This design comes from an exercise in tuning for small area on the open sky130 flow, not from production work.
At most, simulation tests tie the RTL to the original design; equivalence was not proved.
The series may have gaps, and a smaller design here may also do less where the tests do not look.
No functional check of the RTL was part of runs 2 to 5.

==> flow/design.v <==
module PE(
    input wire [7:0] inp_north, 
    input wire [7:0] inp_west,   
    input wire clk,              
    input wire rst,              
    output reg [7:0] outp_south, 
    output reg [7:0] outp_east,  
    output reg [15:0] result      
);
always @(posedge clk or posedge rst) begin
    if (rst) begin
        outp_south <= 0;
        outp_east <= 0;
        result <= 0;
    end
    else begin
        outp_south <= inp_north;  
        outp_east <= inp_west;    
        result <= result + (inp_north * inp_west);
    end
end
endmodule
module systolic_array(
    input wire[7:0] inp_west0,
    input wire[7:0] inp_west4,
    input wire[7:0] inp_west8,
    input wire[7:0] inp_west12,
    input wire[7:0] inp_north0,
    input wire[7:0] inp_north1,
    input wire[7:0] inp_north2,
    input wire[7:0] inp_north3,
    output reg [15:0] out00,
    output reg [15:0] out01,
    output reg [15:0] out02,
    output reg [15:0] out03,
    output reg [15:0] out04,
    output reg [15:0] out05,
    output reg [15:0] out06,
    output reg [15:0] out07,
    output reg [15:0] out08,
    output reg [15:0] out09,
    output reg [15:0] out10,
    output reg [15:0] out11,
    output reg [15:0] out12,
    output reg [15:0] out13,
    output reg [15:0] out14,
    output reg [15:0] out15,
	input wire clk, 
    input wire rst, 
    output reg done);
reg [3:0] cycle_counter;
wire [7:0] out_south[3:0][3:0]; 
wire [7:0] out_east[3:0][3:0];  
wire [15:0] res[3:0][3:0];
PE pe00 (.inp_north(inp_north0), .inp_west(inp_west0), .clk(clk), .rst(rst), .outp_south(out_south[0][0]), .outp_east(out_east[0][0]), .result(res[0][0]));
PE pe01 (.inp_north(inp_north1), .inp_west(out_east[0][0]), .clk(clk), .rst(rst), .outp_south(out_south[0][1]), .outp_east(out_east[0][1]), .result(res[0][1]));
PE pe02 (.inp_north(inp_north2), .inp_west(out_east[0][1]), .clk(clk), .rst(rst), .outp_south(out_south[0][2]), .outp_east(out_east[0][2]), .result(res[0][2]));
PE pe03 (.inp_north(inp_north3), .inp_west(out_east[0][2]), .clk(clk), .rst(rst), .outp_south(out_south[0][3]), .outp_east(out_east[0][3]), .result(res[0][3]));
PE pe04 (.inp_north(out_south[0][0]), .inp_west(inp_west4), .clk(clk), .rst(rst), .outp_south(out_south[1][0]), .outp_east(out_east[1][0]), .result(res[1][0]));
PE pe05 (.inp_north(out_south[0][1]), .inp_west(out_east[1][0]), .clk(clk), .rst(rst), .outp_south(out_south[1][1]), .outp_east(out_east[1][1]), .result(res[1][1]));
PE pe06 (.inp_north(out_south[0][2]), .inp_west(out_east[1][1]), .clk(clk), .rst(rst), .outp_south(out_south[1][2]), .outp_east(out_east[1][2]), .result(res[1][2]));
PE pe07 (.inp_north(out_south[0][3]), .inp_west(out_east[1][2]), .clk(clk), .rst(rst), .outp_south(out_south[1][3]), .outp_east(out_east[1][3]), .result(res[1][3]));
PE pe08 (.inp_north(out_south[1][0]), .inp_west(inp_west8), .clk(clk), .rst(rst), .outp_south(out_south[2][0]), .outp_east(out_east[2][0]), .result(res[2][0]));
PE pe09 (.inp_north(out_south[1][1]), .inp_west(out_east[2][0]), .clk(clk), .rst(rst), .outp_south(out_south[2][1]), .outp_east(out_east[2][1]), .result(res[2][1]));
PE pe10 (.inp_north(out_south[1][2]), .inp_west(out_east[2][1]), .clk(clk), .rst(rst), .outp_south(out_south[2][2]), .outp_east(out_east[2][2]), .result(res[2][2]));
PE pe11 (.inp_north(out_south[1][3]), .inp_west(out_east[2][2]), .clk(clk), .rst(rst), .outp_south(out_south[2][3]), .outp_east(out_east[2][3]), .result(res[2][3]));
PE pe12 (.inp_north(out_south[2][0]), .inp_west(inp_west12), .clk(clk), .rst(rst), .outp_south(out_south[3][0]), .outp_east(out_east[3][0]), .result(res[3][0]));
PE pe13 (.inp_north(out_south[2][1]), .inp_west(out_east[3][0]), .clk(clk), .rst(rst), .outp_south(out_south[3][1]), .outp_east(out_east[3][1]), .result(res[3][1]));
PE pe14 (.inp_north(out_south[2][2]), .inp_west(out_east[3][1]), .clk(clk), .rst(rst), .outp_south(out_south[3][2]), .outp_east(out_east[3][2]), .result(res[3][2]));
PE pe15 (.inp_north(out_south[2][3]), .inp_west(out_east[3][2]), .clk(clk), .rst(rst), .outp_south(out_south[3][3]), .outp_east(out_east[3][3]), .result(res[3][3]));
  always @(posedge clk or posedge rst) begin
    if (rst ) begin
      	out00 = 0; 
      out01 = 0; 
      out02 = 0; 
      out03 = 0;
      out04 = 0; 
      out05 = 0; 
      out06 = 0; 
      out07 = 0;
      out08 = 0; 
      out09 = 0; 
      out10 = 0; 
      out11 = 0;
      out12 = 0; 
      out13 = 0; 
      out14 = 0; 
      out15 = 0;
        done <= 0;
        cycle_counter <= 0;
    end else if (!done) begin
      	out00 = res[0][3]; 
        out01 = res[0][2]; 
        out02 = res[0][1]; 
        out03 = res[0][0];
        out04 = res[1][3]; 
        out05 = res[1][2]; 
        out06 = res[1][1]; 
        out07 = res[1][0];
        out08 = res[2][3]; 
        out09 = res[2][2]; 
        out10 = res[2][1]; 
        out11 = res[2][0];
        out12 = res[3][3]; 
        out13 = res[3][2]; 
        out14 = res[3][1]; 
        out15 = res[3][0];
      if (cycle_counter < 11) begin
            cycle_counter <= cycle_counter + 1;
        end else begin
            done <= 1;   
        end
    end
end
endmodule
==> flow/run.sh <==
#!/bin/bash
# synth_recipe.tcl (not shown) runs the flow's synth.tcl, then flattens the netlist and writes it again
# the make line also repeats each setting of config.mk as NAME=value (left out here)
make -C /OpenROAD-flow-scripts/flow DESIGN_CONFIG=/design/flow/config.mk WORK_HOME=/design/flow/orfs CLKGATE_MAP_FILE= SYNTH_SCRIPT=/design/flow/synth_recipe.tcl finish
==> flow/config.mk <==
export PLATFORM = sky130hd
export DESIGN_NAME = systolic_array
export DESIGN_NICKNAME = systolic_array
export VERILOG_FILES = /design/flow/design.v
export SDC_FILE = /design/flow/constraint.sdc
export NUM_CORES = 4
export LEC_CHECK = 0
export CAP_MARGIN = 20
export CORE_MARGIN = 2
export CORE_UTILIZATION = 40
export SLEW_MARGIN = 20
==> flow/constraint.sdc <==
create_clock -name core_clock -period 6.0 [get_ports {clk}]
set_input_delay 1.2000 -clock core_clock [delete_from_list [all_inputs] [get_ports {clk}]]
set_output_delay 1.2000 -clock core_clock [all_outputs]
set_load 0.01 [all_outputs]
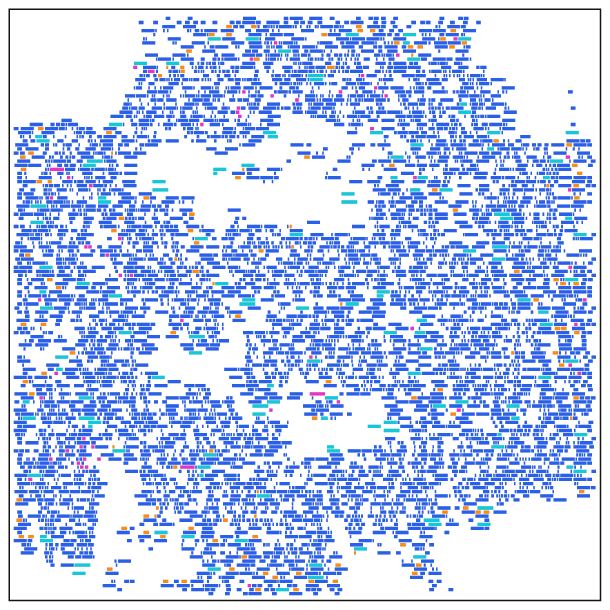
(run_1/drive_strength.png)
Scale: 1.5 px per um.
| color | size | cells | most used |
|---|---|---|---|
| blue | drive 1 or less | 6215 | inv_1 |
| cyan | drive 6 and up | 132 | clkbuf_16 |
| magenta | drive 3 to 4 | 59 | buf_4 |
| orange | drive 2 | 127 | mux2_2 |

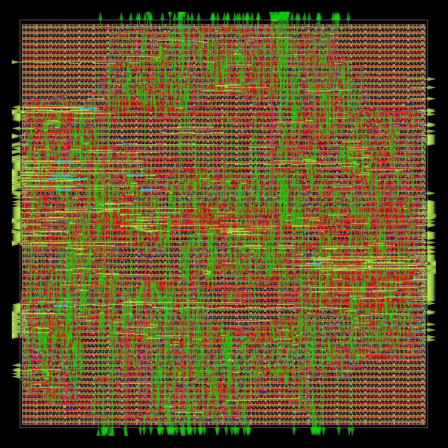
(run_1/final_routing.png)
met3 WL: 8320 um
drt total wl: 145000 um

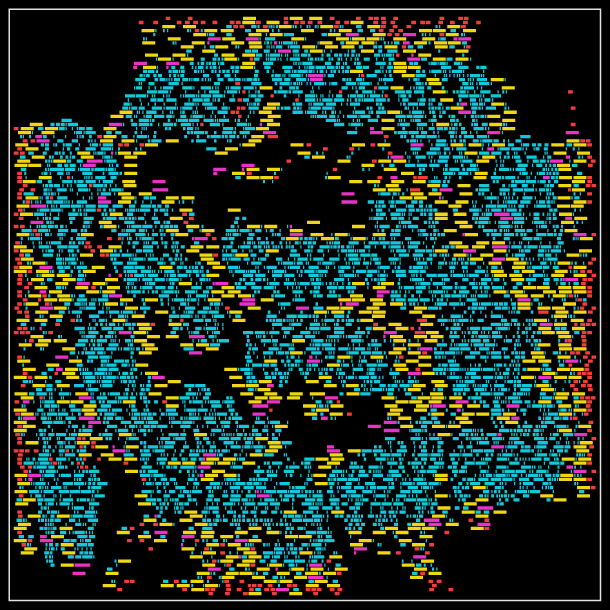
(run_1/cell_classes.png)
Scale: 1.5 px per um.
| color | class | cells | share of their area |
|---|---|---|---|
| yellow | flip-flops | 709 | 26% |
| red | other buffers and delay cells | 374 | 5.5% |
| magenta | clock drivers and dummy loads | 162 | 4.7% |
| cyan | all other logic | 5288 | 63% |
Seq area share: 25.5%
Final Util: 46.4%
num rows: 142

==> results.cfg, run 1 <==
[setup_path]
path_delay_family = adder cells
path_max_fanout = 9
endpoint_kind = flip-flop
cp_slowest_cell = clkdlybuf4s50_1
crit_path_start_kind = input pin
crit_chain = clkdlybuf4s50_1, nand2_1, fa_1, fa_1, inv_1, fa_1, inv_1, fa_1, inv_1, ha_1, o21ai_1, a21oi_2, o41ai_4, or4b_1, o211ai_1
cpPeakStageDelay_ns = 0.76
arrival_ns = 5.78
critPathKind = input pin to flip-flop
cp.required_ns = 6.62
critPathBufInv = 4
crit_top_cell = fa_1

[timing]
maxSlewHeadroom_pct = 34.0
fin_skew_ns = 0.0460
timing.final.crit_share_pct = 86.1
final-setup-viol-count = 0
rsz0062_at_grt = false
clock.fmax_ghz = 0.194
hold_viol = 0
slew_violations = 0
whs_ns = 0.479
fin_tns_setup_ns = 0
tightest_slew_ns = 0.990
min_period_ns = 5.17
fin_ws_ns = 0.835

[yosys]
synth-edff-count = 0
yosys.area.top_type = dfrtp_1
synthAdderAreaFrac_pct = 38.0
synth.most_common_cell = inv_1
synth_compound_area_share_pct = 5.41
yosys.area_share.simple_pct = 12.0
ys_top_cells_by_count = inv_1, fa_1, nand2_1, dfrtp_1, ha_1
synthesis.area_sq_mm = 0.0606
ys_top_cells_by_area = dfrtp_1, fa_1, ha_1
ys_warn_count = 2
synth.distinct_cells = 70
synth_mux_area_share_pct = 1.94
synth-seq-cells = 709
seq_area_frac_synth_pct = 29.3
syn-num-nets = 7515
syn_inst = 6088
yosysTopAreaCellShare_pct = 29.3
synth_top_family_by_area = adder cells
syn_area_per_cell_sq_um = 9.95
ys.flop_type = dfrtp_1
async_flop_share_pct = 100
synth_xor_area_share_pct = 2.86

[clocking]
htree_levels = 3
numClockSinks = 709
clk_pin_slew_ns = 0.06
post_cts_buffers = 0
ctsHoldBuffers = 0
cts_buffer_depth = 3
cts-resized-gates = 0
clock-root-buffer = clkbuf_16
cts_tree = done
clock_latency_ns = 0.72
cts_inserted_buffers = 88

[floorplanning]
ios = 323
fp.dieH_um = 393
start_util_pct = 40.4
die_w_um = 393
nWellTaps = 2016
fp.dieArea_sq_mm = 0.155
core_sq_mm = 0.150

[global_routing]
grt_max_degree = 144
grt_usage_pct = 19.8
gr-total-overflow = 0
grt_use_met3_pct = 4.11
met1_usage_pct = 26.0
grt_pass1_vias = 43662
grt-busiest-layer = met2
met2_usage_pct = 32.7
grt_pass1_wl_um = 240000
antenna_found_initial = 19

[layout]
clk_share_pct = 4.53
instances_no_fill = 8555
area_growth_pct = 14.9
seqCellArea_sq_mm = 0.0177
multiInputGateArea_sq_mm = 0.0365
antennaDiodeCount = 6
drive_gt1_share_pct = 4.87
multi_input_area_share_pct = 52.4
multi_input_gates = 3688
inverters = 1600
seq_cells = 709
layout_commonest_cell = inv_1
buf_share_pct = 5.30
largest_cell_class = multi-input combinational cells
final_cell_area_sq_mm = 0.0696
num-fill-cells = 14192
finalNetCount = 7888
nNonClkBuffers = 374
layout_common_cells = inv_1, fa_1, nand2_1
nClkBuffers = 120

[place]
hpwlAfterDp_um = 117000
pre_cts_ws_ns = 0.141
gp_congestion = 0.856
io_buffers = 322
post_dp_cell_area_sq_mm = 0.0665
dp_cells = 8387

[drt]
drc_errors = 0
viasPerCell = 4.76
wl_per_cell_um = 17.0
wl_met1_um = 62500
drt-initial-drc-count = 1669
highest_layer = met5
vias = 40688
ant_nets = 0
met2_length_um = 69400
dr.pass1.iters = 5

[flow_run]
max-cap-violations = 0

[hold_path]
hold_path_class = flip-flop to flip-flop

[status]
status = timing/DRC/antenna clean
[run 1: tightest hold or removal path: cells and delay by family (launching register included)]
family | cells | cell delay (ns)
flip-flops | 1 | 0.34
AND/OR/NAND/NOR | 1 | 0.05
AO/OA/AOI/OAI | 1 | 0.05
[run 1: path summary, 6_finish.rpt]
kind | start | endpoint | slack, ns | cells past startpoint
worst min register to register | out09[7]$_DFFE_PP0N_ | out09[7]$_DFFE_PP0N_ | 0.48 | 2
min in group asynchronous | rst | out09[3]$_DFFE_PP0N_ | 0.95 | 2
worst min-delay path | out09[7]$_DFFE_PP0N_ | out09[7]$_DFFE_PP0N_ | 0.48 | 2
worst max register to register | pe01.outp_south[3]$_DFF_PP0_ | pe05.result[13]$_DFF_PP0_ | 1.13 | 15
max in group asynchronous | rst | pe04.outp_east[2]$_DFF_PP0_ | 3.76 | 3
worst max-delay path | inp_north1[5] | pe01.result[13]$_DFF_PP0_ | 0.83 | 15
==> run_1/final_congestion.png <==
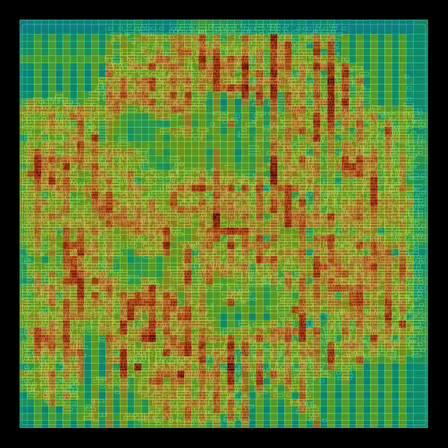

==> run 2: a larger rewrite; changed files in full <==
==> flow/design.v <==
module PE(
    input wire [7:0] a,
    input wire [7:0] b,
    input wire en,
    input wire clk,
    input wire rst,
    output reg [15:0] result
);
wire pp0_0 = a[0] & b[0] & en;
wire pp0_1 = a[0] & b[1] & en;
wire pp0_2 = a[0] & b[2] & en;
wire pp0_3 = a[0] & b[3] & en;
wire pp0_4 = a[0] & b[4] & en;
wire pp0_5 = a[0] & b[5] & en;
wire pp0_6 = a[0] & b[6] & en;
wire pp0_7 = a[0] & b[7] & en;
wire pp1_0 = a[1] & b[0] & en;
wire pp1_1 = a[1] & b[1] & en;
wire pp1_2 = a[1] & b[2] & en;
wire pp1_3 = a[1] & b[3] & en;
wire pp1_4 = a[1] & b[4] & en;
wire pp1_5 = a[1] & b[5] & en;
wire pp1_6 = a[1] & b[6] & en;
wire pp1_7 = a[1] & b[7] & en;
wire pp2_0 = a[2] & b[0] & en;
wire pp2_1 = a[2] & b[1] & en;
wire pp2_2 = a[2] & b[2] & en;
wire pp2_3 = a[2] & b[3] & en;
wire pp2_4 = a[2] & b[4] & en;
wire pp2_5 = a[2] & b[5] & en;
wire pp2_6 = a[2] & b[6] & en;
wire pp2_7 = a[2] & b[7] & en;
wire pp3_0 = a[3] & b[0] & en;
wire pp3_1 = a[3] & b[1] & en;
wire pp3_2 = a[3] & b[2] & en;
wire pp3_3 = a[3] & b[3] & en;
wire pp3_4 = a[3] & b[4] & en;
wire pp3_5 = a[3] & b[5] & en;
wire pp3_6 = a[3] & b[6] & en;
wire pp3_7 = a[3] & b[7] & en;
wire pp4_0 = a[4] & b[0] & en;
wire pp4_1 = a[4] & b[1] & en;
wire pp4_2 = a[4] & b[2] & en;
wire pp4_3 = a[4] & b[3] & en;
wire pp4_4 = a[4] & b[4] & en;
wire pp4_5 = a[4] & b[5] & en;
wire pp4_6 = a[4] & b[6] & en;
wire pp4_7 = a[4] & b[7] & en;
wire pp5_0 = a[5] & b[0] & en;
wire pp5_1 = a[5] & b[1] & en;
wire pp5_2 = a[5] & b[2] & en;
wire pp5_3 = a[5] & b[3] & en;
wire pp5_4 = a[5] & b[4] & en;
wire pp5_5 = a[5] & b[5] & en;
wire pp5_6 = a[5] & b[6] & en;
wire pp5_7 = a[5] & b[7] & en;
wire pp6_0 = a[6] & b[0] & en;
wire pp6_1 = a[6] & b[1] & en;
wire pp6_2 = a[6] & b[2] & en;
wire pp6_3 = a[6] & b[3] & en;
wire pp6_4 = a[6] & b[4] & en;
wire pp6_5 = a[6] & b[5] & en;
wire pp6_6 = a[6] & b[6] & en;
wire pp6_7 = a[6] & b[7] & en;
wire pp7_0 = a[7] & b[0] & en;
wire pp7_1 = a[7] & b[1] & en;
wire pp7_2 = a[7] & b[2] & en;
wire pp7_3 = a[7] & b[3] & en;
wire pp7_4 = a[7] & b[4] & en;
wire pp7_5 = a[7] & b[5] & en;
wire pp7_6 = a[7] & b[6] & en;
wire pp7_7 = a[7] & b[7] & en;
wire h0_0 = result[0] ^ pp0_0;
wire hc0_0 = result[0] & pp0_0;
wire s1_0, c1_0;
assign s1_0 = result[1] ^ pp0_1 ^ pp1_0;
assign c1_0 = (result[1] & pp0_1) | (pp1_0 & (result[1] ^ pp0_1));
wire h1_1 = hc0_0 ^ s1_0;
wire hc1_1 = hc0_0 & s1_0;
wire s2_1, c2_1;
assign s2_1 = result[2] ^ pp0_2 ^ pp1_1;
assign c2_1 = (result[2] & pp0_2) | (pp1_1 & (result[2] ^ pp0_2));
wire s2_2, c2_2;
assign s2_2 = pp2_0 ^ c1_0 ^ s2_1;
assign c2_2 = (pp2_0 & c1_0) | (s2_1 & (pp2_0 ^ c1_0));
wire h2_2 = hc1_1 ^ s2_2;
wire hc2_2 = hc1_1 & s2_2;
wire s3_3, c3_3;
assign s3_3 = result[3] ^ pp0_3 ^ pp1_2;
assign c3_3 = (result[3] & pp0_3) | (pp1_2 & (result[3] ^ pp0_3));
wire s3_4, c3_4;
assign s3_4 = pp2_1 ^ pp3_0 ^ c2_1;
assign c3_4 = (pp2_1 & pp3_0) | (c2_1 & (pp2_1 ^ pp3_0));
wire s3_5, c3_5;
assign s3_5 = s3_3 ^ c2_2 ^ s3_4;
assign c3_5 = (s3_3 & c2_2) | (s3_4 & (s3_3 ^ c2_2));
wire h3_3 = hc2_2 ^ s3_5;
wire hc3_3 = hc2_2 & s3_5;
wire s4_6, c4_6;
assign s4_6 = result[4] ^ pp0_4 ^ pp1_3;
assign c4_6 = (result[4] & pp0_4) | (pp1_3 & (result[4] ^ pp0_4));
wire s4_7, c4_7;
assign s4_7 = pp2_2 ^ pp3_1 ^ pp4_0;
assign c4_7 = (pp2_2 & pp3_1) | (pp4_0 & (pp2_2 ^ pp3_1));
wire s4_8, c4_8;
assign s4_8 = c3_3 ^ s4_6 ^ s4_7;
assign c4_8 = (c3_3 & s4_6) | (s4_7 & (c3_3 ^ s4_6));
wire s4_9, c4_9;
assign s4_9 = c3_4 ^ s4_8 ^ c3_5;
assign c4_9 = (c3_4 & s4_8) | (c3_5 & (c3_4 ^ s4_8));
wire h4_4 = hc3_3 ^ s4_9;
wire hc4_4 = hc3_3 & s4_9;
wire s5_10, c5_10;
assign s5_10 = result[5] ^ pp0_5 ^ pp1_4;
assign c5_10 = (result[5] & pp0_5) | (pp1_4 & (result[5] ^ pp0_5));
wire s5_11, c5_11;
assign s5_11 = pp2_3 ^ pp3_2 ^ pp4_1;
assign c5_11 = (pp2_3 & pp3_2) | (pp4_1 & (pp2_3 ^ pp3_2));
wire s5_12, c5_12;
assign s5_12 = pp5_0 ^ c4_6 ^ c4_7;
assign c5_12 = (pp5_0 & c4_6) | (c4_7 & (pp5_0 ^ c4_6));
wire s5_13, c5_13;
assign s5_13 = s5_10 ^ s5_11 ^ c4_8;
assign c5_13 = (s5_10 & s5_11) | (c4_8 & (s5_10 ^ s5_11));
wire s5_14, c5_14;
assign s5_14 = s5_12 ^ s5_13 ^ c4_9;
assign c5_14 = (s5_12 & s5_13) | (c4_9 & (s5_12 ^ s5_13));
wire h5_5 = hc4_4 ^ s5_14;
wire hc5_5 = hc4_4 & s5_14;
wire s6_15, c6_15;
assign s6_15 = result[6] ^ pp0_6 ^ pp1_5;
assign c6_15 = (result[6] & pp0_6) | (pp1_5 & (result[6] ^ pp0_6));
wire s6_16, c6_16;
assign s6_16 = pp2_4 ^ pp3_3 ^ pp4_2;
assign c6_16 = (pp2_4 & pp3_3) | (pp4_2 & (pp2_4 ^ pp3_3));
wire s6_17, c6_17;
assign s6_17 = pp5_1 ^ pp6_0 ^ c5_10;
assign c6_17 = (pp5_1 & pp6_0) | (c5_10 & (pp5_1 ^ pp6_0));
wire s6_18, c6_18;
assign s6_18 = c5_11 ^ s6_15 ^ s6_16;
assign c6_18 = (c5_11 & s6_15) | (s6_16 & (c5_11 ^ s6_15));
wire s6_19, c6_19;
assign s6_19 = c5_12 ^ s6_17 ^ s6_18;
assign c6_19 = (c5_12 & s6_17) | (s6_18 & (c5_12 ^ s6_17));
wire s6_20, c6_20;
assign s6_20 = c5_13 ^ s6_19 ^ c5_14;
assign c6_20 = (c5_13 & s6_19) | (c5_14 & (c5_13 ^ s6_19));
wire h6_6 = hc5_5 ^ s6_20;
wire hc6_6 = hc5_5 & s6_20;
wire s7_21, c7_21;
assign s7_21 = result[7] ^ pp0_7 ^ pp1_6;
assign c7_21 = (result[7] & pp0_7) | (pp1_6 & (result[7] ^ pp0_7));
wire s7_22, c7_22;
assign s7_22 = pp2_5 ^ pp3_4 ^ pp4_3;
assign c7_22 = (pp2_5 & pp3_4) | (pp4_3 & (pp2_5 ^ pp3_4));
wire s7_23, c7_23;
assign s7_23 = pp5_2 ^ pp6_1 ^ pp7_0;
assign c7_23 = (pp5_2 & pp6_1) | (pp7_0 & (pp5_2 ^ pp6_1));
wire s7_24, c7_24;
assign s7_24 = c6_15 ^ c6_16 ^ s7_21;
assign c7_24 = (c6_15 & c6_16) | (s7_21 & (c6_15 ^ c6_16));
wire s7_25, c7_25;
assign s7_25 = s7_22 ^ s7_23 ^ c6_17;
assign c7_25 = (s7_22 & s7_23) | (c6_17 & (s7_22 ^ s7_23));
wire s7_26, c7_26;
assign s7_26 = c6_18 ^ s7_24 ^ s7_25;
assign c7_26 = (c6_18 & s7_24) | (s7_25 & (c6_18 ^ s7_24));
wire s7_27, c7_27;
assign s7_27 = c6_19 ^ s7_26 ^ c6_20;
assign c7_27 = (c6_19 & s7_26) | (c6_20 & (c6_19 ^ s7_26));
wire h7_7 = hc6_6 ^ s7_27;
wire hc7_7 = hc6_6 & s7_27;
wire s8_28, c8_28;
assign s8_28 = result[8] ^ pp1_7 ^ pp2_6;
assign c8_28 = (result[8] & pp1_7) | (pp2_6 & (result[8] ^ pp1_7));
wire s8_29, c8_29;
assign s8_29 = pp3_5 ^ pp4_4 ^ pp5_3;
assign c8_29 = (pp3_5 & pp4_4) | (pp5_3 & (pp3_5 ^ pp4_4));
wire s8_30, c8_30;
assign s8_30 = pp6_2 ^ pp7_1 ^ c7_21;
assign c8_30 = (pp6_2 & pp7_1) | (c7_21 & (pp6_2 ^ pp7_1));
wire s8_31, c8_31;
assign s8_31 = c7_22 ^ c7_23 ^ s8_28;
assign c8_31 = (c7_22 & c7_23) | (s8_28 & (c7_22 ^ c7_23));
wire s8_32, c8_32;
assign s8_32 = s8_29 ^ c7_24 ^ s8_30;
assign c8_32 = (s8_29 & c7_24) | (s8_30 & (s8_29 ^ c7_24));
wire s8_33, c8_33;
assign s8_33 = s8_31 ^ c7_25 ^ s8_32;
assign c8_33 = (s8_31 & c7_25) | (s8_32 & (s8_31 ^ c7_25));
wire s8_34, c8_34;
assign s8_34 = c7_26 ^ s8_33 ^ c7_27;
assign c8_34 = (c7_26 & s8_33) | (c7_27 & (c7_26 ^ s8_33));
wire h8_8 = hc7_7 ^ s8_34;
wire hc8_8 = hc7_7 & s8_34;
wire s9_35, c9_35;
assign s9_35 = result[9] ^ pp2_7 ^ pp3_6;
assign c9_35 = (result[9] & pp2_7) | (pp3_6 & (result[9] ^ pp2_7));
wire s9_36, c9_36;
assign s9_36 = pp4_5 ^ pp5_4 ^ pp6_3;
assign c9_36 = (pp4_5 & pp5_4) | (pp6_3 & (pp4_5 ^ pp5_4));
wire s9_37, c9_37;
assign s9_37 = pp7_2 ^ c8_28 ^ c8_29;
assign c9_37 = (pp7_2 & c8_28) | (c8_29 & (pp7_2 ^ c8_28));
wire s9_38, c9_38;
assign s9_38 = s9_35 ^ s9_36 ^ c8_30;
assign c9_38 = (s9_35 & s9_36) | (c8_30 & (s9_35 ^ s9_36));
wire s9_39, c9_39;
assign s9_39 = c8_31 ^ s9_37 ^ c8_32;
assign c9_39 = (c8_31 & s9_37) | (c8_32 & (c8_31 ^ s9_37));
wire s9_40, c9_40;
assign s9_40 = s9_38 ^ c8_33 ^ s9_39;
assign c9_40 = (s9_38 & c8_33) | (s9_39 & (s9_38 ^ c8_33));
wire s9_41, c9_41;
assign s9_41 = s9_40 ^ c8_34 ^ hc8_8;
assign c9_41 = (s9_40 & c8_34) | (hc8_8 & (s9_40 ^ c8_34));
wire s10_42, c10_42;
assign s10_42 = result[10] ^ pp3_7 ^ pp4_6;
assign c10_42 = (result[10] & pp3_7) | (pp4_6 & (result[10] ^ pp3_7));
wire s10_43, c10_43;
assign s10_43 = pp5_5 ^ pp6_4 ^ pp7_3;
assign c10_43 = (pp5_5 & pp6_4) | (pp7_3 & (pp5_5 ^ pp6_4));
wire s10_44, c10_44;
assign s10_44 = c9_35 ^ c9_36 ^ s10_42;
assign c10_44 = (c9_35 & c9_36) | (s10_42 & (c9_35 ^ c9_36));
wire s10_45, c10_45;
assign s10_45 = s10_43 ^ c9_37 ^ s10_44;
assign c10_45 = (s10_43 & c9_37) | (s10_44 & (s10_43 ^ c9_37));
wire s10_46, c10_46;
assign s10_46 = c9_38 ^ s10_45 ^ c9_39;
assign c10_46 = (c9_38 & s10_45) | (c9_39 & (c9_38 ^ s10_45));
wire s10_47, c10_47;
assign s10_47 = c9_40 ^ s10_46 ^ c9_41;
assign c10_47 = (c9_40 & s10_46) | (c9_41 & (c9_40 ^ s10_46));
wire s11_48, c11_48;
assign s11_48 = result[11] ^ pp4_7 ^ pp5_6;
assign c11_48 = (result[11] & pp4_7) | (pp5_6 & (result[11] ^ pp4_7));
wire s11_49, c11_49;
assign s11_49 = pp6_5 ^ pp7_4 ^ c10_42;
assign c11_49 = (pp6_5 & pp7_4) | (c10_42 & (pp6_5 ^ pp7_4));
wire s11_50, c11_50;
assign s11_50 = c10_43 ^ s11_48 ^ c10_44;
assign c11_50 = (c10_43 & s11_48) | (c10_44 & (c10_43 ^ s11_48));
wire s11_51, c11_51;
assign s11_51 = s11_49 ^ c10_45 ^ s11_50;
assign c11_51 = (s11_49 & c10_45) | (s11_50 & (s11_49 ^ c10_45));
wire s11_52, c11_52;
assign s11_52 = s11_51 ^ c10_46 ^ c10_47;
assign c11_52 = (s11_51 & c10_46) | (c10_47 & (s11_51 ^ c10_46));
wire s12_53, c12_53;
assign s12_53 = result[12] ^ pp5_7 ^ pp6_6;
assign c12_53 = (result[12] & pp5_7) | (pp6_6 & (result[12] ^ pp5_7));
wire s12_54, c12_54;
assign s12_54 = pp7_5 ^ c11_48 ^ s12_53;
assign c12_54 = (pp7_5 & c11_48) | (s12_53 & (pp7_5 ^ c11_48));
wire s12_55, c12_55;
assign s12_55 = c11_49 ^ s12_54 ^ c11_50;
assign c12_55 = (c11_49 & s12_54) | (c11_50 & (c11_49 ^ s12_54));
wire s12_56, c12_56;
assign s12_56 = c11_51 ^ s12_55 ^ c11_52;
assign c12_56 = (c11_51 & s12_55) | (c11_52 & (c11_51 ^ s12_55));
wire s13_57, c13_57;
assign s13_57 = result[13] ^ pp6_7 ^ pp7_6;
assign c13_57 = (result[13] & pp6_7) | (pp7_6 & (result[13] ^ pp6_7));
wire s13_58, c13_58;
assign s13_58 = c12_53 ^ s13_57 ^ c12_54;
assign c13_58 = (c12_53 & s13_57) | (c12_54 & (c12_53 ^ s13_57));
wire s13_59, c13_59;
assign s13_59 = s13_58 ^ c12_55 ^ c12_56;
assign c13_59 = (s13_58 & c12_55) | (c12_56 & (s13_58 ^ c12_55));
wire s14_60, c14_60;
assign s14_60 = result[14] ^ pp7_7 ^ c13_57;
assign c14_60 = (result[14] & pp7_7) | (c13_57 & (result[14] ^ pp7_7));
wire s14_61, c14_61;
assign s14_61 = s14_60 ^ c13_58 ^ c13_59;
assign c14_61 = (s14_60 & c13_58) | (c13_59 & (s14_60 ^ c13_58));
wire s15_62 = result[15] ^ c14_60 ^ c14_61;
always @(posedge clk or posedge rst) begin
    if (rst)
        result <= 16'd0;
    else
        result <= {s15_62, s14_61, s13_59, s12_56, s11_52, s10_47, s9_41, h8_8, h7_7, h6_6, h5_5, h4_4, h3_3, h2_2, h1_1, h0_0};
end
endmodule
module systolic_array(
    input wire[7:0] inp_west0,
    input wire[7:0] inp_west4,
    input wire[7:0] inp_west8,
    input wire[7:0] inp_west12,
    input wire[7:0] inp_north0,
    input wire[7:0] inp_north1,
    input wire[7:0] inp_north2,
    input wire[7:0] inp_north3,
    output wire [15:0] out00,
    output wire [15:0] out01,
    output wire [15:0] out02,
    output wire [15:0] out03,
    output wire [15:0] out04,
    output wire [15:0] out05,
    output wire [15:0] out06,
    output wire [15:0] out07,
    output wire [15:0] out08,
    output wire [15:0] out09,
    output wire [15:0] out10,
    output wire [15:0] out11,
    output wire [15:0] out12,
    output wire [15:0] out13,
    output wire [15:0] out14,
    output wire [15:0] out15,
    input wire clk,
    input wire rst,
    output reg done);
reg [3:0] cycle_counter;
always @(posedge clk or posedge rst) begin
    if (rst) begin
        cycle_counter <= 4'd0;
        done <= 1'b0;
    end else if (cycle_counter != 4'd11) begin
        cycle_counter <= cycle_counter + 4'd1;
    end else begin
        done <= 1'b1;
    end
end
wire run = (cycle_counter != 4'd11);
wire [3:0] en;
assign en[0] = run;
assign en[1] = run & (cycle_counter != 4'd0);
assign en[2] = run & (cycle_counter[3:1] != 3'd0);
assign en[3] = run & (cycle_counter[3:2] != 2'd0 || cycle_counter[1:0] == 2'd3);
reg [7:0] west [0:3][1:3];
reg [7:0] north [1:3][0:3];
wire [7:0] w [0:3][0:3];
wire [7:0] n [0:3][0:3];
assign w[0][0] = inp_west0;
assign w[1][0] = inp_west4;
assign w[2][0] = inp_west8;
assign w[3][0] = inp_west12;
assign n[0][0] = inp_north0;
assign n[0][1] = inp_north1;
assign n[0][2] = inp_north2;
assign n[0][3] = inp_north3;
wire [15:0] res [0:3][0:3];
genvar i, j;
generate
    for (i = 0; i < 4; i = i + 1) begin : row
        for (j = 0; j < 4; j = j + 1) begin : col
            if (j > 0) begin : wp
                always @(posedge clk) west[i][j] <= w[i][j-1];
                assign w[i][j] = west[i][j];
            end
            if (i > 0) begin : np
                always @(posedge clk) north[i][j] <= n[i-1][j];
                assign n[i][j] = north[i][j];
            end
            PE pe (.a(w[i][j]), .b(n[i][j]), .en(en[(i > j) ? i : j]), .clk(clk), .rst(rst), .result(res[i][j]));
        end
    end
endgenerate
assign out00 = res[0][3];
assign out01 = res[0][2];
assign out02 = res[0][1];
assign out03 = res[0][0];
assign out04 = res[1][3];
assign out05 = res[1][2];
assign out06 = res[1][1];
assign out07 = res[1][0];
assign out08 = res[2][3];
assign out09 = res[2][2];
assign out10 = res[2][1];
assign out11 = res[2][0];
assign out12 = res[3][3];
assign out13 = res[3][2];
assign out14 = res[3][1];
assign out15 = res[3][0];
endmodule
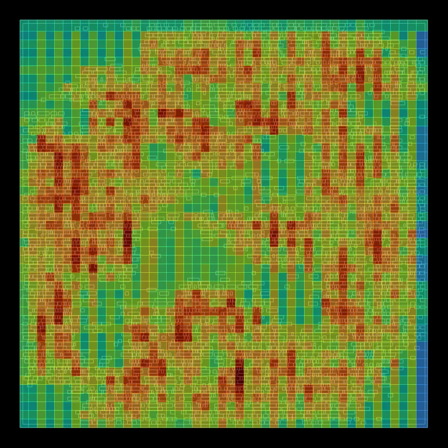
(run_2/final_congestion.png)
GRT Total Usage: 22.7%
met3 GRT Util: 4.82%
drt wl/cell: 20.2 um

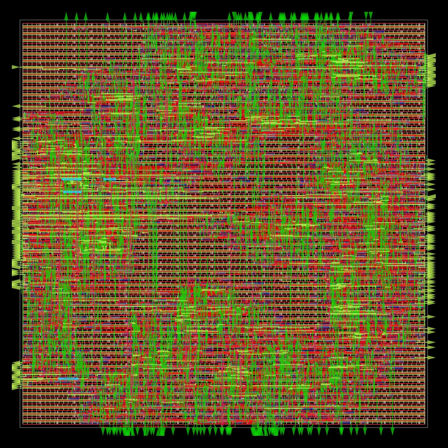
(run_2/final_routing.png)
Top Metal Used: met5
Vias: 28948
met3 WL: 8380 um
drt total wl: 116000 um
Routed met2 length: 56300 um

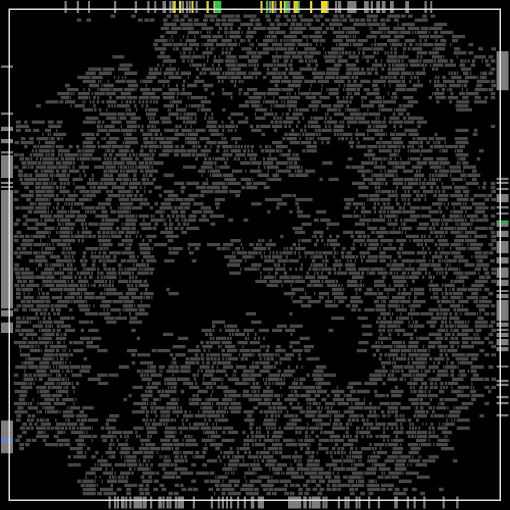
(run_2/pins.png)
Scale: 1.5 px per um. Pins as bars across the die edge, other pins in gray.
| color | port | pins | direction | edge |
|---|---|---|---|---|
| blue | rst | 1 | input | left |
| green | inp_north2 | 8 | input | 7 top, 1 right |
| yellow | out01 | 16 | output | top |

==> run 2 against run 1 <==
- clock skew decreased by 0.030 ns
- design area fell by 23%
- die area shrank 31%
- sequential share of layout area shrank 6.1 points
- non-clock buffer count up 475
- the layout now fails its checks (negative setup slack)
- first-iteration DRC count up 13%
- cell count fell by 33%
- core utilization increased by 5.5 points
==> results.cfg, run 2 <==
[clocking]
htree_levels = 2
clk_pin_slew_ns = 0.06
clock-root-buffer = clkbuf_16
post_cts_buffers = 36
ctsHoldBuffers = 0
cts_inserted_buffers = 60
cts_buffer_depth = 3
cts-resized-gates = 104
numClockSinks = 453
cts_tree = done
clock_latency_ns = 0.67

[timing]
timing.final.crit_share_pct = 124
min_period_ns = 7.44
whs_ns = 0.437
rsz0062_at_grt = true
slew_violations = 0
hold_viol = 0
fin_tns_setup_ns = -65.56
maxSlewHeadroom_pct = 47.5
fin_ws_ns = -1.44
final-setup-viol-count = 78
tightest_slew_ns = 0.787
clock.fmax_ghz = 0.134
fin_skew_ns = 0.0158

[place]
post_dp_cell_area_sq_mm = 0.0501
io_buffers = 322
gp_congestion = 0.900
dp_cells = 5561
pre_cts_ws_ns = -2.22
hpwlAfterDp_um = 92500

[setup_path]
arrival_ns = 7.99
critPathKind = flip-flop to flip-flop
path_delay_family = adder cells
crit_path_start_kind = flip-flop
crit_top_cell = fa_2
critPathBufInv = 7
cp_slowest_cell = fa_1
r2r-start = cycle_counter[1]$_DFFE_PP0N_
r2r_setup_slack_ns = -1.44
endpoint_kind = flip-flop
regToRegEndpoint = row[1].col[3].pe.result[15]$_DFF_PP0_
cpPeakStageDelay_ns = 0.50
cp.required_ns = 6.54
path_depth = 28
ff2ff_path_depth = 28
critPathLaunch = cycle_counter[1]$_DFFE_PP0N_
path_max_fanout = 18
endpoint = row[1].col[3].pe.result[15]$_DFF_PP0_

[yosys]
syn_area_per_cell_sq_um = 11.6
async_flop_share_pct = 57.6
synth.distinct_cells = 25
yosys.area_share.simple_pct = 13.6
synth_mux_area_share_pct = 0
ys_warn_count = 6
synth.most_common_cell = fa_1
synthAdderAreaFrac_pct = 52.2
synth_top_family_by_area = adder cells
yosysTopAreaCellShare_pct = 47.8
synthesis.area_sq_mm = 0.0416
syn-num-nets = 4774
syn_inst = 3570
ys_top_cells_by_area = fa_1, dfrtp_1, dfxtp_1
seq_area_frac_synth_pct = 25.0
synth-seq-cells = 453
yosys.area.top_type = fa_1
ys_top_cells_by_count = fa_1, inv_1, nand3_1, and3_1, dfrtp_1
synth-edff-count = 0
synth_compound_area_share_pct = 0.0963
synth_xor_area_share_pct = 0.716
ys.flop_type = dfrtp_1

[layout]
top_register = row.col.pe.result
num-fill-cells = 9082
final_core_util_pct = 51.9
largest_reg_flops = 256
finalNetCount = 5522
layout_commonest_cell = fa_1
area_growth_pct = 29.0
drive_gt1_share_pct = 21.8
layout_common_cells = fa_1, inv_1, nand3_1
final_cell_area_sq_mm = 0.0536
instances_no_fill = 5751
reg_top3 = row.col.pe.result (256), north (96), west (96)

[hold_path]
whs_path_depth = 0
hold_path_class = flip-flop to flip-flop

[floorplanning]
core_sq_mm = 0.103
rows = 118
fp.dieH_um = 326
start_util_pct = 40.2
ios = 323
die_w_um = 326
fp.dieArea_sq_mm = 0.107

[global_routing]
antenna_found_initial = 4
grt-busiest-layer = met2
gr-total-overflow = 0
met1_usage_pct = 30.8
met2_usage_pct = 37.0
grt_pass1_wl_um = 186000
grt_max_degree = 117
grt_pass1_vias = 32239

[status]
status = failed layout checks
violations = negative setup slack

[drt]
dr.pass1.iters = 6
drt-initial-drc-count = 1887
viasPerCell = 5.03
drc_errors = 0
ant_nets = 0
wl_met1_um = 47800

[flow_run]
max-cap-violations = 0
==> run 2: worst min-delay path by stage <==
stage	end	slack, ns	from
2_1_floorplan	north[10][0]$_DFF_P_	0.33	north[6][0]$_DFF_P_
3_3_place_gp	west[7][6]$_DFF_P_	0.43	west[6][6]$_DFF_P_
3_5_place_dp	west[7][6]$_DFF_P_	0.43	west[6][6]$_DFF_P_
4_1_cts	west[7][6]$_DFF_P_	0.44	west[6][6]$_DFF_P_
5_1_grt	west[7][6]$_DFF_P_	0.46	west[6][6]$_DFF_P_
6_report	west[7][6]$_DFF_P_	0.44	west[6][6]$_DFF_P_
==> run 2: area by class of cell <==
type                            instances  area [sq um]  area share, %
Antenna cell                            1          2.50        0.00467
Clock buffer                           81          1770           3.30
Clock inverter                         33           308          0.574
Inverter                              737          2770           5.16
Multi-Input combinational cell       2217         28700           53.5
Sequential cell                       453         10400           19.3
Tap cell                             1380          1730           3.22
Timing Repair Buffer                  849          7960           14.8
==> run 2: cell families after synthesis <==
logic type                 count (synthesis)
DFF                                      453
xor gates and xnor gates                  34
adders and majority gates               1138
buffers and inverters                    901
AOI/OAI and AO/OA                          5
and+or+nand+nor                         1039
==> run_2/registers.png <==
Scale: 1.5 px per um.
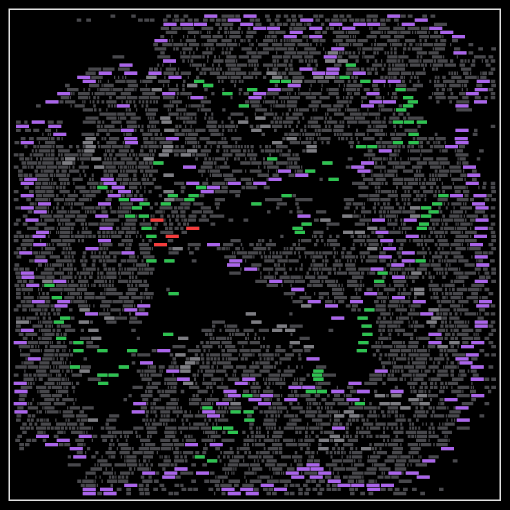

## Run 3: files that changed since run 2, shown whole
removed: flow/run.sh
==> flow/design.v <==
module PE(
    input wire [7:0] a,
    input wire [7:0] b,
    input wire en,
    input wire clk,
    input wire rst,
    output reg [15:0] result
);
reg cy;
wire pp0_0 = a[0] & b[0] & en;
wire pp0_1 = a[0] & b[1] & en;
wire pp0_2 = a[0] & b[2] & en;
wire pp0_3 = a[0] & b[3] & en;
wire pp0_4 = a[0] & b[4] & en;
wire pp0_5 = a[0] & b[5] & en;
wire pp0_6 = a[0] & b[6] & en;
wire pp0_7 = a[0] & b[7] & en;
wire pp1_0 = a[1] & b[0] & en;
wire pp1_1 = a[1] & b[1] & en;
wire pp1_2 = a[1] & b[2] & en;
wire pp1_3 = a[1] & b[3] & en;
wire pp1_4 = a[1] & b[4] & en;
wire pp1_5 = a[1] & b[5] & en;
wire pp1_6 = a[1] & b[6] & en;
wire pp1_7 = a[1] & b[7] & en;
wire pp2_0 = a[2] & b[0] & en;
wire pp2_1 = a[2] & b[1] & en;
wire pp2_2 = a[2] & b[2] & en;
wire pp2_3 = a[2] & b[3] & en;
wire pp2_4 = a[2] & b[4] & en;
wire pp2_5 = a[2] & b[5] & en;
wire pp2_6 = a[2] & b[6] & en;
wire pp2_7 = a[2] & b[7] & en;
wire pp3_0 = a[3] & b[0] & en;
wire pp3_1 = a[3] & b[1] & en;
wire pp3_2 = a[3] & b[2] & en;
wire pp3_3 = a[3] & b[3] & en;
wire pp3_4 = a[3] & b[4] & en;
wire pp3_5 = a[3] & b[5] & en;
wire pp3_6 = a[3] & b[6] & en;
wire pp3_7 = a[3] & b[7] & en;
wire pp4_0 = a[4] & b[0] & en;
wire pp4_1 = a[4] & b[1] & en;
wire pp4_2 = a[4] & b[2] & en;
wire pp4_3 = a[4] & b[3] & en;
wire pp4_4 = a[4] & b[4] & en;
wire pp4_5 = a[4] & b[5] & en;
wire pp4_6 = a[4] & b[6] & en;
wire pp4_7 = a[4] & b[7] & en;
wire pp5_0 = a[5] & b[0] & en;
wire pp5_1 = a[5] & b[1] & en;
wire pp5_2 = a[5] & b[2] & en;
wire pp5_3 = a[5] & b[3] & en;
wire pp5_4 = a[5] & b[4] & en;
wire pp5_5 = a[5] & b[5] & en;
wire pp5_6 = a[5] & b[6] & en;
wire pp5_7 = a[5] & b[7] & en;
wire pp6_0 = a[6] & b[0] & en;
wire pp6_1 = a[6] & b[1] & en;
wire pp6_2 = a[6] & b[2] & en;
wire pp6_3 = a[6] & b[3] & en;
wire pp6_4 = a[6] & b[4] & en;
wire pp6_5 = a[6] & b[5] & en;
wire pp6_6 = a[6] & b[6] & en;
wire pp6_7 = a[6] & b[7] & en;
wire pp7_0 = a[7] & b[0] & en;
wire pp7_1 = a[7] & b[1] & en;
wire pp7_2 = a[7] & b[2] & en;
wire pp7_3 = a[7] & b[3] & en;
wire pp7_4 = a[7] & b[4] & en;
wire pp7_5 = a[7] & b[5] & en;
wire pp7_6 = a[7] & b[6] & en;
wire pp7_7 = a[7] & b[7] & en;
wire s5_0h = result[5] ^ pp0_5;
wire c5_0h = result[5] & pp0_5;
wire s6_0 = result[6] ^ pp0_6 ^ pp1_5;
wire c6_0 = (result[6] & pp0_6) | (pp1_5 & (result[6] ^ pp0_6));
wire s6_1h = pp2_4 ^ pp3_3;
wire c6_1h = pp2_4 & pp3_3;
wire s7_1 = result[7] ^ pp0_7 ^ pp1_6;
wire c7_1 = (result[7] & pp0_7) | (pp1_6 & (result[7] ^ pp0_7));
wire s7_2 = pp2_5 ^ pp3_4 ^ pp4_3;
wire c7_2 = (pp2_5 & pp3_4) | (pp4_3 & (pp2_5 ^ pp3_4));
wire s7_2h = pp5_2 ^ pp6_1;
wire c7_2h = pp5_2 & pp6_1;
wire s8_3 = result[8] ^ pp1_7 ^ pp2_6;
wire c8_3 = (result[8] & pp1_7) | (pp2_6 & (result[8] ^ pp1_7));
wire s8_4 = pp3_5 ^ pp4_4 ^ pp5_3;
wire c8_4 = (pp3_5 & pp4_4) | (pp5_3 & (pp3_5 ^ pp4_4));
wire s8_3h = pp6_2 ^ pp7_1;
wire c8_3h = pp6_2 & pp7_1;
wire s9_5 = result[9] ^ pp2_7 ^ pp3_6;
wire c9_5 = (result[9] & pp2_7) | (pp3_6 & (result[9] ^ pp2_7));
wire s9_6 = pp4_5 ^ pp5_4 ^ pp6_3;
wire c9_6 = (pp4_5 & pp5_4) | (pp6_3 & (pp4_5 ^ pp5_4));
wire s10_7 = result[10] ^ pp3_7 ^ pp4_6;
wire c10_7 = (result[10] & pp3_7) | (pp4_6 & (result[10] ^ pp3_7));
wire s3_4h = result[3] ^ pp0_3;
wire c3_4h = result[3] & pp0_3;
wire s4_8 = result[4] ^ pp0_4 ^ pp1_3;
wire c4_8 = (result[4] & pp0_4) | (pp1_3 & (result[4] ^ pp0_4));
wire s4_5h = pp2_2 ^ pp3_1;
wire c4_5h = pp2_2 & pp3_1;
wire s5_9 = pp1_4 ^ pp2_3 ^ pp3_2;
wire c5_9 = (pp1_4 & pp2_3) | (pp3_2 & (pp1_4 ^ pp2_3));
wire s5_10 = pp4_1 ^ pp5_0 ^ s5_0h;
wire c5_10 = (pp4_1 & pp5_0) | (s5_0h & (pp4_1 ^ pp5_0));
wire s6_11 = pp4_2 ^ pp5_1 ^ pp6_0;
wire c6_11 = (pp4_2 & pp5_1) | (pp6_0 & (pp4_2 ^ pp5_1));
wire s6_12 = c5_0h ^ s6_1h ^ s6_0;
wire c6_12 = (c5_0h & s6_1h) | (s6_0 & (c5_0h ^ s6_1h));
wire s7_13 = pp7_0 ^ c6_1h ^ s7_2h;
wire c7_13 = (pp7_0 & c6_1h) | (s7_2h & (pp7_0 ^ c6_1h));
wire s7_14 = c6_0 ^ s7_1 ^ s7_2;
wire c7_14 = (c6_0 & s7_1) | (s7_2 & (c6_0 ^ s7_1));
wire s8_15 = c7_2h ^ s8_3h ^ c7_1;
wire c8_15 = (c7_2h & s8_3h) | (c7_1 & (c7_2h ^ s8_3h));
wire s8_16 = c7_2 ^ s8_3 ^ s8_4;
wire c8_16 = (c7_2 & s8_3) | (s8_4 & (c7_2 ^ s8_3));
wire s9_17 = pp7_2 ^ c8_3h ^ c8_3;
wire c9_17 = (pp7_2 & c8_3h) | (c8_3 & (pp7_2 ^ c8_3h));
wire s9_18 = c8_4 ^ s9_5 ^ s9_6;
wire c9_18 = (c8_4 & s9_5) | (s9_6 & (c8_4 ^ s9_5));
wire s10_19 = pp5_5 ^ pp6_4 ^ pp7_3;
wire c10_19 = (pp5_5 & pp6_4) | (pp7_3 & (pp5_5 ^ pp6_4));
wire s10_20 = c9_5 ^ c9_6 ^ s10_7;
wire c10_20 = (c9_5 & c9_6) | (s10_7 & (c9_5 ^ c9_6));
wire s11_21 = result[11] ^ pp4_7 ^ pp5_6;
wire c11_21 = (result[11] & pp4_7) | (pp5_6 & (result[11] ^ pp4_7));
wire s11_22 = pp6_5 ^ pp7_4 ^ c10_7;
wire c11_22 = (pp6_5 & pp7_4) | (c10_7 & (pp6_5 ^ pp7_4));
wire s12_23 = result[12] ^ pp5_7 ^ pp6_6;
wire c12_23 = (result[12] & pp5_7) | (pp6_6 & (result[12] ^ pp5_7));
wire s2_6h = result[2] ^ pp0_2;
wire c2_6h = result[2] & pp0_2;
wire s3_24 = pp1_2 ^ pp2_1 ^ pp3_0;
wire c3_24 = (pp1_2 & pp2_1) | (pp3_0 & (pp1_2 ^ pp2_1));
wire s4_25 = pp4_0 ^ c3_4h ^ s4_5h;
wire c4_25 = (pp4_0 & c3_4h) | (s4_5h & (pp4_0 ^ c3_4h));
wire s5_26 = c4_5h ^ c4_8 ^ s5_9;
wire c5_26 = (c4_5h & c4_8) | (s5_9 & (c4_5h ^ c4_8));
wire s6_27 = c5_9 ^ s6_11 ^ c5_10;
wire c6_27 = (c5_9 & s6_11) | (c5_10 & (c5_9 ^ s6_11));
wire s7_28 = c6_11 ^ s7_13 ^ c6_12;
wire c7_28 = (c6_11 & s7_13) | (c6_12 & (c6_11 ^ s7_13));
wire s8_29 = c7_13 ^ c7_14 ^ s8_15;
wire c8_29 = (c7_13 & c7_14) | (s8_15 & (c7_13 ^ c7_14));
wire s9_30 = c8_15 ^ c8_16 ^ s9_17;
wire c9_30 = (c8_15 & c8_16) | (s9_17 & (c8_15 ^ c8_16));
wire s10_31 = s10_19 ^ c9_17 ^ c9_18;
wire c10_31 = (s10_19 & c9_17) | (c9_18 & (s10_19 ^ c9_17));
wire s11_32 = c10_19 ^ s11_21 ^ c10_20;
wire c11_32 = (c10_19 & s11_21) | (c10_20 & (c10_19 ^ s11_21));
wire s12_33 = pp7_5 ^ c11_21 ^ s12_23;
wire c12_33 = (pp7_5 & c11_21) | (s12_23 & (pp7_5 ^ c11_21));
wire s13_34 = result[13] ^ pp6_7 ^ pp7_6;
wire c13_34 = (result[13] & pp6_7) | (pp7_6 & (result[13] ^ pp6_7));
wire s1_7h = result[1] ^ pp0_1;
wire c1_7h = result[1] & pp0_1;
wire s2_35 = pp1_1 ^ pp2_0 ^ s2_6h;
wire c2_35 = (pp1_1 & pp2_0) | (s2_6h & (pp1_1 ^ pp2_0));
wire s3_36 = c2_6h ^ s3_4h ^ s3_24;
wire c3_36 = (c2_6h & s3_4h) | (s3_24 & (c2_6h ^ s3_4h));
wire s4_37 = c3_24 ^ s4_8 ^ s4_25;
wire c4_37 = (c3_24 & s4_8) | (s4_25 & (c3_24 ^ s4_8));
wire s5_38 = c4_25 ^ s5_10 ^ s5_26;
wire c5_38 = (c4_25 & s5_10) | (s5_26 & (c4_25 ^ s5_10));
wire s6_39 = c5_26 ^ s6_12 ^ s6_27;
wire c6_39 = (c5_26 & s6_12) | (s6_27 & (c5_26 ^ s6_12));
wire s7_40 = s7_14 ^ c6_27 ^ s7_28;
wire c7_40 = (s7_14 & c6_27) | (s7_28 & (s7_14 ^ c6_27));
wire s8_41 = s8_16 ^ c7_28 ^ s8_29;
wire c8_41 = (s8_16 & c7_28) | (s8_29 & (s8_16 ^ c7_28));
wire s9_42 = s9_18 ^ c8_29 ^ s9_30;
wire c9_42 = (s9_18 & c8_29) | (s9_30 & (s9_18 ^ c8_29));
wire s10_43 = s10_20 ^ c9_30 ^ s10_31;
wire c10_43 = (s10_20 & c9_30) | (s10_31 & (s10_20 ^ c9_30));
wire s11_44 = s11_22 ^ c10_31 ^ s11_32;
wire c11_44 = (s11_22 & c10_31) | (s11_32 & (s11_22 ^ c10_31));
wire s12_45 = c11_22 ^ s12_33 ^ c11_32;
wire c12_45 = (c11_22 & s12_33) | (c11_32 & (c11_22 ^ s12_33));
wire s13_46 = c12_23 ^ s13_34 ^ c12_33;
wire c13_46 = (c12_23 & s13_34) | (c12_33 & (c12_23 ^ s13_34));
wire s14_47 = result[14] ^ pp7_7 ^ c13_34;
wire c14_47 = (result[14] & pp7_7) | (c13_34 & (result[14] ^ pp7_7));
wire r0 = result[0] ^ pp0_0;
wire rc0 = result[0] & pp0_0;
wire r1 = pp1_0 ^ rc0 ^ s1_7h;
wire rc1 = (pp1_0 & rc0) | (s1_7h & (pp1_0 ^ rc0));
wire r2 = c1_7h ^ rc1 ^ s2_35;
wire rc2 = (c1_7h & rc1) | (s2_35 & (c1_7h ^ rc1));
wire r3 = c2_35 ^ s3_36 ^ rc2;
wire rc3 = (c2_35 & s3_36) | (rc2 & (c2_35 ^ s3_36));
wire r4 = c3_36 ^ s4_37 ^ rc3;
wire rc4 = (c3_36 & s4_37) | (rc3 & (c3_36 ^ s4_37));
wire r5 = c4_37 ^ s5_38 ^ rc4;
wire rc5 = (c4_37 & s5_38) | (rc4 & (c4_37 ^ s5_38));
wire r6 = c5_38 ^ s6_39 ^ rc5;
wire rc6 = (c5_38 & s6_39) | (rc5 & (c5_38 ^ s6_39));
wire r7 = c6_39 ^ s7_40 ^ rc6;
wire rc7 = (c6_39 & s7_40) | (rc6 & (c6_39 ^ s7_40));
wire r8 = c7_40 ^ s8_41 ^ rc7;
wire rc8 = (c7_40 & s8_41) | (rc7 & (c7_40 ^ s8_41));
wire r9 = c8_41 ^ s9_42 ^ rc8;
wire rc9 = (c8_41 & s9_42) | (rc8 & (c8_41 ^ s9_42));
wire cy_next = rc9;
wire r10 = cy ^ c9_42 ^ s10_43;
wire rc10 = (cy & c9_42) | (s10_43 & (cy ^ c9_42));
wire r11 = c10_43 ^ s11_44 ^ rc10;
wire rc11 = (c10_43 & s11_44) | (rc10 & (c10_43 ^ s11_44));
wire r12 = c11_44 ^ s12_45 ^ rc11;
wire rc12 = (c11_44 & s12_45) | (rc11 & (c11_44 ^ s12_45));
wire r13 = s13_46 ^ c12_45 ^ rc12;
wire rc13 = (s13_46 & c12_45) | (rc12 & (s13_46 ^ c12_45));
wire r14 = s14_47 ^ c13_46 ^ rc13;
wire rc14 = (s14_47 & c13_46) | (rc13 & (s14_47 ^ c13_46));
wire r15 = result[15] ^ c14_47 ^ rc14;
always @(posedge clk or posedge rst) begin
    if (rst) begin
        result <= 16'd0;
        cy <= 1'b0;
    end else begin
        result <= {r15, r14, r13, r12, r11, r10, r9, r8, r7, r6, r5, r4, r3, r2, r1, r0};
        cy <= cy_next;
    end
end
endmodule
module systolic_array(
    input wire[7:0] inp_west0,
    input wire[7:0] inp_west4,
    input wire[7:0] inp_west8,
    input wire[7:0] inp_west12,
    input wire[7:0] inp_north0,
    input wire[7:0] inp_north1,
    input wire[7:0] inp_north2,
    input wire[7:0] inp_north3,
    output wire [15:0] out00,
    output wire [15:0] out01,
    output wire [15:0] out02,
    output wire [15:0] out03,
    output wire [15:0] out04,
    output wire [15:0] out05,
    output wire [15:0] out06,
    output wire [15:0] out07,
    output wire [15:0] out08,
    output wire [15:0] out09,
    output wire [15:0] out10,
    output wire [15:0] out11,
    output wire [15:0] out12,
    output wire [15:0] out13,
    output wire [15:0] out14,
    output wire [15:0] out15,
    input wire clk,
    input wire rst,
    output reg done);
reg [3:0] cycle_counter;
always @(posedge clk or posedge rst) begin
    if (rst) begin
        cycle_counter <= 4'd0;
        done <= 1'b0;
    end else if (cycle_counter != 4'd11) begin
        cycle_counter <= cycle_counter + 4'd1;
    end else begin
        done <= 1'b1;
    end
end
wire [3:0] count_next = (cycle_counter != 4'd11) ? cycle_counter + 4'd1 : cycle_counter;
reg [3:0] en;
always @(posedge clk or posedge rst) begin
    if (rst)
        en <= 4'b0001;
    else begin
        en[0] <= (count_next != 4'd11);
        en[1] <= (count_next != 4'd11) & (count_next >= 4'd1);
        en[2] <= (count_next != 4'd11) & (count_next >= 4'd2);
        en[3] <= (count_next != 4'd11) & (count_next >= 4'd3);
    end
end
reg [7:0] west [0:3][1:3];
reg [7:0] north [1:3][0:3];
wire [7:0] w [0:3][0:3];
wire [7:0] n [0:3][0:3];
assign w[0][0] = inp_west0;
assign w[1][0] = inp_west4;
assign w[2][0] = inp_west8;
assign w[3][0] = inp_west12;
assign n[0][0] = inp_north0;
assign n[0][1] = inp_north1;
assign n[0][2] = inp_north2;
assign n[0][3] = inp_north3;
wire [15:0] res [0:3][0:3];
genvar i, j;
generate
    for (i = 0; i < 4; i = i + 1) begin : row
        for (j = 0; j < 4; j = j + 1) begin : col
            if (j > 0) begin : wp
                always @(posedge clk) west[i][j] <= w[i][j-1];
                assign w[i][j] = west[i][j];
            end
            if (i > 0) begin : np
                always @(posedge clk) north[i][j] <= n[i-1][j];
                assign n[i][j] = north[i][j];
            end
            PE pe (.a(w[i][j]), .b(n[i][j]), .en(en[(i > j) ? i : j]), .clk(clk), .rst(rst), .result(res[i][j]));
        end
    end
endgenerate
assign out00 = res[0][3];
assign out01 = res[0][2];
assign out02 = res[0][1];
assign out03 = res[0][0];
assign out04 = res[1][3];
assign out05 = res[1][2];
assign out06 = res[1][1];
assign out07 = res[1][0];
assign out08 = res[2][3];
assign out09 = res[2][2];
assign out10 = res[2][1];
assign out11 = res[2][0];
assign out12 = res[3][3];
assign out13 = res[3][2];
assign out14 = res[3][1];
assign out15 = res[3][0];
endmodule
==> flow/flow/run.sh <==
#!/bin/bash
# The standard layout (standard.sh) with two changes:
#  - SYNTH_ARGS=-noabc: Yosys's quick ABC pass inside `synth` is skipped, so the explicit
#    full-adder trees in the RTL reach extract_fa unchanged and map to fa/ha cells without
#    inverters between them (the final ABC mapping still runs as usual);
#  - port buffers are buf_1 instead of the 10 um2 delay buffers buffer_ports picks by default
#    (every input and output port still gets its own buffer).
set -euo pipefail
export SYNTH_ARGS=-noabc
export BUFFER_PORTS_ARGS="-inputs -outputs -buffer_cell sky130_fd_sc_hd__buf_1"
bash standard.sh > standard.log 2>&1
==> flow/standard.sh <==
#!/bin/bash
# synth_recipe.tcl (not shown) runs the flow's synth.tcl, then flattens the netlist and writes it again
# the make line also repeats each setting of config.mk as NAME=value (left out here)
make -C /OpenROAD-flow-scripts/flow DESIGN_CONFIG=/design/flow/config.mk WORK_HOME=/design/flow/orfs CLKGATE_MAP_FILE= SYNTH_SCRIPT=/design/flow/synth_recipe.tcl "${@:-finish}"
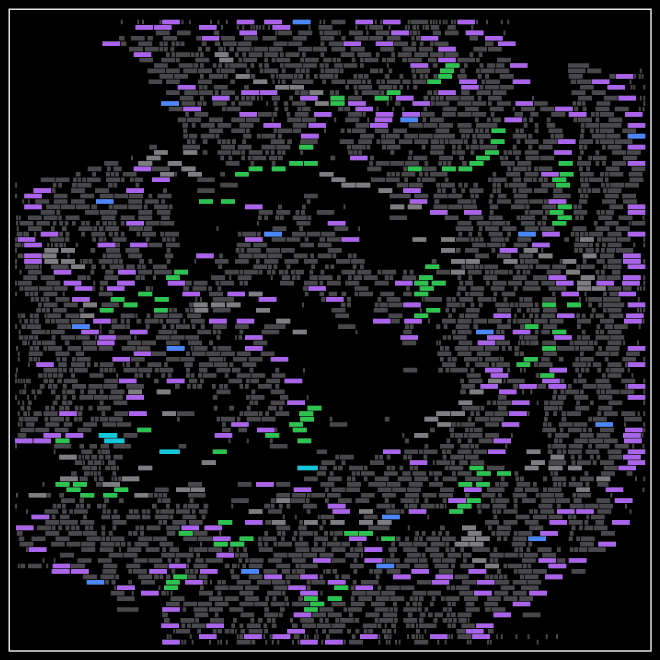
(run_3/registers.png)
Scale: 2 px per um.
| color | signal | flops |
|---|---|---|
| green | north | 96 |
| blue | row.col.pe.cy | 16 |
| purple | row.col.pe.result | 256 |
| cyan | en | 4 |

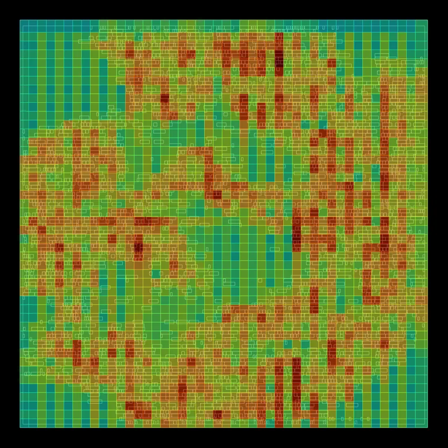
(run_3/final_congestion.png)
met3 GRT Util: 4.39%
met2 Use GR: 33.3%
global routing's busiest layer: met2
drt wl/cell: 22.4 um

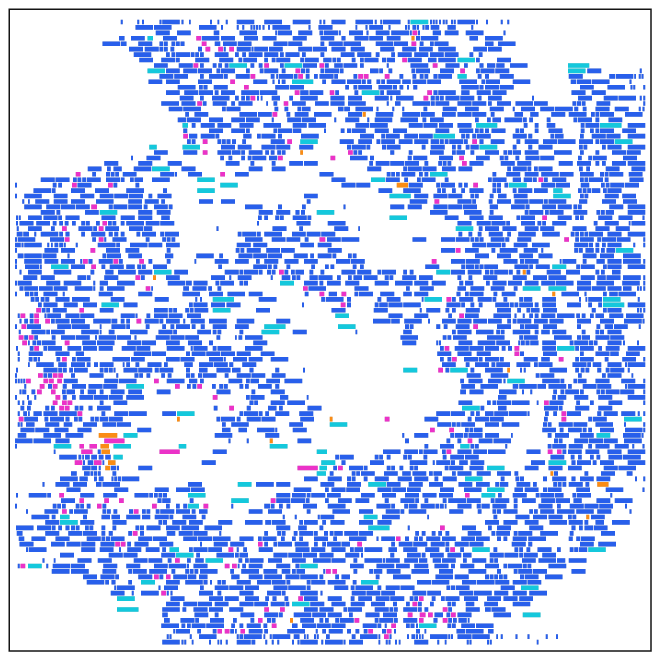
(run_3/drive_strength.png)
Scale: 2 px per um.
| color | size | cells | most used |
|---|---|---|---|
| magenta | drive 3 to 4 | 186 | buf_4 |
| cyan | drive 6 and up | 102 | clkbuf_16 |
| orange | drive 2 | 20 | clkinv_2 |
| blue | drive 1 or less | 3017 | and3_1 |
fin area: 0.0462 sq mm
Syn-to-layout area delta: 15.5%

==> run 3 against run 2 <==
- the run now finishes clean
- area after synthesis shrank 3.9%
- synthesized cell count shrank 21%
- clock skew grew 0.026 ns
- sequential share of layout area grew 4.2 points
- largest cell class unchanged
- highest routed layer is now met4
==> results.cfg, run 3 <==
[status]
status = timing/DRC/antenna clean

[timing]
fin_skew_ns = 0.0423
tightest_slew_ns = 0.939
maxSlewHeadroom_pct = 37.4
fin_tns_setup_ns = 0
hold_viol = 0
whs_ns = 0.400
min_period_ns = 5.75
final-setup-viol-count = 0
timing.final.crit_share_pct = 95.8
slew_violations = 0
rsz0062_at_grt = false
fin_ws_ns = 0.254
clock.fmax_ghz = 0.174

[clocking]
htree_levels = 2
clock_latency_ns = 0.67
clock-root-buffer = clkbuf_16
cts_buffer_depth = 3
post_cts_buffers = 0
ctsHoldBuffers = 0
cts_inserted_buffers = 60
clk_pin_slew_ns = 0.06
cts-resized-gates = 0
cts_tree = done
numClockSinks = 473

[yosys]
synth_compound_area_share_pct = 0.257
synthesis.area_sq_mm = 0.0400
synth.most_common_cell = and3_1
ys_warn_count = 6
yosysTopAreaCellShare_pct = 49.7
ys_top_cells_by_count = and3_1, fa_1, dfrtp_1, dfxtp_1, ha_1
yosys.area_share.simple_pct = 16.3
synthAdderAreaFrac_pct = 54.2
async_flop_share_pct = 59.4
synth-seq-cells = 473
synth_xor_area_share_pct = 0.789
synth_top_family_by_area = adder cells
synth.distinct_cells = 35
yosys.area.top_type = fa_1
seq_area_frac_synth_pct = 27.2
ys.flop_type = dfrtp_1
syn_inst = 2817
synth-edff-count = 0
syn-num-nets = 4021
syn_area_per_cell_sq_um = 14.2
synth_mux_area_share_pct = 0
ys_top_cells_by_area = fa_1, dfrtp_1, and3_1

[setup_path]
path_max_fanout = 54
endpoint_kind = flip-flop
critPathKind = flip-flop to flip-flop
cp.required_ns = 6.59
ff2ff_path_depth = 13
arrival_ns = 6.34
crit_path_start_kind = flip-flop

[layout]
largest_cell_class = multi-input combinational cells
final_core_util_pct = 46.8
clk_share_pct = 4.76
num-fill-cells = 8778
multiInputGateArea_sq_mm = 0.0286
inverters = 3
seq_cells = 473
reg_top3 = row.col.pe.result (256), north (96), west (96)
instances_no_fill = 4612
nClkBuffers = 76
nNonClkBuffers = 509
layout_commonest_cell = and3_1
top_register = row.col.pe.result
largest_reg_flops = 256
drive_gt1_share_pct = 9.26
layout_common_cells = and3_1, fa_1, buf_1
buf_share_pct = 6.09
multi_input_area_share_pct = 62.0
finalNetCount = 4478
seqCellArea_sq_mm = 0.0109
seq_share_pct = 23.6
antennaDiodeCount = 0
multi_input_gates = 2227

[global_routing]
grt_pass1_wl_um = 166000
grt_pass1_vias = 28527
grt_usage_pct = 20.8
gr-total-overflow = 0
antenna_found_initial = 0
grt_max_degree = 130

[place]
dp_cells = 4491
gp_congestion = 0.853
pre_cts_ws_ns = -0.316
io_buffers = 322
post_dp_cell_area_sq_mm = 0.0438
hpwlAfterDp_um = 78800

[drt]
wl_um = 103000
viasPerCell = 5.36
ant_nets = 0
vias = 24733
dr.pass1.iters = 5
drt-initial-drc-count = 1518
drc_errors = 0

[floorplanning]
nWellTaps = 1287
core_sq_mm = 0.0987
start_util_pct = 40.5
fp.dieH_um = 320
fp.dieArea_sq_mm = 0.102
rows = 115
ios = 323
die_w_um = 320

[flow_run]
max-cap-violations = 0

[hold_path]
whs_path_depth = 0
hold_path_class = flip-flop to flip-flop
[run 3: layer usage]
metal	GRT usage (%)	vias up	part of all wire, %
met5	0	-	0
met4	5.86	0	2.6
met1	28.8	13385	43
li1	-	10560	-
met3	4.39	139	6.1
met2	33.3	649	48
[run 3: path summary, 6_finish.rpt]
path                                                               to               start  slack [ns]
min in group asynchronous       row[1].col[0].pe.result[11]$_DFF_PP0_                 rst        0.50
max in group asynchronous       row[1].col[3].pe.result[13]$_DFF_PP0_                 rst        4.39
worst min register to register                     west[4][5]$_DFF_P_  west[3][5]$_DFF_P_        0.40
worst max-delay path             row[0].col[2].pe.result[9]$_DFF_PP0_     en[2]$_DFF_PP0_        0.25
worst max register to register   row[0].col[2].pe.result[9]$_DFF_PP0_     en[2]$_DFF_PP0_        0.25
worst min-delay path                               west[4][5]$_DFF_P_  west[3][5]$_DFF_P_        0.40
[run 3: worst max-delay path, cell delays in order (launching register included)]
cell     delay (ns)
dfrtp_4        0.60
buf_12         0.19
buf_12         0.16
and3_1         0.18
ha_1           0.29
fa_1           0.50
fa_1           0.43
fa_1           0.46
fa_1           0.47
fa_1           0.46
fa_1           0.46
fa_1           0.46
fa_1           0.48
fa_1           0.54
==> run_3/pins.png <==
Scale: 1.5 px per um. Pins as bars across the die edge, other pins in gray.
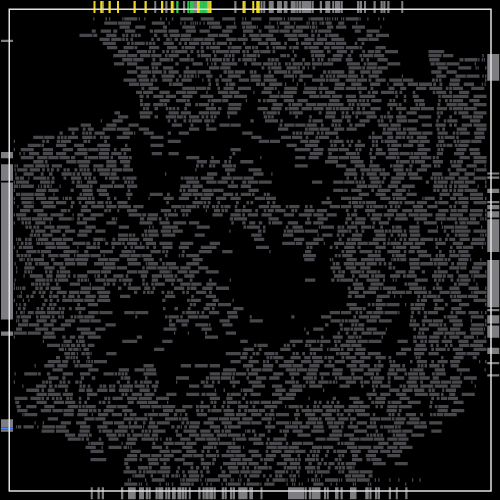

==> run 4, diff against run 3 <==
==> flow/flow/run.sh (replaced) <==
#!/bin/bash
set -euo pipefail
export SYNTH_ARGS=-noabc
export BUFFER_PORTS_ARGS="-inputs -outputs -buffer_cell sky130_fd_sc_hd__buf_1"
export CTS_ARGS="-sink_clustering_enable -repair_clock_nets -dont_use_dummy_load -buf_list {sky130_fd_sc_hd__clkbuf_4 sky130_fd_sc_hd__clkbuf_8}"
bash standard.sh > standard.log 2>&1
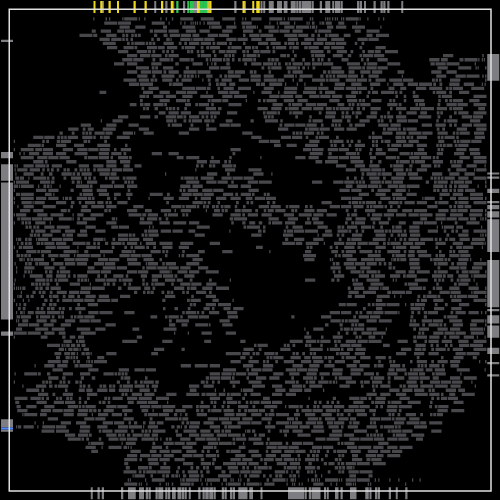
(run_4/pins.png)
Scale: 1.5 px per um. Pins as bars across the die edge, other pins in gray.
Die W: 320 um
Die H: 320 um
PortBufs: 322

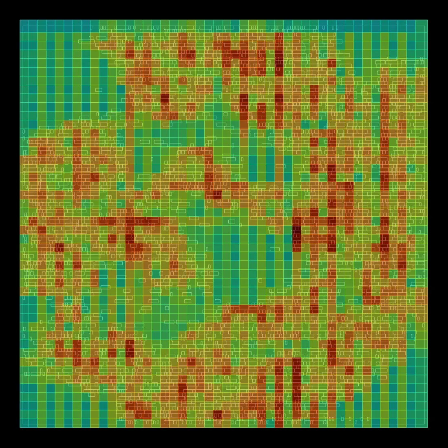
(run_4/final_congestion.png)
GRT met1 Usage: 28.6%
met3 GRT Util: 5.03%
met2 Use GR: 33.1%

==> run 4 against run 3 <==
- sequential cell count unchanged
- design area shrank 1.9%
- register-to-register slack worse by 0.04 ns
- area after synthesis did not move
- routed wire length about the same
- critical path type unchanged
- die area unchanged
- maximum frequency down 0.67%
- highest routed layer unchanged
- core utilization is 0.90 points lower
==> results.cfg, run 4 <==
[place]
gp_congestion = 0.853
post_dp_cell_area_sq_mm = 0.0438
hpwlAfterDp_um = 78800
dp_cells = 4491
pre_cts_ws_ns = -0.316

[yosys]
seq_area_frac_synth_pct = 27.2
synthAdderAreaFrac_pct = 54.2
synth_xor_area_share_pct = 0.789
syn_inst = 2817
ys.flop_type = dfrtp_1
synth.most_common_cell = and3_1
synth-seq-cells = 473
synth.distinct_cells = 35
ys_top_cells_by_count = and3_1, fa_1, dfrtp_1, dfxtp_1, ha_1
ys_top_cells_by_area = fa_1, dfrtp_1, and3_1
syn-num-nets = 4021
synth-edff-count = 0
synth_mux_area_share_pct = 0
synth_top_family_by_area = adder cells
yosys.area_share.simple_pct = 16.3
synth_compound_area_share_pct = 0.257
yosysTopAreaCellShare_pct = 49.7
ys_warn_count = 6
syn_area_per_cell_sq_um = 14.2
synthesis.area_sq_mm = 0.0400
async_flop_share_pct = 59.4
yosys.area.top_type = fa_1

[layout]
instances_no_fill = 4597
largest_reg_flops = 256
final_core_util_pct = 45.9
final_cell_area_sq_mm = 0.0453
drive_gt1_share_pct = 9.07
top_register = row.col.pe.result
area_growth_pct = 13.3
finalNetCount = 4515
reg_top3 = row.col.pe.result (256), north (96), west (96)
layout_commonest_cell = and3_1
layout_common_cells = and3_1, fa_1, buf_1

[clocking]
cts_buffer_depth = 3
cts_tree = done
clock-root-buffer = clkbuf_8
cts_inserted_buffers = 93
clock_latency_ns = 0.74
numClockSinks = 473
ctsHoldBuffers = 0
clk_pin_slew_ns = 0.05
htree_levels = 3

[floorplanning]
fp.dieArea_sq_mm = 0.102
start_util_pct = 40.5
core_sq_mm = 0.0987
rows = 115

[setup_path]
crit_path_start_kind = flip-flop
crit_top_cell = fa_1
cpPeakStageDelay_ns = 0.58
path_max_fanout = 41
critPathKind = flip-flop to flip-flop
crit_chain = buf_4, buf_12, and3_1, fa_1, fa_1, fa_1, fa_1, fa_1, fa_1, fa_1, fa_1, fa_1, xnor2_1, xnor2_1
critPathBufInv = 2
arrival_ns = 6.42
endpoint_kind = flip-flop
cp_slowest_cell = dfrtp_4
path_delay_family = adder cells
cp.required_ns = 6.63

[drt]
vias = 24794
wl_per_cell_um = 22.4
viasPerCell = 5.39
wl_um = 103000
drc_errors = 0
ant_nets = 0
drt-initial-drc-count = 1581
dr.pass1.iters = 5

[timing]
tightest_slew_ns = 0.930
slew_violations = 0
clock.fmax_ghz = 0.173
timing.final.crit_share_pct = 96.4
fin_skew_ns = 0.0728
final-setup-viol-count = 0
maxSlewHeadroom_pct = 38.0
min_period_ns = 5.78
fin_ws_ns = 0.216
fin_tns_setup_ns = 0
whs_ns = 0.384
hold_viol = 0

[global_routing]
grt_max_degree = 130
antenna_found_initial = 1
grt_pass1_wl_um = 166000
grt-busiest-layer = met2
grt_pass1_vias = 28654
grt_usage_pct = 20.9
gr-total-overflow = 0

[hold_path]
hold_path_class = flip-flop to flip-flop

[flow_run]
max-cap-violations = 0

[status]
status = timing/DRC/antenna clean
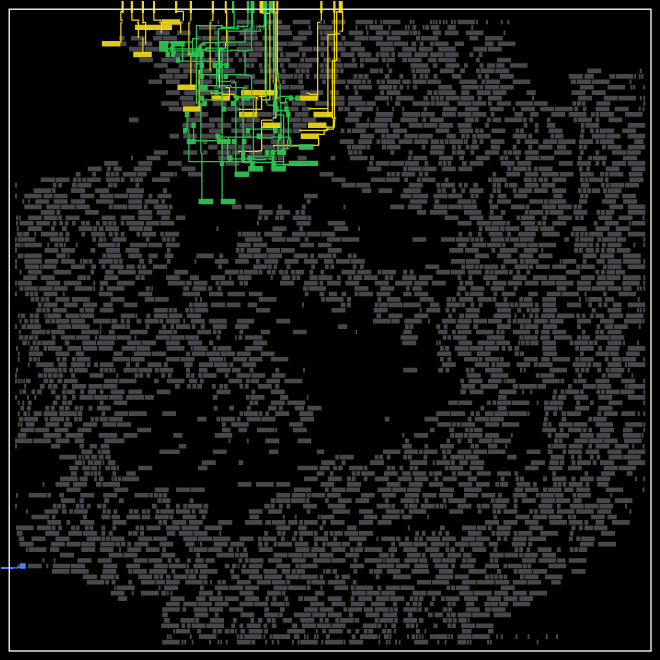
(run_4/port_nets.png)
Scale: 2 px per um.
| color | port | bits | direction | edge | end cells | wire |
|---|---|---|---|---|---|---|
| yellow | out01 | 16 | output | top | 16 | 835 um |
| green | inp_north2 | 8 | input | top | 72 | 1300 um |
| blue | rst | 1 | input | left | 1 | 5.10 um |
IO Pins: 323

-- run 4: cell counts after synthesis --
No cell type changed its count.
-- run 4: worst paths after layout --
path	from	end	slack (ns)	cells past startpoint
max	en[2]$_DFF_PP0_	row[2].col[0].pe.result[15]$_DFF_PP0_	0.22	14
min	west[3][5]$_DFF_P_	west[4][5]$_DFF_P_	0.38	0
max reg2reg	en[2]$_DFF_PP0_	row[2].col[0].pe.result[15]$_DFF_PP0_	0.22	14
min reg2reg	west[3][5]$_DFF_P_	west[4][5]$_DFF_P_	0.38	0
max in group asynchronous	rst	row[1].col[3].pe.result[6]$_DFF_PP0_	4.45	3
min in group asynchronous	rst	row[1].col[0].pe.result[7]$_DFF_PP0_	0.43	2
-- run 4: cell type report --
cell class	instances	area [sq um]
fillers	8875	53400
multi-input cells	2227	28600
flip-flops and latches	473	10900
repair buffers	513	2840
well taps	1287	1610
clock buffers	93	1280
inverters	3	15.0
diodes	1	2.50
-- run 4: what timing repair did --
action,in CTS,in global routing
setup endpoints to repair,0,17
resized for setup,0,3
setup buffers,0,12
-- run 4: metal layers --
metal  share of wire, %  wire length, um
met1                 43            43900
met2                 47            48900
met3                7.1             7340
met4                2.9             2970
met5                  0                0
==> run_4/final_routing.png <==
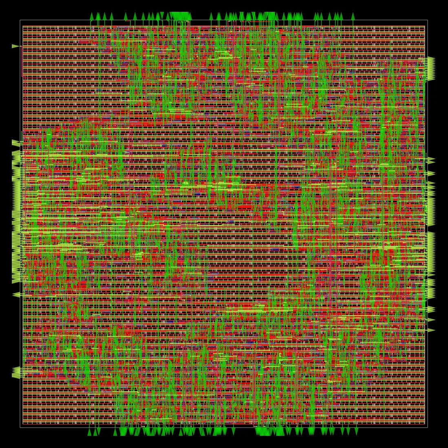

==> run 5, diff against run 4 <==
==> flow/flow/run.sh (replaced) <==
#!/bin/bash
set -euo pipefail
export SYNTH_ARGS=-noabc
export PRE_GLOBAL_PLACE_TCL=$PWD/flow/ports.tcl
export CTS_ARGS="-sink_clustering_enable -repair_clock_nets -dont_use_dummy_load -buf_list {sky130_fd_sc_hd__clkbuf_4 sky130_fd_sc_hd__clkbuf_8}"
bash standard.sh > standard.log 2>&1
==> flow/flow/ports.tcl (new file) <==
rename buffer_ports my_buffer_ports_orig
proc buffer_ports {args} {
  my_buffer_ports_orig -inputs -buffer_cell sky130_fd_sc_hd__buf_4
  my_buffer_ports_orig -outputs -buffer_cell sky130_fd_sc_hd__buf_1
}
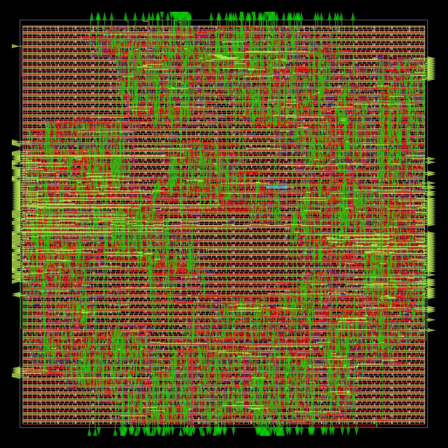
(run_5/final_routing.png)
drt wl/cell: 22.4 um
Vias: 24610
GRT Total Usage: 20.9%
Routed met2 length: 49500 um

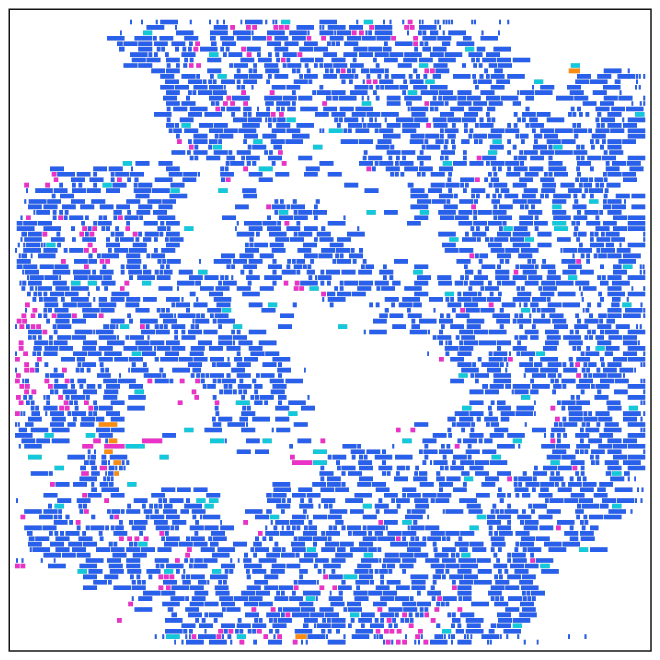
(run_5/drive_strength.png)
Scale: 2 px per um.
fin area: 0.0453 sq mm
layout buffer count excluding clock buffers: 485
Syn-to-layout area delta: 13.4%
PnR worst setup slack: 0.180 ns

==> run 5 against run 4 <==
- still clean
- global-route usage rose by 0.078 points
- maximum frequency fell by 0.61%
- die area did not move
- sequential cell count did not move
- sequential share of layout area barely moved
- first-iteration DRC count rose by 0.70%
- count of clock-buffer cells in the layout rose by 5
- critical endpoint is now row[3].col[3].pe.result[15]$_DFF_PP0_
==> results.cfg, run 5 <==
[hold_path]
whs_path_depth = 0
hp-start = west[3][5]$_DFF_P_
hold_path_class = flip-flop to flip-flop
min_to = west[4][5]$_DFF_P_

[layout]
drive_gt1_share_pct = 10.4
antennaDiodeCount = 1
reg_top3 = row.col.pe.result (256), north (96), west (96)
multi_input_gates = 2227
largest_reg_flops = 256
finalNetCount = 4492
seqCellArea_sq_mm = 0.0109
inverters = 3
top_register = row.col.pe.result
layout_common_cells = and3_1, fa_1, dfrtp_1
num-fill-cells = 8959
multi_input_area_share_pct = 63.2
layout_commonest_cell = and3_1
buf_share_pct = 6.25
seq_cells = 473
clk_share_pct = 2.97
seq_share_pct = 24.0

[yosys]
synthAdderAreaFrac_pct = 54.2
syn_inst = 2817
synth.most_common_cell = and3_1
ys_warn_count = 6
ys.flop_type = dfrtp_1
synth-seq-cells = 473
synth_compound_area_share_pct = 0.257
synth-edff-count = 0
yosys.area_share.simple_pct = 16.3
seq_area_frac_synth_pct = 27.2
async_flop_share_pct = 59.4
yosys.area.top_type = fa_1
syn-num-nets = 4021
synth_xor_area_share_pct = 0.789
ys_top_cells_by_count = and3_1, fa_1, dfrtp_1, dfxtp_1, ha_1
synth_mux_area_share_pct = 0

[timing]
final-setup-viol-count = 0
clock.fmax_ghz = 0.172
tightest_slew_ns = 0.868
min_period_ns = 5.82
fin_skew_ns = 0.0470
fin_tns_setup_ns = 0
maxSlewHeadroom_pct = 42.1
timing.final.crit_share_pct = 97.0

[drt]
drt-initial-drc-count = 1592
dr.pass1.iters = 6
routed-wl-met3_um = 6820
highest_layer = met5
wl_um = 102000
drc_errors = 0
ant_nets = 0
wl_met1_um = 43600

[global_routing]
gr-total-overflow = 0
grt_pass1_wl_um = 166000
met2_usage_pct = 33.9
grt-busiest-layer = met2
met1_usage_pct = 28.2
antenna_found_initial = 2
grt_use_met3_pct = 5.15
grt_pass1_vias = 28843

[clocking]
cts_inserted_buffers = 98
clock_latency_ns = 0.72
cts_buffer_depth = 3
clock-root-buffer = clkbuf_8
htree_levels = 3

[setup_path]
crit_chain = buf_12, buf_12, and3_1, fa_1, fa_1, fa_1, fa_1, fa_1, fa_1, fa_1, fa_1, fa_1, xnor2_2, xnor2_1
r2r-start = en[3]$_DFF_PP0_
cp_slowest_cell = fa_1
cpPeakStageDelay_ns = 0.54
crit_top_cell = fa_1
critPathKind = flip-flop to flip-flop
critPathLaunch = en[3]$_DFF_PP0_
endpoint_kind = flip-flop
cp.required_ns = 6.60
endpoint = row[3].col[3].pe.result[15]$_DFF_PP0_
regToRegEndpoint = row[3].col[3].pe.result[15]$_DFF_PP0_
path_max_fanout = 47
crit_path_start_kind = flip-flop
r2r_setup_slack_ns = 0.18
ff2ff_path_depth = 14
arrival_ns = 6.42

[status]
status = timing/DRC/antenna clean

[floorplanning]
fp.dieArea_sq_mm = 0.102
die_w_um = 320
ios = 323
start_util_pct = 40.5
rows = 115
fp.dieH_um = 320

[flow_run]
max-cap-violations = 0

[place]
hpwlAfterDp_um = 79500
pre_cts_ws_ns = -0.259
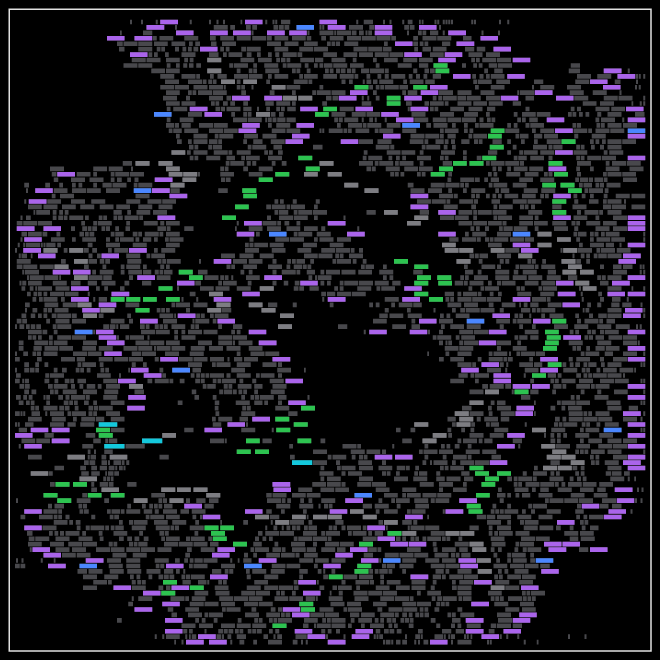
(run_5/registers.png)
Scale: 2 px per um.
| color | signal | flops |
|---|---|---|
| green | north | 96 |
| blue | row.col.pe.cy | 16 |
| purple | row.col.pe.result | 256 |
| cyan | en | 4 |
not colored: 101

run 5: worst max-delay path, delay by kind of cell, from the launching register on:
family / cells / cell delay, ns
fa+ha+maj: 9 / 4.38
flops: 1 / 0.50
buf+inv: 2 / 0.36
xor+xnor: 2 / 0.28
simple gates: 1 / 0.17
run 5: stage by stage:
| stage | hold slack (ns) | std cells | util [%] | instance area [sq um] |
|---|---|---|---|---|
| 6_report | 0.414 | 4574 | 45.9 | 45300 |
| 5_1_grt | 0.423 | 4574 | 45.9 | 45300 |
| 3_5_place_dp | 0.407 | 4474 | 44.5 | 43900 |
| 4_1_cts | 0.420 | 4572 | 45.9 | 45300 |
| 2_1_floorplan | 0.390 | 2817 | - | 40000 |
| 3_3_place_gp | 0.410 | 4474 | 44.5 | 43900 |
run 5: timing repair:
action	CTS	global route
buffers inserted	0	1
resized for setup	0	2
setup endpoints to repair	0	3
hold buffers	0	0
==> run_5/pins.png <==
Scale: 1.5 px per um. Pins as bars across the die edge, other pins in gray.
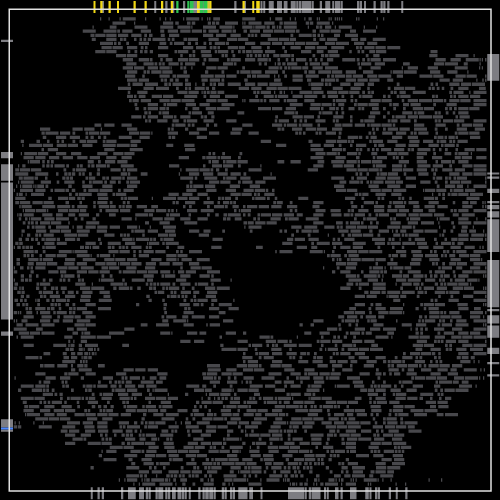

==> run 6, diff against run 5 <==
--- a/flow/design.v
+++ b/flow/design.v
@@ -266,59 +266,94 @@
 end
 wire [3:0] count_next = (cycle_counter != 4'd11) ? cycle_counter + 4'd1 : cycle_counter;
-reg [3:0] en;
+reg [7:0] win;
 always @(posedge clk or posedge rst) begin
     if (rst)
-        en <= 4'b0001;
+        win <= 8'b00000011;
     else begin
-        en[0] <= (count_next != 4'd11);
-        en[1] <= (count_next != 4'd11) & (count_next >= 4'd1);
-        en[2] <= (count_next != 4'd11) & (count_next >= 4'd2);
-        en[3] <= (count_next != 4'd11) & (count_next >= 4'd3);
+        win[0] <= (count_next >= 4'd0) & (count_next <= 4'd7);   
+        win[1] <= (count_next >= 4'd0) & (count_next <= 4'd10);   
+        win[2] <= (count_next >= 4'd1) & (count_next <= 4'd8);   
+        win[3] <= (count_next >= 4'd1) & (count_next <= 4'd9);   
+        win[4] <= (count_next >= 4'd1) & (count_next <= 4'd10);   
+        win[5] <= (count_next >= 4'd2) & (count_next <= 4'd9);   
+        win[6] <= (count_next >= 4'd2) & (count_next <= 4'd10);   
+        win[7] <= (count_next >= 4'd3) & (count_next <= 4'd10);   
     end
 end
-reg [7:0] west [0:3][1:3];
-reg [7:0] north [1:3][0:3];
-wire [7:0] w [0:3][0:3];
-wire [7:0] n [0:3][0:3];
-assign w[0][0] = inp_west0;
-assign w[1][0] = inp_west4;
-assign w[2][0] = inp_west8;
-assign w[3][0] = inp_west12;
-assign n[0][0] = inp_north0;
-assign n[0][1] = inp_north1;
-assign n[0][2] = inp_north2;
-assign n[0][3] = inp_north3;
-wire [15:0] res [0:3][0:3];
-genvar i, j;
-generate
-    for (i = 0; i < 4; i = i + 1) begin : row
-        for (j = 0; j < 4; j = j + 1) begin : col
-            if (j > 0) begin : wp
-                always @(posedge clk) west[i][j] <= w[i][j-1];
-                assign w[i][j] = west[i][j];
-            end
-            if (i > 0) begin : np
-                always @(posedge clk) north[i][j] <= n[i-1][j];
-                assign n[i][j] = north[i][j];
-            end
-            PE pe (.a(w[i][j]), .b(n[i][j]), .en(en[(i > j) ? i : j]), .clk(clk), .rst(rst), .result(res[i][j]));
-        end
-    end
-endgenerate
-assign out00 = res[0][3];
-assign out01 = res[0][2];
-assign out02 = res[0][1];
-assign out03 = res[0][0];
-assign out04 = res[1][3];
-assign out05 = res[1][2];
-assign out06 = res[1][1];
-assign out07 = res[1][0];
-assign out08 = res[2][3];
-assign out09 = res[2][2];
-assign out10 = res[2][1];
-assign out11 = res[2][0];
-assign out12 = res[3][3];
-assign out13 = res[3][2];
-assign out14 = res[3][1];
-assign out15 = res[3][0];
+wire [7:0] W0 = inp_west0, W1 = inp_west4, W2 = inp_west8, W3 = inp_west12;
+wire [7:0] N0 = inp_north0, N1 = inp_north1, N2 = inp_north2, N3 = inp_north3;
+reg [7:0] wd0_1;
+reg [7:0] wd0_2;
+reg [7:0] wd0_3;
+reg [7:0] wd1_1;
+reg [7:0] wd1_2;
+reg [7:0] wd2_1;
+reg [7:0] nd0_1;
+reg [7:0] nd0_2;
+reg [7:0] nd0_3;
+reg [7:0] nd1_1;
+reg [7:0] nd1_2;
+reg [7:0] nd2_1;
+always @(posedge clk) begin
+    wd0_1 <= W0;
+    wd0_2 <= wd0_1;
+    wd0_3 <= wd0_2;
+    wd1_1 <= W1;
+    wd1_2 <= wd1_1;
+    wd2_1 <= W2;
+    nd0_1 <= N0;
+    nd0_2 <= nd0_1;
+    nd0_3 <= nd0_2;
+    nd1_1 <= N1;
+    nd1_2 <= nd1_1;
+    nd2_1 <= N2;
+end
+wire [15:0] c00;
+PE pe00 (.a(W0), .b(N0), .en(win[1]), .clk(clk), .rst(rst), .result(c00));   
+wire [15:0] c01;
+PE pe01 (.a(wd0_1), .b(N1), .en(win[4]), .clk(clk), .rst(rst), .result(c01));   
+wire [15:0] c02;
+PE pe02 (.a(wd0_2), .b(N2), .en(win[6]), .clk(clk), .rst(rst), .result(c02));   
+wire [15:0] c03;
+PE pe03 (.a(wd0_3), .b(N3), .en(win[7]), .clk(clk), .rst(rst), .result(c03));   
+wire [15:0] c10;
+PE pe10 (.a(W1), .b(nd0_1), .en(win[4]), .clk(clk), .rst(rst), .result(c10));   
+wire [15:0] c11;
+PE pe11 (.a(wd1_1), .b(nd1_1), .en(win[4]), .clk(clk), .rst(rst), .result(c11));   
+wire [15:0] c12;
+PE pe12 (.a(wd1_2), .b(nd2_1), .en(win[6]), .clk(clk), .rst(rst), .result(c12));   
+wire [15:0] c13;
+PE pe13 (.a(wd1_2), .b(N3), .en(win[5]), .clk(clk), .rst(rst), .result(c13));   
+wire [15:0] c20;
+PE pe20 (.a(W2), .b(nd0_2), .en(win[6]), .clk(clk), .rst(rst), .result(c20));   
+wire [15:0] c21;
+PE pe21 (.a(wd2_1), .b(nd1_2), .en(win[6]), .clk(clk), .rst(rst), .result(c21));   
+wire [15:0] c22;
+PE pe22 (.a(wd2_1), .b(nd2_1), .en(win[3]), .clk(clk), .rst(rst), .result(c22));   
+wire [15:0] c23;
+PE pe23 (.a(wd2_1), .b(N3), .en(win[2]), .clk(clk), .rst(rst), .result(c23));   
+wire [15:0] c30;
+PE pe30 (.a(W3), .b(nd0_3), .en(win[7]), .clk(clk), .rst(rst), .result(c30));   
+wire [15:0] c31;
+PE pe31 (.a(W3), .b(nd1_2), .en(win[5]), .clk(clk), .rst(rst), .result(c31));   
+wire [15:0] c32;
+PE pe32 (.a(W3), .b(nd2_1), .en(win[2]), .clk(clk), .rst(rst), .result(c32));   
+wire [15:0] c33;
+PE pe33 (.a(W3), .b(N3), .en(win[0]), .clk(clk), .rst(rst), .result(c33));   
+assign out03 = c00;
+assign out02 = c01;
+assign out01 = c02;
+assign out00 = c03;
+assign out07 = c10;
+assign out06 = c11;
+assign out05 = c12;
+assign out04 = c13;
+assign out11 = c20;
+assign out10 = c21;
+assign out09 = c22;
+assign out08 = c23;
+assign out15 = c30;
+assign out14 = c31;
+assign out13 = c32;
+assign out12 = c33;
 endmodule
==> flow/flow/run.sh (replaced) <==
#!/bin/bash
# The standard layout (standard.sh) with these changes:
#  - SYNTH_ARGS=-noabc: Yosys's quick ABC pass inside `synth` is skipped, so the explicit
#    full-adder trees in the RTL reach extract_fa unchanged and map to fa/ha cells without
#    inverters between them (the final ABC mapping still runs as usual);
#  - port buffers are buf_1 instead of the 10 um2 delay buffers buffer_ports picks by default
#    (every input and output port still gets its own buffer);
#  - clock tree: no dummy loads, clkbuf_8/16 only, larger sink clusters.
set -euo pipefail
export SYNTH_ARGS=-noabc
export BUFFER_PORTS_ARGS="-inputs -outputs -buffer_cell sky130_fd_sc_hd__buf_1"
export CTS_ARGS="-sink_clustering_enable -repair_clock_nets -dont_use_dummy_load -sink_clustering_size 20 -sink_clustering_max_diameter 60 -buf_list {sky130_fd_sc_hd__clkbuf_8 sky130_fd_sc_hd__clkbuf_16}"
bash standard.sh > standard.log 2>&1
--- a/flow/config.mk
+++ b/flow/config.mk
@@ -8,4 +8,5 @@
 export CAP_MARGIN = 20
 export CORE_MARGIN = 2
-export CORE_UTILIZATION = 40
+export CORE_UTILIZATION = 65
+export GPL_TIMING_DRIVEN = 0
 export SLEW_MARGIN = 20
removed: flow/flow/ports.tcl
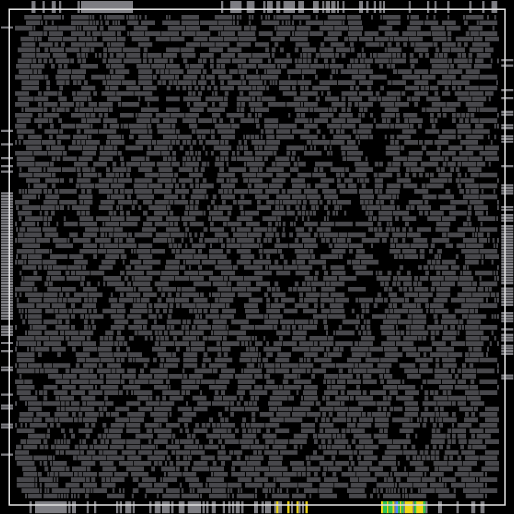
(run_6/pins.png)
Scale: 2 px per um. Pins as bars across the die edge, other pins in gray.
| color | port | pins | direction | edge |
|---|---|---|---|---|
| blue | rst | 1 | input | bottom |
| yellow | out01 | 16 | output | bottom |
| green | inp_north2 | 8 | input | bottom |

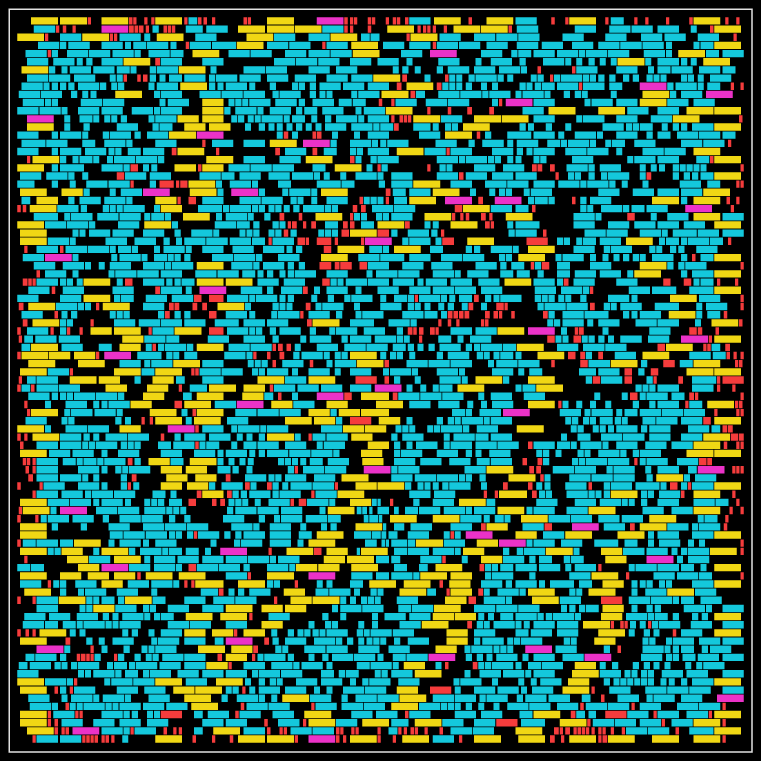
(run_6/cell_classes.png)
Scale: 3 px per um.
| color | class | cells | share of their area |
|---|---|---|---|
| yellow | flip-flops | 381 | 22% |
| cyan | all other logic | 2222 | 69% |
| red | other buffers and delay cells | 538 | 6.1% |
| magenta | cells driving clock nets | 43 | 2.6% |

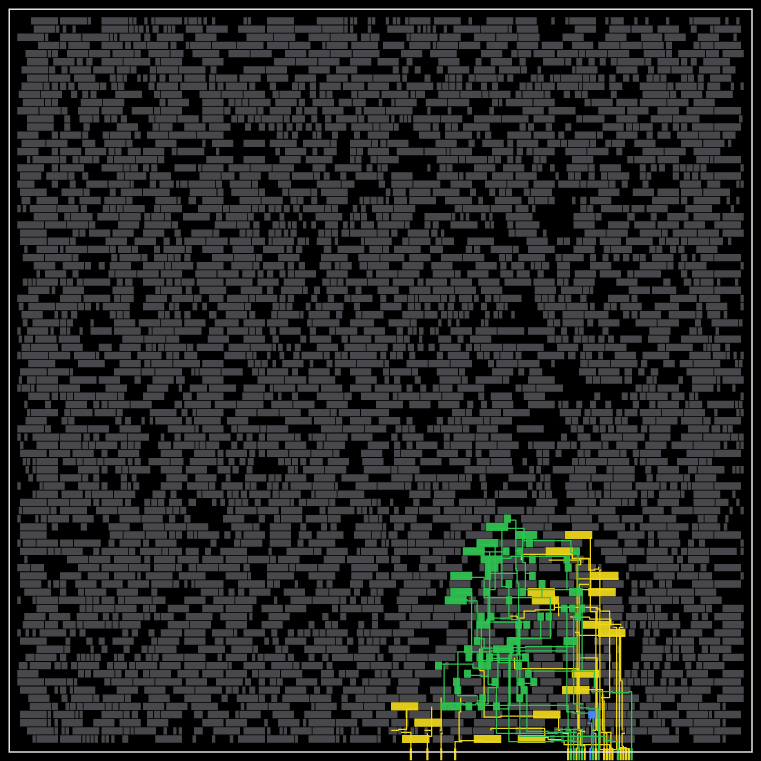
(run_6/port_nets.png)
Scale: 3 px per um.
| color | port | bits | direction | edge | end cells | wire |
|---|---|---|---|---|---|---|
| green | inp_north2 | 8 | input | bottom | 72 | 1270 um |
| yellow | out01 | 16 | output | bottom | 16 | 919 um |
| blue | rst | 1 | input | bottom | 1 | 13.3 um |

==> run 6 against run 5 <==
- cell count is 13% lower
- worst setup slack worse by 0.080 ns
- register-to-register slack worse by 0.04 ns
- core utilization is 26 points higher
- hold slack better by 0.055 ns
- sequential cell count is 92 lower
- die area is 40% lower
- design area is 6.6% lower
- first-iteration DRC count is 47% higher
- non-clock buffer count is 53 higher
- still clean on timing, DRC and antenna
==> results.cfg, run 6 <==
[status]
status = timing/DRC/antenna clean

[drt]
viasPerCell = 6.46
routed-wl-met3_um = 10800
met2_length_um = 50800
highest_layer = met5
drt-initial-drc-count = 2334
vias = 25558
drc_errors = 0
wl_um = 106000
wl_per_cell_um = 26.9
wl_met1_um = 40400
ant_nets = 0
dr.pass1.iters = 6

[yosys]
async_flop_share_pct = 74.8
ys.flop_type = dfrtp_1
syn_inst = 2810
ys_warn_count = 2
syn_area_per_cell_sq_um = 13.7
synth-edff-count = 0
synth.distinct_cells = 25
yosysTopAreaCellShare_pct = 51.7
synth-seq-cells = 381
yosys.area.top_type = fa_1
ys_top_cells_by_area = fa_1, dfrtp_1, and3_1
ys_top_cells_by_count = and3_1, fa_1, dfrtp_1, clkbuf_1, ha_1
synth.most_common_cell = and3_1
synthesis.area_sq_mm = 0.0384
seq_area_frac_synth_pct = 23.6
syn-num-nets = 4014

[clocking]
clock-root-buffer = clkbuf_16
cts-resized-gates = 76
htree_levels = 2
cts_inserted_buffers = 43
cts_tree = done
clock_latency_ns = 0.62
post_cts_buffers = 0
cts_buffer_depth = 3
ctsHoldBuffers = 0
clk_pin_slew_ns = 0.08
numClockSinks = 381

[floorplanning]
core_sq_mm = 0.0587
fp.dieH_um = 247
rows = 89
ios = 323
fp.dieArea_sq_mm = 0.0611
start_util_pct = 65.4
die_w_um = 247

[setup_path]
cp.required_ns = 6.49
path_delay_family = adder cells
crit_top_cell = fa_1
critPathKind = input pin to flip-flop
arrival_ns = 6.39
cpPeakStageDelay_ns = 0.52
cp_slowest_cell = fa_1
crit_path_start_kind = input pin
crit_chain = clkbuf_4, buf_4, and3_1, fa_1, fa_1, fa_1, fa_1, fa_2, fa_1, fa_1, fa_1, fa_1, xnor2_1, xnor2_1
path_max_fanout = 10
critPathBufInv = 2
r2r_setup_slack_ns = 0.14
endpoint_kind = flip-flop

[layout]
num-fill-cells = 4103
finalNetCount = 4390
seqCellArea_sq_mm = 0.00906
area_growth_pct = 10.2
instances_no_fill = 3959
layout_commonest_cell = and3_1
drive_gt1_share_pct = 8.07
final_core_util_pct = 72.1
layout_common_cells = and3_1, fa_1, buf_1
multiInputGateArea_sq_mm = 0.0287
final_cell_area_sq_mm = 0.0423

[timing]
fin_ws_ns = 0.0997
final-setup-viol-count = 0
slew_violations = 0
min_period_ns = 5.90
rsz0062_at_grt = true
tightest_slew_ns = 0.668
hold_viol = 0
fin_tns_setup_ns = 0
clock.fmax_ghz = 0.169
maxSlewHeadroom_pct = 55.5
timing.final.crit_share_pct = 98.3
fin_skew_ns = 0.0732
whs_ns = 0.469

[global_routing]
grt_usage_pct = 37.1
grt_use_met3_pct = 10.1
grt_pass1_wl_um = 169000
gr-total-overflow = 0
met2_usage_pct = 56.9
grt_pass1_vias = 29185
antenna_found_initial = 5
grt_max_degree = 34
grt-busiest-layer = met2
met1_usage_pct = 51.3

[hold_path]
hold_path_class = flip-flop to flip-flop

[place]
gp_congestion = 0.940
io_buffers = 322
dp_cells = 3914
post_dp_cell_area_sq_mm = 0.0408
pre_cts_ws_ns = -1.00
hpwlAfterDp_um = 84000

[flow_run]
max-cap-violations = 0
-- run 6: kinds of logic after synthesis --
family	share of synthesized area, %
adder cells (fa/ha/maj)	56.5
AND/OR/NAND/NOR	16.9
flip-flops	23.6
buffers and inverters	2.05
XOR/XNOR	0.863
AO/OA/AOI/OAI	0.104
multiplexers	0.0684
-- run 6: path summary, 6_finish.rpt --
check / startpoint / end / cells after the start
min reg2reg: wd1_1[3]$_DFF_P_ / wd1_2[3]$_DFF_P_ / 0
min: wd1_1[3]$_DFF_P_ / wd1_2[3]$_DFF_P_ / 0
max: inp_north3[3] / pe13.result[15]$_DFF_PP0_ / 14
max reg2reg: nd2_1[4]$_DFF_P_ / pe32.result[15]$_DFF_PP0_ / 13
min in group asynchronous: rst / pe03.result[14]$_DFF_PP0_ / 2
max in group asynchronous: rst / pe20.cy$_DFF_PP0_ / 6
-- run 6: cell type report --
class	count	area share (%)
tap	773	2.28
inverter	3	0.0355
multi-input combinational	2219	67.7
timing repair buffer	333	3.38
buffer	205	2.62
antenna	2	0.0118
sequential	381	21.4
clock buffer	43	2.54
==> run_6/drive_strength.png <==
Scale: 2 px per um.
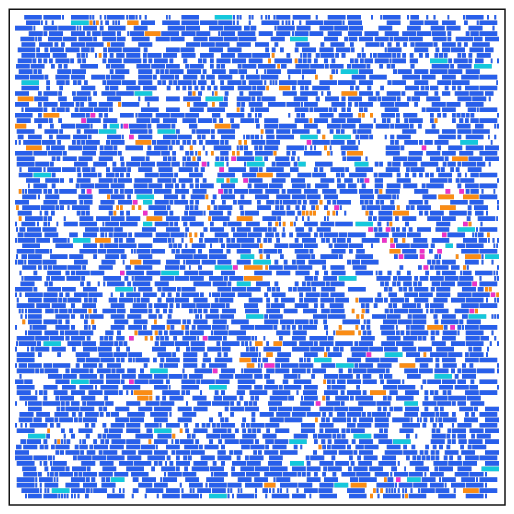

==> run 7, diff against run 6 <==
--- a/flow/config.mk
+++ b/flow/config.mk
@@ -6,7 +6,9 @@
 export NUM_CORES = 4
 export LEC_CHECK = 0
+export ABC_AREA = 1
 export CAP_MARGIN = 20
 export CORE_MARGIN = 2
 export CORE_UTILIZATION = 65
 export GPL_TIMING_DRIVEN = 0
+export SETUP_SLACK_MARGIN = 0.15
 export SLEW_MARGIN = 20
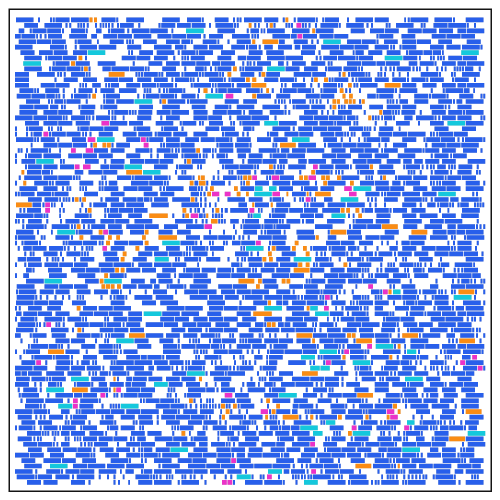
(run_7/drive_strength.png)
Scale: 2 px per um.
| color | size | cells | most used |
|---|---|---|---|
| cyan | drive 6 and up | 65 | clkbuf_16 |
| blue | drive 1 or less | 2996 | nor2_1 |
| orange | drive 2 | 183 | nand2_2 |
| magenta | drive 3 to 4 | 58 | buf_4 |
Syn-to-layout area delta: 11.4%
fin area: 0.0404 sq mm
layout buffer count excluding clock buffers: 405

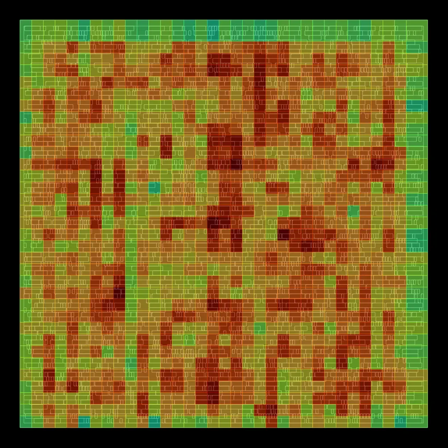
(run_7/final_congestion.png)
GRT met1 Usage: 47.6%
Final Util: 73.3%
met3 GRT Util: 7.57%

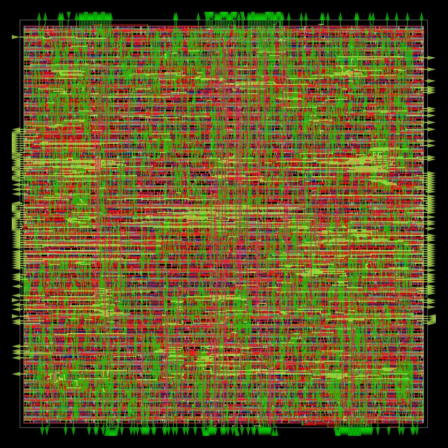
(run_7/final_routing.png)
met3 WL: 7480 um
Vias: 23449
Top Metal Used: met4

==> run 7 against run 6 <==
- hold slack lost 0.14 ns
- cell count up 2.3%
- sequential cell count unchanged
- first-iteration DRC count fell by 26%
- critical path depth is 1 lower
- routed wire length shrank 13%
- design area is 4.6% lower
- largest cell class unchanged
- highest routed layer is now met4
==> results.cfg, run 7 <==
[setup_path]
cp.required_ns = 6.46
cp_slowest_cell = fa_1
crit_top_cell = fa_1
critPathKind = input pin to flip-flop
critPathBufInv = 2
crit_path_start_kind = input pin
path_depth = 13
crit_chain = buf_1, clkinvlp_4, nor2_1, ha_1, fa_1, fa_2, fa_1, fa_1, fa_1, fa_1, fa_1, fa_2, fa_1
endpoint_kind = flip-flop
path_delay_family = adder cells
path_max_fanout = 5
r2r_setup_slack_ns = 0.29
cpPeakStageDelay_ns = 0.53
critPathLaunch = inp_west0[0]
ff2ff_path_depth = 13
regToRegEndpoint = pe21.result[9]$_DFF_PP0_
r2r-start = win[6]$_DFF_PP0_
endpoint = pe00.result[9]$_DFF_PP0_
arrival_ns = 6.20

[yosys]
synthAdderAreaFrac_pct = 59.8
yosys.area.top_type = fa_1
synth_mux_area_share_pct = 0
syn_inst = 2915
ys_top_cells_by_area = fa_1, dfrtp_1, nor2_1
synth_xor_area_share_pct = 0.773
ys_top_cells_by_count = nor2_1, fa_1, dfrtp_1, ha_1, nand2_1
seq_area_frac_synth_pct = 25.0
yosysTopAreaCellShare_pct = 54.7
synth-seq-cells = 381
ys_warn_count = 2
async_flop_share_pct = 74.8
yosys.area_share.simple_pct = 12.7
synth_compound_area_share_pct = 0.0138
synth.most_common_cell = nor2_1
syn_area_per_cell_sq_um = 12.4
synth_top_family_by_area = adder cells
syn-num-nets = 4119
synth.distinct_cells = 23
ys.flop_type = dfrtp_1
synth-edff-count = 0
synthesis.area_sq_mm = 0.0363

[layout]
seqCellArea_sq_mm = 0.00906
multiInputGateArea_sq_mm = 0.0270
num-fill-cells = 3939
layout_commonest_cell = nor2_1
layout_common_cells = nor2_1, fa_1, buf_1
instances_no_fill = 4050
antennaDiodeCount = 0
finalNetCount = 4508
drive_gt1_share_pct = 9.27

[timing]
slew_violations = 0
hold_viol = 0
final-setup-viol-count = 0
clock.fmax_ghz = 0.174
fin_skew_ns = 0.0557
rsz0062_at_grt = true
fin_ws_ns = 0.259
min_period_ns = 5.74
tightest_slew_ns = 0.622
timing.final.crit_share_pct = 95.7
maxSlewHeadroom_pct = 58.5
whs_ns = 0.334
fin_tns_setup_ns = 0

[global_routing]
gr-total-overflow = 0
antenna_found_initial = 0
grt_pass1_wl_um = 149000
met2_usage_pct = 53.7
grt_usage_pct = 34.7
grt-busiest-layer = met2
grt_max_degree = 33
grt_pass1_vias = 27107

[drt]
ant_nets = 0
drt-initial-drc-count = 1719
wl_per_cell_um = 22.8
wl_um = 92300
met2_length_um = 44900
dr.pass1.iters = 8
drc_errors = 0
wl_met1_um = 35100
viasPerCell = 5.79

[status]
status = timing/DRC/antenna clean

[place]
gp_congestion = 0.941
pre_cts_ws_ns = -0.993
post_dp_cell_area_sq_mm = 0.0388
dp_cells = 3995
hpwlAfterDp_um = 75300
io_buffers = 322

[flow_run]
max-cap-violations = 0

[clocking]
numClockSinks = 381
htree_levels = 2
cts_buffer_depth = 3
clock_latency_ns = 0.60
cts_inserted_buffers = 44
clk_pin_slew_ns = 0.08
cts_tree = done
clock-root-buffer = clkbuf_16

[floorplanning]
ios = 323
die_w_um = 240
start_util_pct = 65.8
rows = 86
core_sq_mm = 0.0551
fp.dieH_um = 240
fp.dieArea_sq_mm = 0.0577

[hold_path]
min_to = nd0_2[0]$_DFF_P_
hold_path_class = flip-flop to flip-flop
whs_path_depth = 0
hp-start = nd0_1[0]$_DFF_P_
## run 7: cell count changes after synthesis, moves of 12 or more
| cell | change |
|---|---|
| and3_1 | -1024 |
| buf_1 | +16 |
| buf_2 | +12 |
| clkbuf_1 | -173 |
| inv_1 | +97 |
| nand2_1 | +132 |
| nand2_2 | +26 |
| nor2_1 | +1023 |
## run 7: cell type report
class / count / area share, %
plain buffers: 61 / 0.997
clock buffers: 44 / 2.72
inverters: 102 / 1.02
multi-input cells: 2370 / 66.7
flip-flops and latches: 381 / 22.4
well taps: 748 / 2.32
repair buffers: 344 / 3.81
## run 7: what timing repair did
action	CTS	global route
cloned	0	0
endpoints found under the setup margin	39	57
buffers inserted	2	10
pin swaps	0	0
hold buffers	0	0
resized for setup	33	160
==> run_7/port_nets.png <==
Scale: 3 px per um.
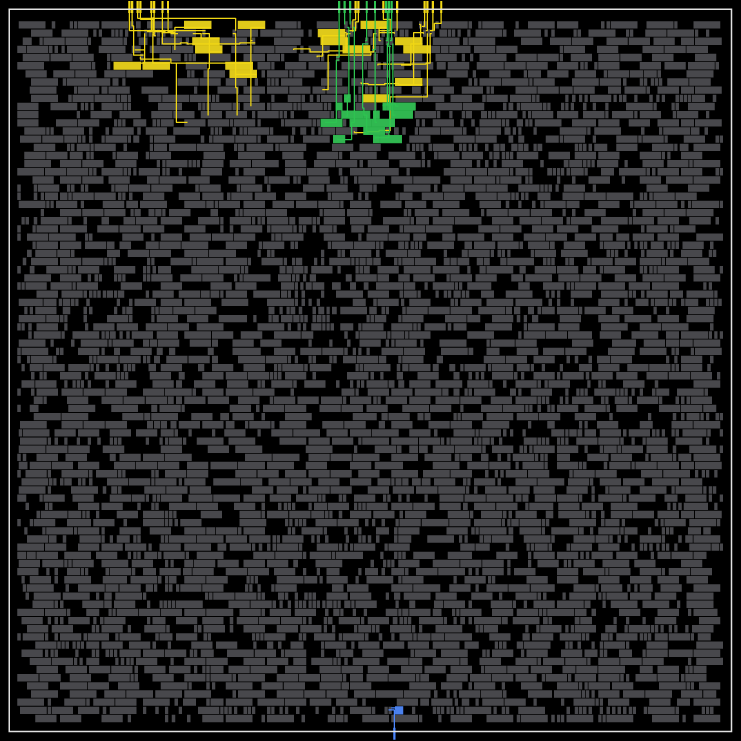

==> run 8, diff against run 7 <==
--- a/flow/flow/run.sh
+++ b/flow/flow/run.sh
@@ -10,4 +10,4 @@
 export SYNTH_ARGS=-noabc
 export BUFFER_PORTS_ARGS="-inputs -outputs -buffer_cell sky130_fd_sc_hd__buf_1"
-export CTS_ARGS="-sink_clustering_enable -repair_clock_nets -dont_use_dummy_load -sink_clustering_size 20 -sink_clustering_max_diameter 60 -buf_list {sky130_fd_sc_hd__clkbuf_8 sky130_fd_sc_hd__clkbuf_16}"
+export CTS_ARGS="-sink_clustering_enable -repair_clock_nets -dont_use_dummy_load -sink_clustering_size 30 -sink_clustering_max_diameter 80 -buf_list {sky130_fd_sc_hd__clkbuf_16}"
 bash standard.sh > standard.log 2>&1
--- a/flow/config.mk
+++ b/flow/config.mk
@@ -6,9 +6,7 @@
 export NUM_CORES = 4
 export LEC_CHECK = 0
-export ABC_AREA = 1
 export CAP_MARGIN = 20
 export CORE_MARGIN = 2
 export CORE_UTILIZATION = 65
 export GPL_TIMING_DRIVEN = 0
-export SETUP_SLACK_MARGIN = 0.15
 export SLEW_MARGIN = 20
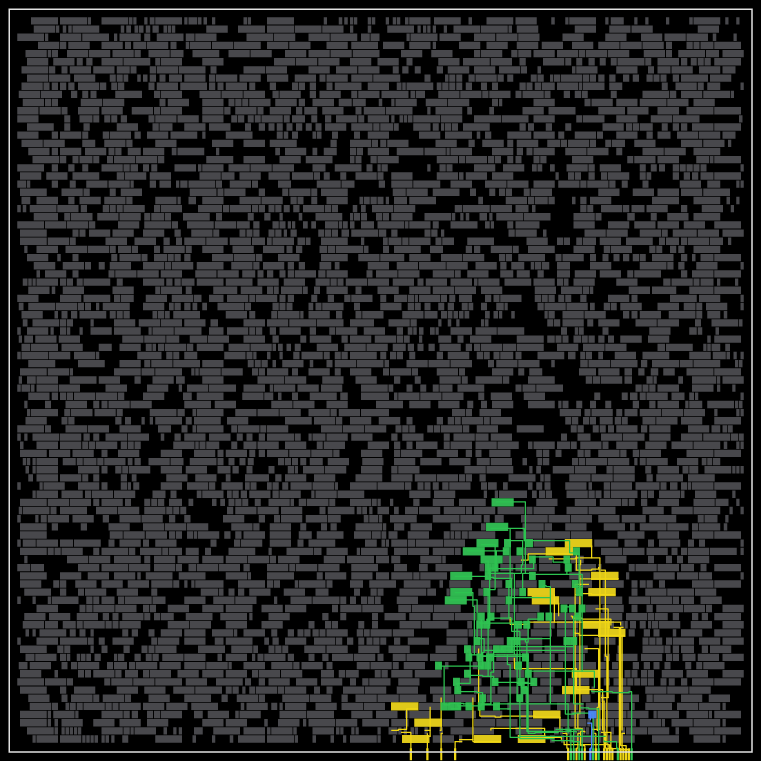
(run_8/port_nets.png)
Scale: 3 px per um.
| color | port | bits | direction | edge | end cells | wire |
|---|---|---|---|---|---|---|
| blue | rst | 1 | input | bottom | 1 | 13.3 um |
| yellow | out01 | 16 | output | bottom | 16 | 919 um |
| green | inp_north2 | 8 | input | bottom | 72 | 1300 um |

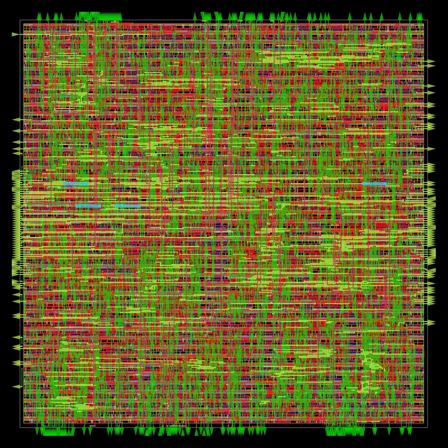
(run_8/final_routing.png)
GRT Total Usage: 36.9%
Top Metal Used: met5
met3 WL: 10800 um

==> run 8 against run 7 <==
- still clean
- critical endpoint is now pe33.result[15]$_DFF_PP0_
- maximum frequency down 2.9%
- non-clock buffer count up 132
- synthesized cell count down 3.6%
- largest cell class unchanged
- routed wire length up 15%
- clock skew down 0.0067 ns
- global-route usage up 2.3 points
==> results.cfg, run 8 <==
[layout]
largest_cell_class = multi-input combinational cells
multi_input_area_share_pct = 68.1
clk_share_pct = 2.08
nClkBuffers = 35
multiInputGateArea_sq_mm = 0.0286
num-fill-cells = 4107
instances_no_fill = 3951
layout_common_cells = and3_1, fa_1, buf_1
layout_commonest_cell = and3_1
drive_gt1_share_pct = 7.50
nNonClkBuffers = 537
area_growth_pct = 9.57

[floorplanning]
start_util_pct = 65.4
core_sq_mm = 0.0587
rows = 89
die_w_um = 247
ios = 323
nWellTaps = 773
fp.dieArea_sq_mm = 0.0611

[yosys]
ys_top_cells_by_area = fa_1, dfrtp_1, and3_1
yosys.area.top_type = fa_1
synthesis.area_sq_mm = 0.0384
syn_inst = 2810
synth.most_common_cell = and3_1
ys_top_cells_by_count = and3_1, fa_1, dfrtp_1, clkbuf_1, ha_1
ys_warn_count = 2
yosysTopAreaCellShare_pct = 51.7
synth-seq-cells = 381
seq_area_frac_synth_pct = 23.6
synth-edff-count = 0
syn-num-nets = 4014

[clocking]
numClockSinks = 381
clock-root-buffer = clkbuf_16
htree_levels = 2
cts_buffer_depth = 3
clock_latency_ns = 0.57
post_cts_buffers = 0

[setup_path]
path_depth = 14
crit_chain = buf_2, clkbuf_4, and3_1, fa_1, fa_1, fa_1, fa_1, fa_2, fa_1, fa_1, fa_1, fa_1, xnor2_2, xnor2_1
path_delay_family = adder cells
r2r-start = win[6]$_DFF_PP0_
r2r_setup_slack_ns = 0.11
cpPeakStageDelay_ns = 0.56
cp_slowest_cell = fa_1
arrival_ns = 6.41
crit_top_cell = fa_1
endpoint_kind = flip-flop
ff2ff_path_depth = 13
critPathLaunch = inp_north3[6]
crit_path_start_kind = input pin
critPathKind = input pin to flip-flop

[status]
status = timing/DRC/antenna clean

[timing]
fin_ws_ns = 0.0908
timing.final.crit_share_pct = 98.5
clock.fmax_ghz = 0.169
tightest_slew_ns = 0.622
slew_violations = 0
hold_viol = 0
maxSlewHeadroom_pct = 58.5
rsz0062_at_grt = true

[global_routing]
grt_pass1_wl_um = 169000
grt_max_degree = 34
antenna_found_initial = 8

[place]
io_buffers = 322
pre_cts_ws_ns = -1.00
gp_congestion = 0.940
dp_cells = 3914

[drt]
dr.pass1.iters = 6
drt-initial-drc-count = 2349
drc_errors = 0
vias = 25550
wl_um = 106000

[hold_path]
min_to = nd0_2[4]$_DFF_P_
whs_path_depth = 0
hp-start = nd0_1[4]$_DFF_P_

[flow_run]
max-cap-violations = 0
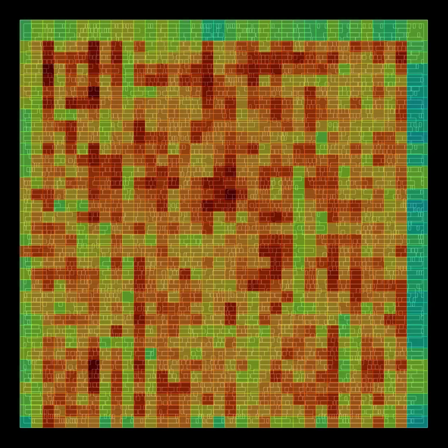
(run_8/final_congestion.png)
drt wl/cell: 26.8 um
met2 Use GR: 56.9%
met3 GRT Util: 10.3%
Final Util: 71.7%
GRT met1 Usage: 51.1%

-- run 8: repair_timing --
item,CTS,global route
endpoints found under the setup margin,50,46
gates cloned,0,1
hold buffers,0,0
pin swaps,0,2
hold endpoints to repair,0,0
resized for setup,78,280
-- run 8: routing by layer --
layer	global-route usage (%)	vias up	routed length (um)
met5	0	-	54
met4	13.3	8	4270
met3	10.3	244	10800
met2	56.9	1407	50800
met1	51.1	13690	40100
li1	-	10201	-
-- run 8: cells by family after synthesis --
family | share of synthesized area [%]
simple gates | 16.9
flops | 23.6
xor+xnor | 0.863
buf+inv | 2.05
compound gates | 0.104
fa+ha+maj | 56.5
mux | 0.0684
-- run 8: through the flow --
stage	setup TNS, ns	util, %	cell area (sq um)	hold WS [ns]
final	0	71.7	42100	0.430
after global routing	-0.136	71.7	42100	0.438
after CTS	0	71.2	41800	0.433
after detailed placement	-33.29	69.5	40800	0.461
after global placement	-312.04	69.2	40600	0.456
after floorplan	0	-	38500	0.390

## Gallery

Ports around the boundary.
shot_01.png
Scale: 2 px per um. Pins as bars across the die edge, other pins in gray.
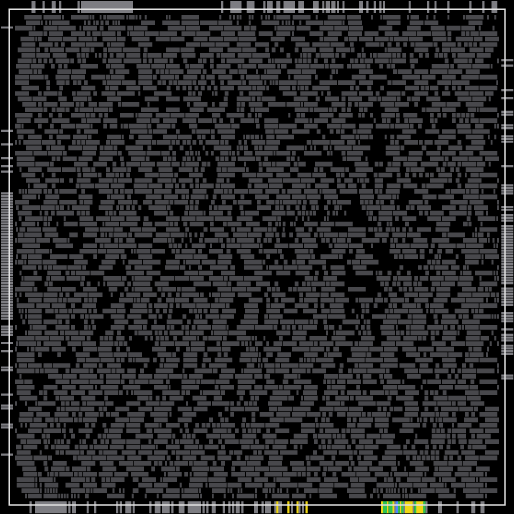
shot_02.png
Scale: 1 px per um. Pins as bars across the die edge, other pins in gray.
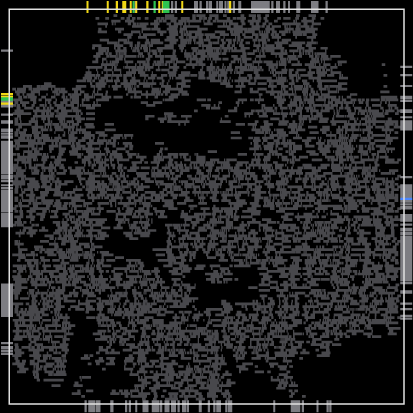
shot_03.png
Scale: 2 px per um. Pins as bars across the die edge, other pins in gray.
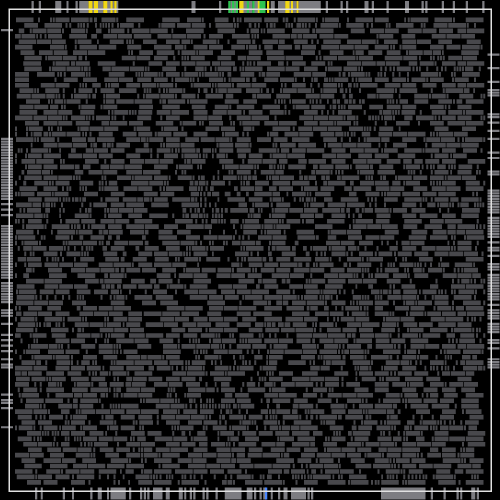
- run 8 = shot_01.png
- run 7 = shot_03.png
- run 1 = shot_02.png
- largest die: shot_02.png


## Gallery

Sizing map.
Plate I
Scale: 1.5 px per um.
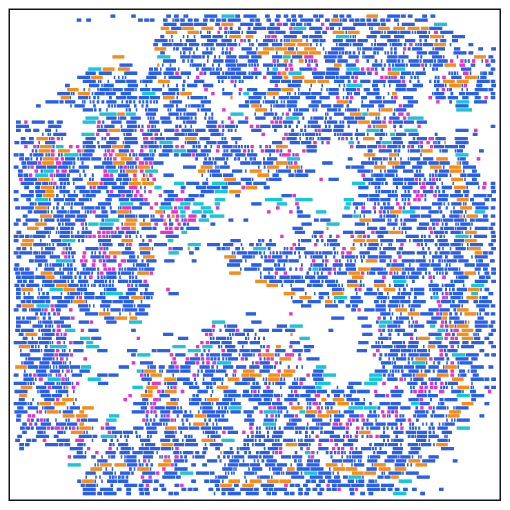
Plate II
Scale: 2 px per um.
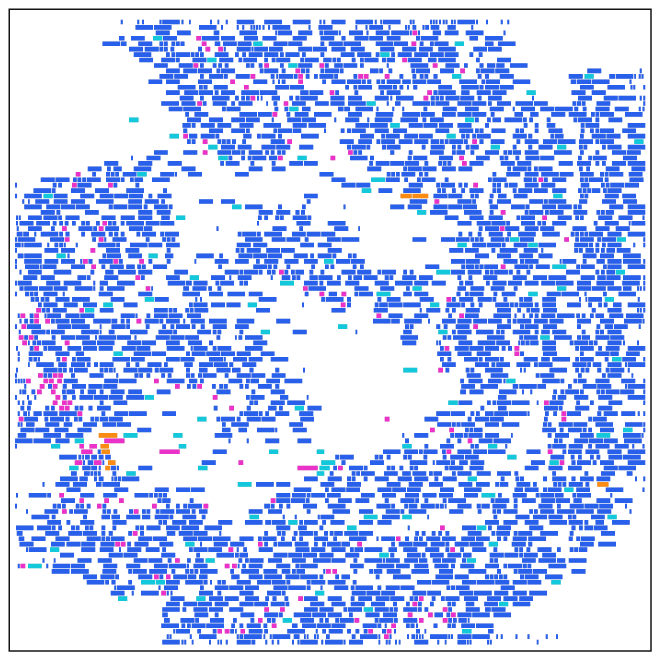
Plate III
Scale: 2 px per um.
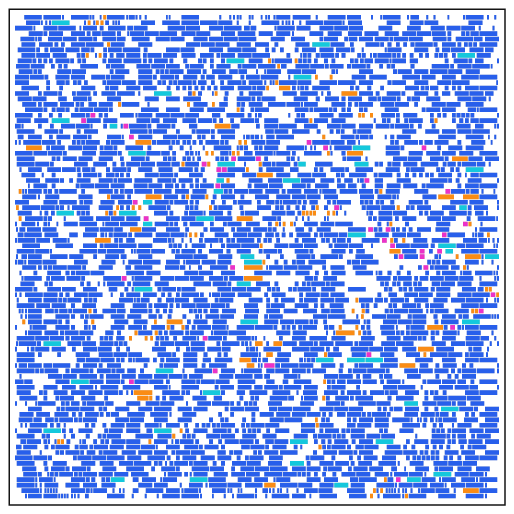
Plate III -> run 8
Plate II -> run 4
Plate I -> run 2
The one with the fewest cells is Plate III.
The one with the smallest die is Plate III.

-- afterwards: timing with drivers on the ports --
How much do the figures lean on ideal ports? The routed layouts below were timed once more, with nothing changed but the port constraints. Step 1 assumes that a clkbuf_16 drives the clock port and a buf_2 every other input. Step 2 adds t to the input delays and takes it off the output delays; t is the mean of the earliest and latest rising clock arrival at the registers after step 1. Input paths then give back, and output paths get back, about the clock's delay inside the block. Slacks: no drivers / after step 1 / after step 2; pairs: no drivers / after step 1.
| run | t (ns) | setup slack, ns | clock arrival spread, ns |
|---|---|---|---|
| run 1 | 0.769 | 0.835 / 0.865 / 0.096 | 0.048 / 0.048 |
| run 2 | 0.730 | -1.444 / -1.444 / -1.834 | 0.019 / 0.019 |
| run 3 | 0.714 | 0.254 / 0.254 / -0.342 | 0.043 / 0.043 |
| run 4 | 0.764 | 0.216 / 0.216 / -0.332 | 0.073 / 0.073 |
| run 5 | 0.758 | 0.180 / 0.180 / -0.300 | 0.054 / 0.055 |
| run 6 | 0.641 | 0.100 / 0.124 / -0.517 | 0.074 / 0.073 |
| run 7 | 0.631 | 0.259 / 0.292 / -0.333 | 0.057 / 0.058 |
| run 8 | 0.619 | 0.091 / 0.068 / -0.551 | 0.063 / 0.063 |
Met with ideal ports but missed after step 2: setup timing in 6 of these runs. The setup slack of run 1, which loses most, moves by +0.030 ns with the drivers and by -0.739 ns with both steps.
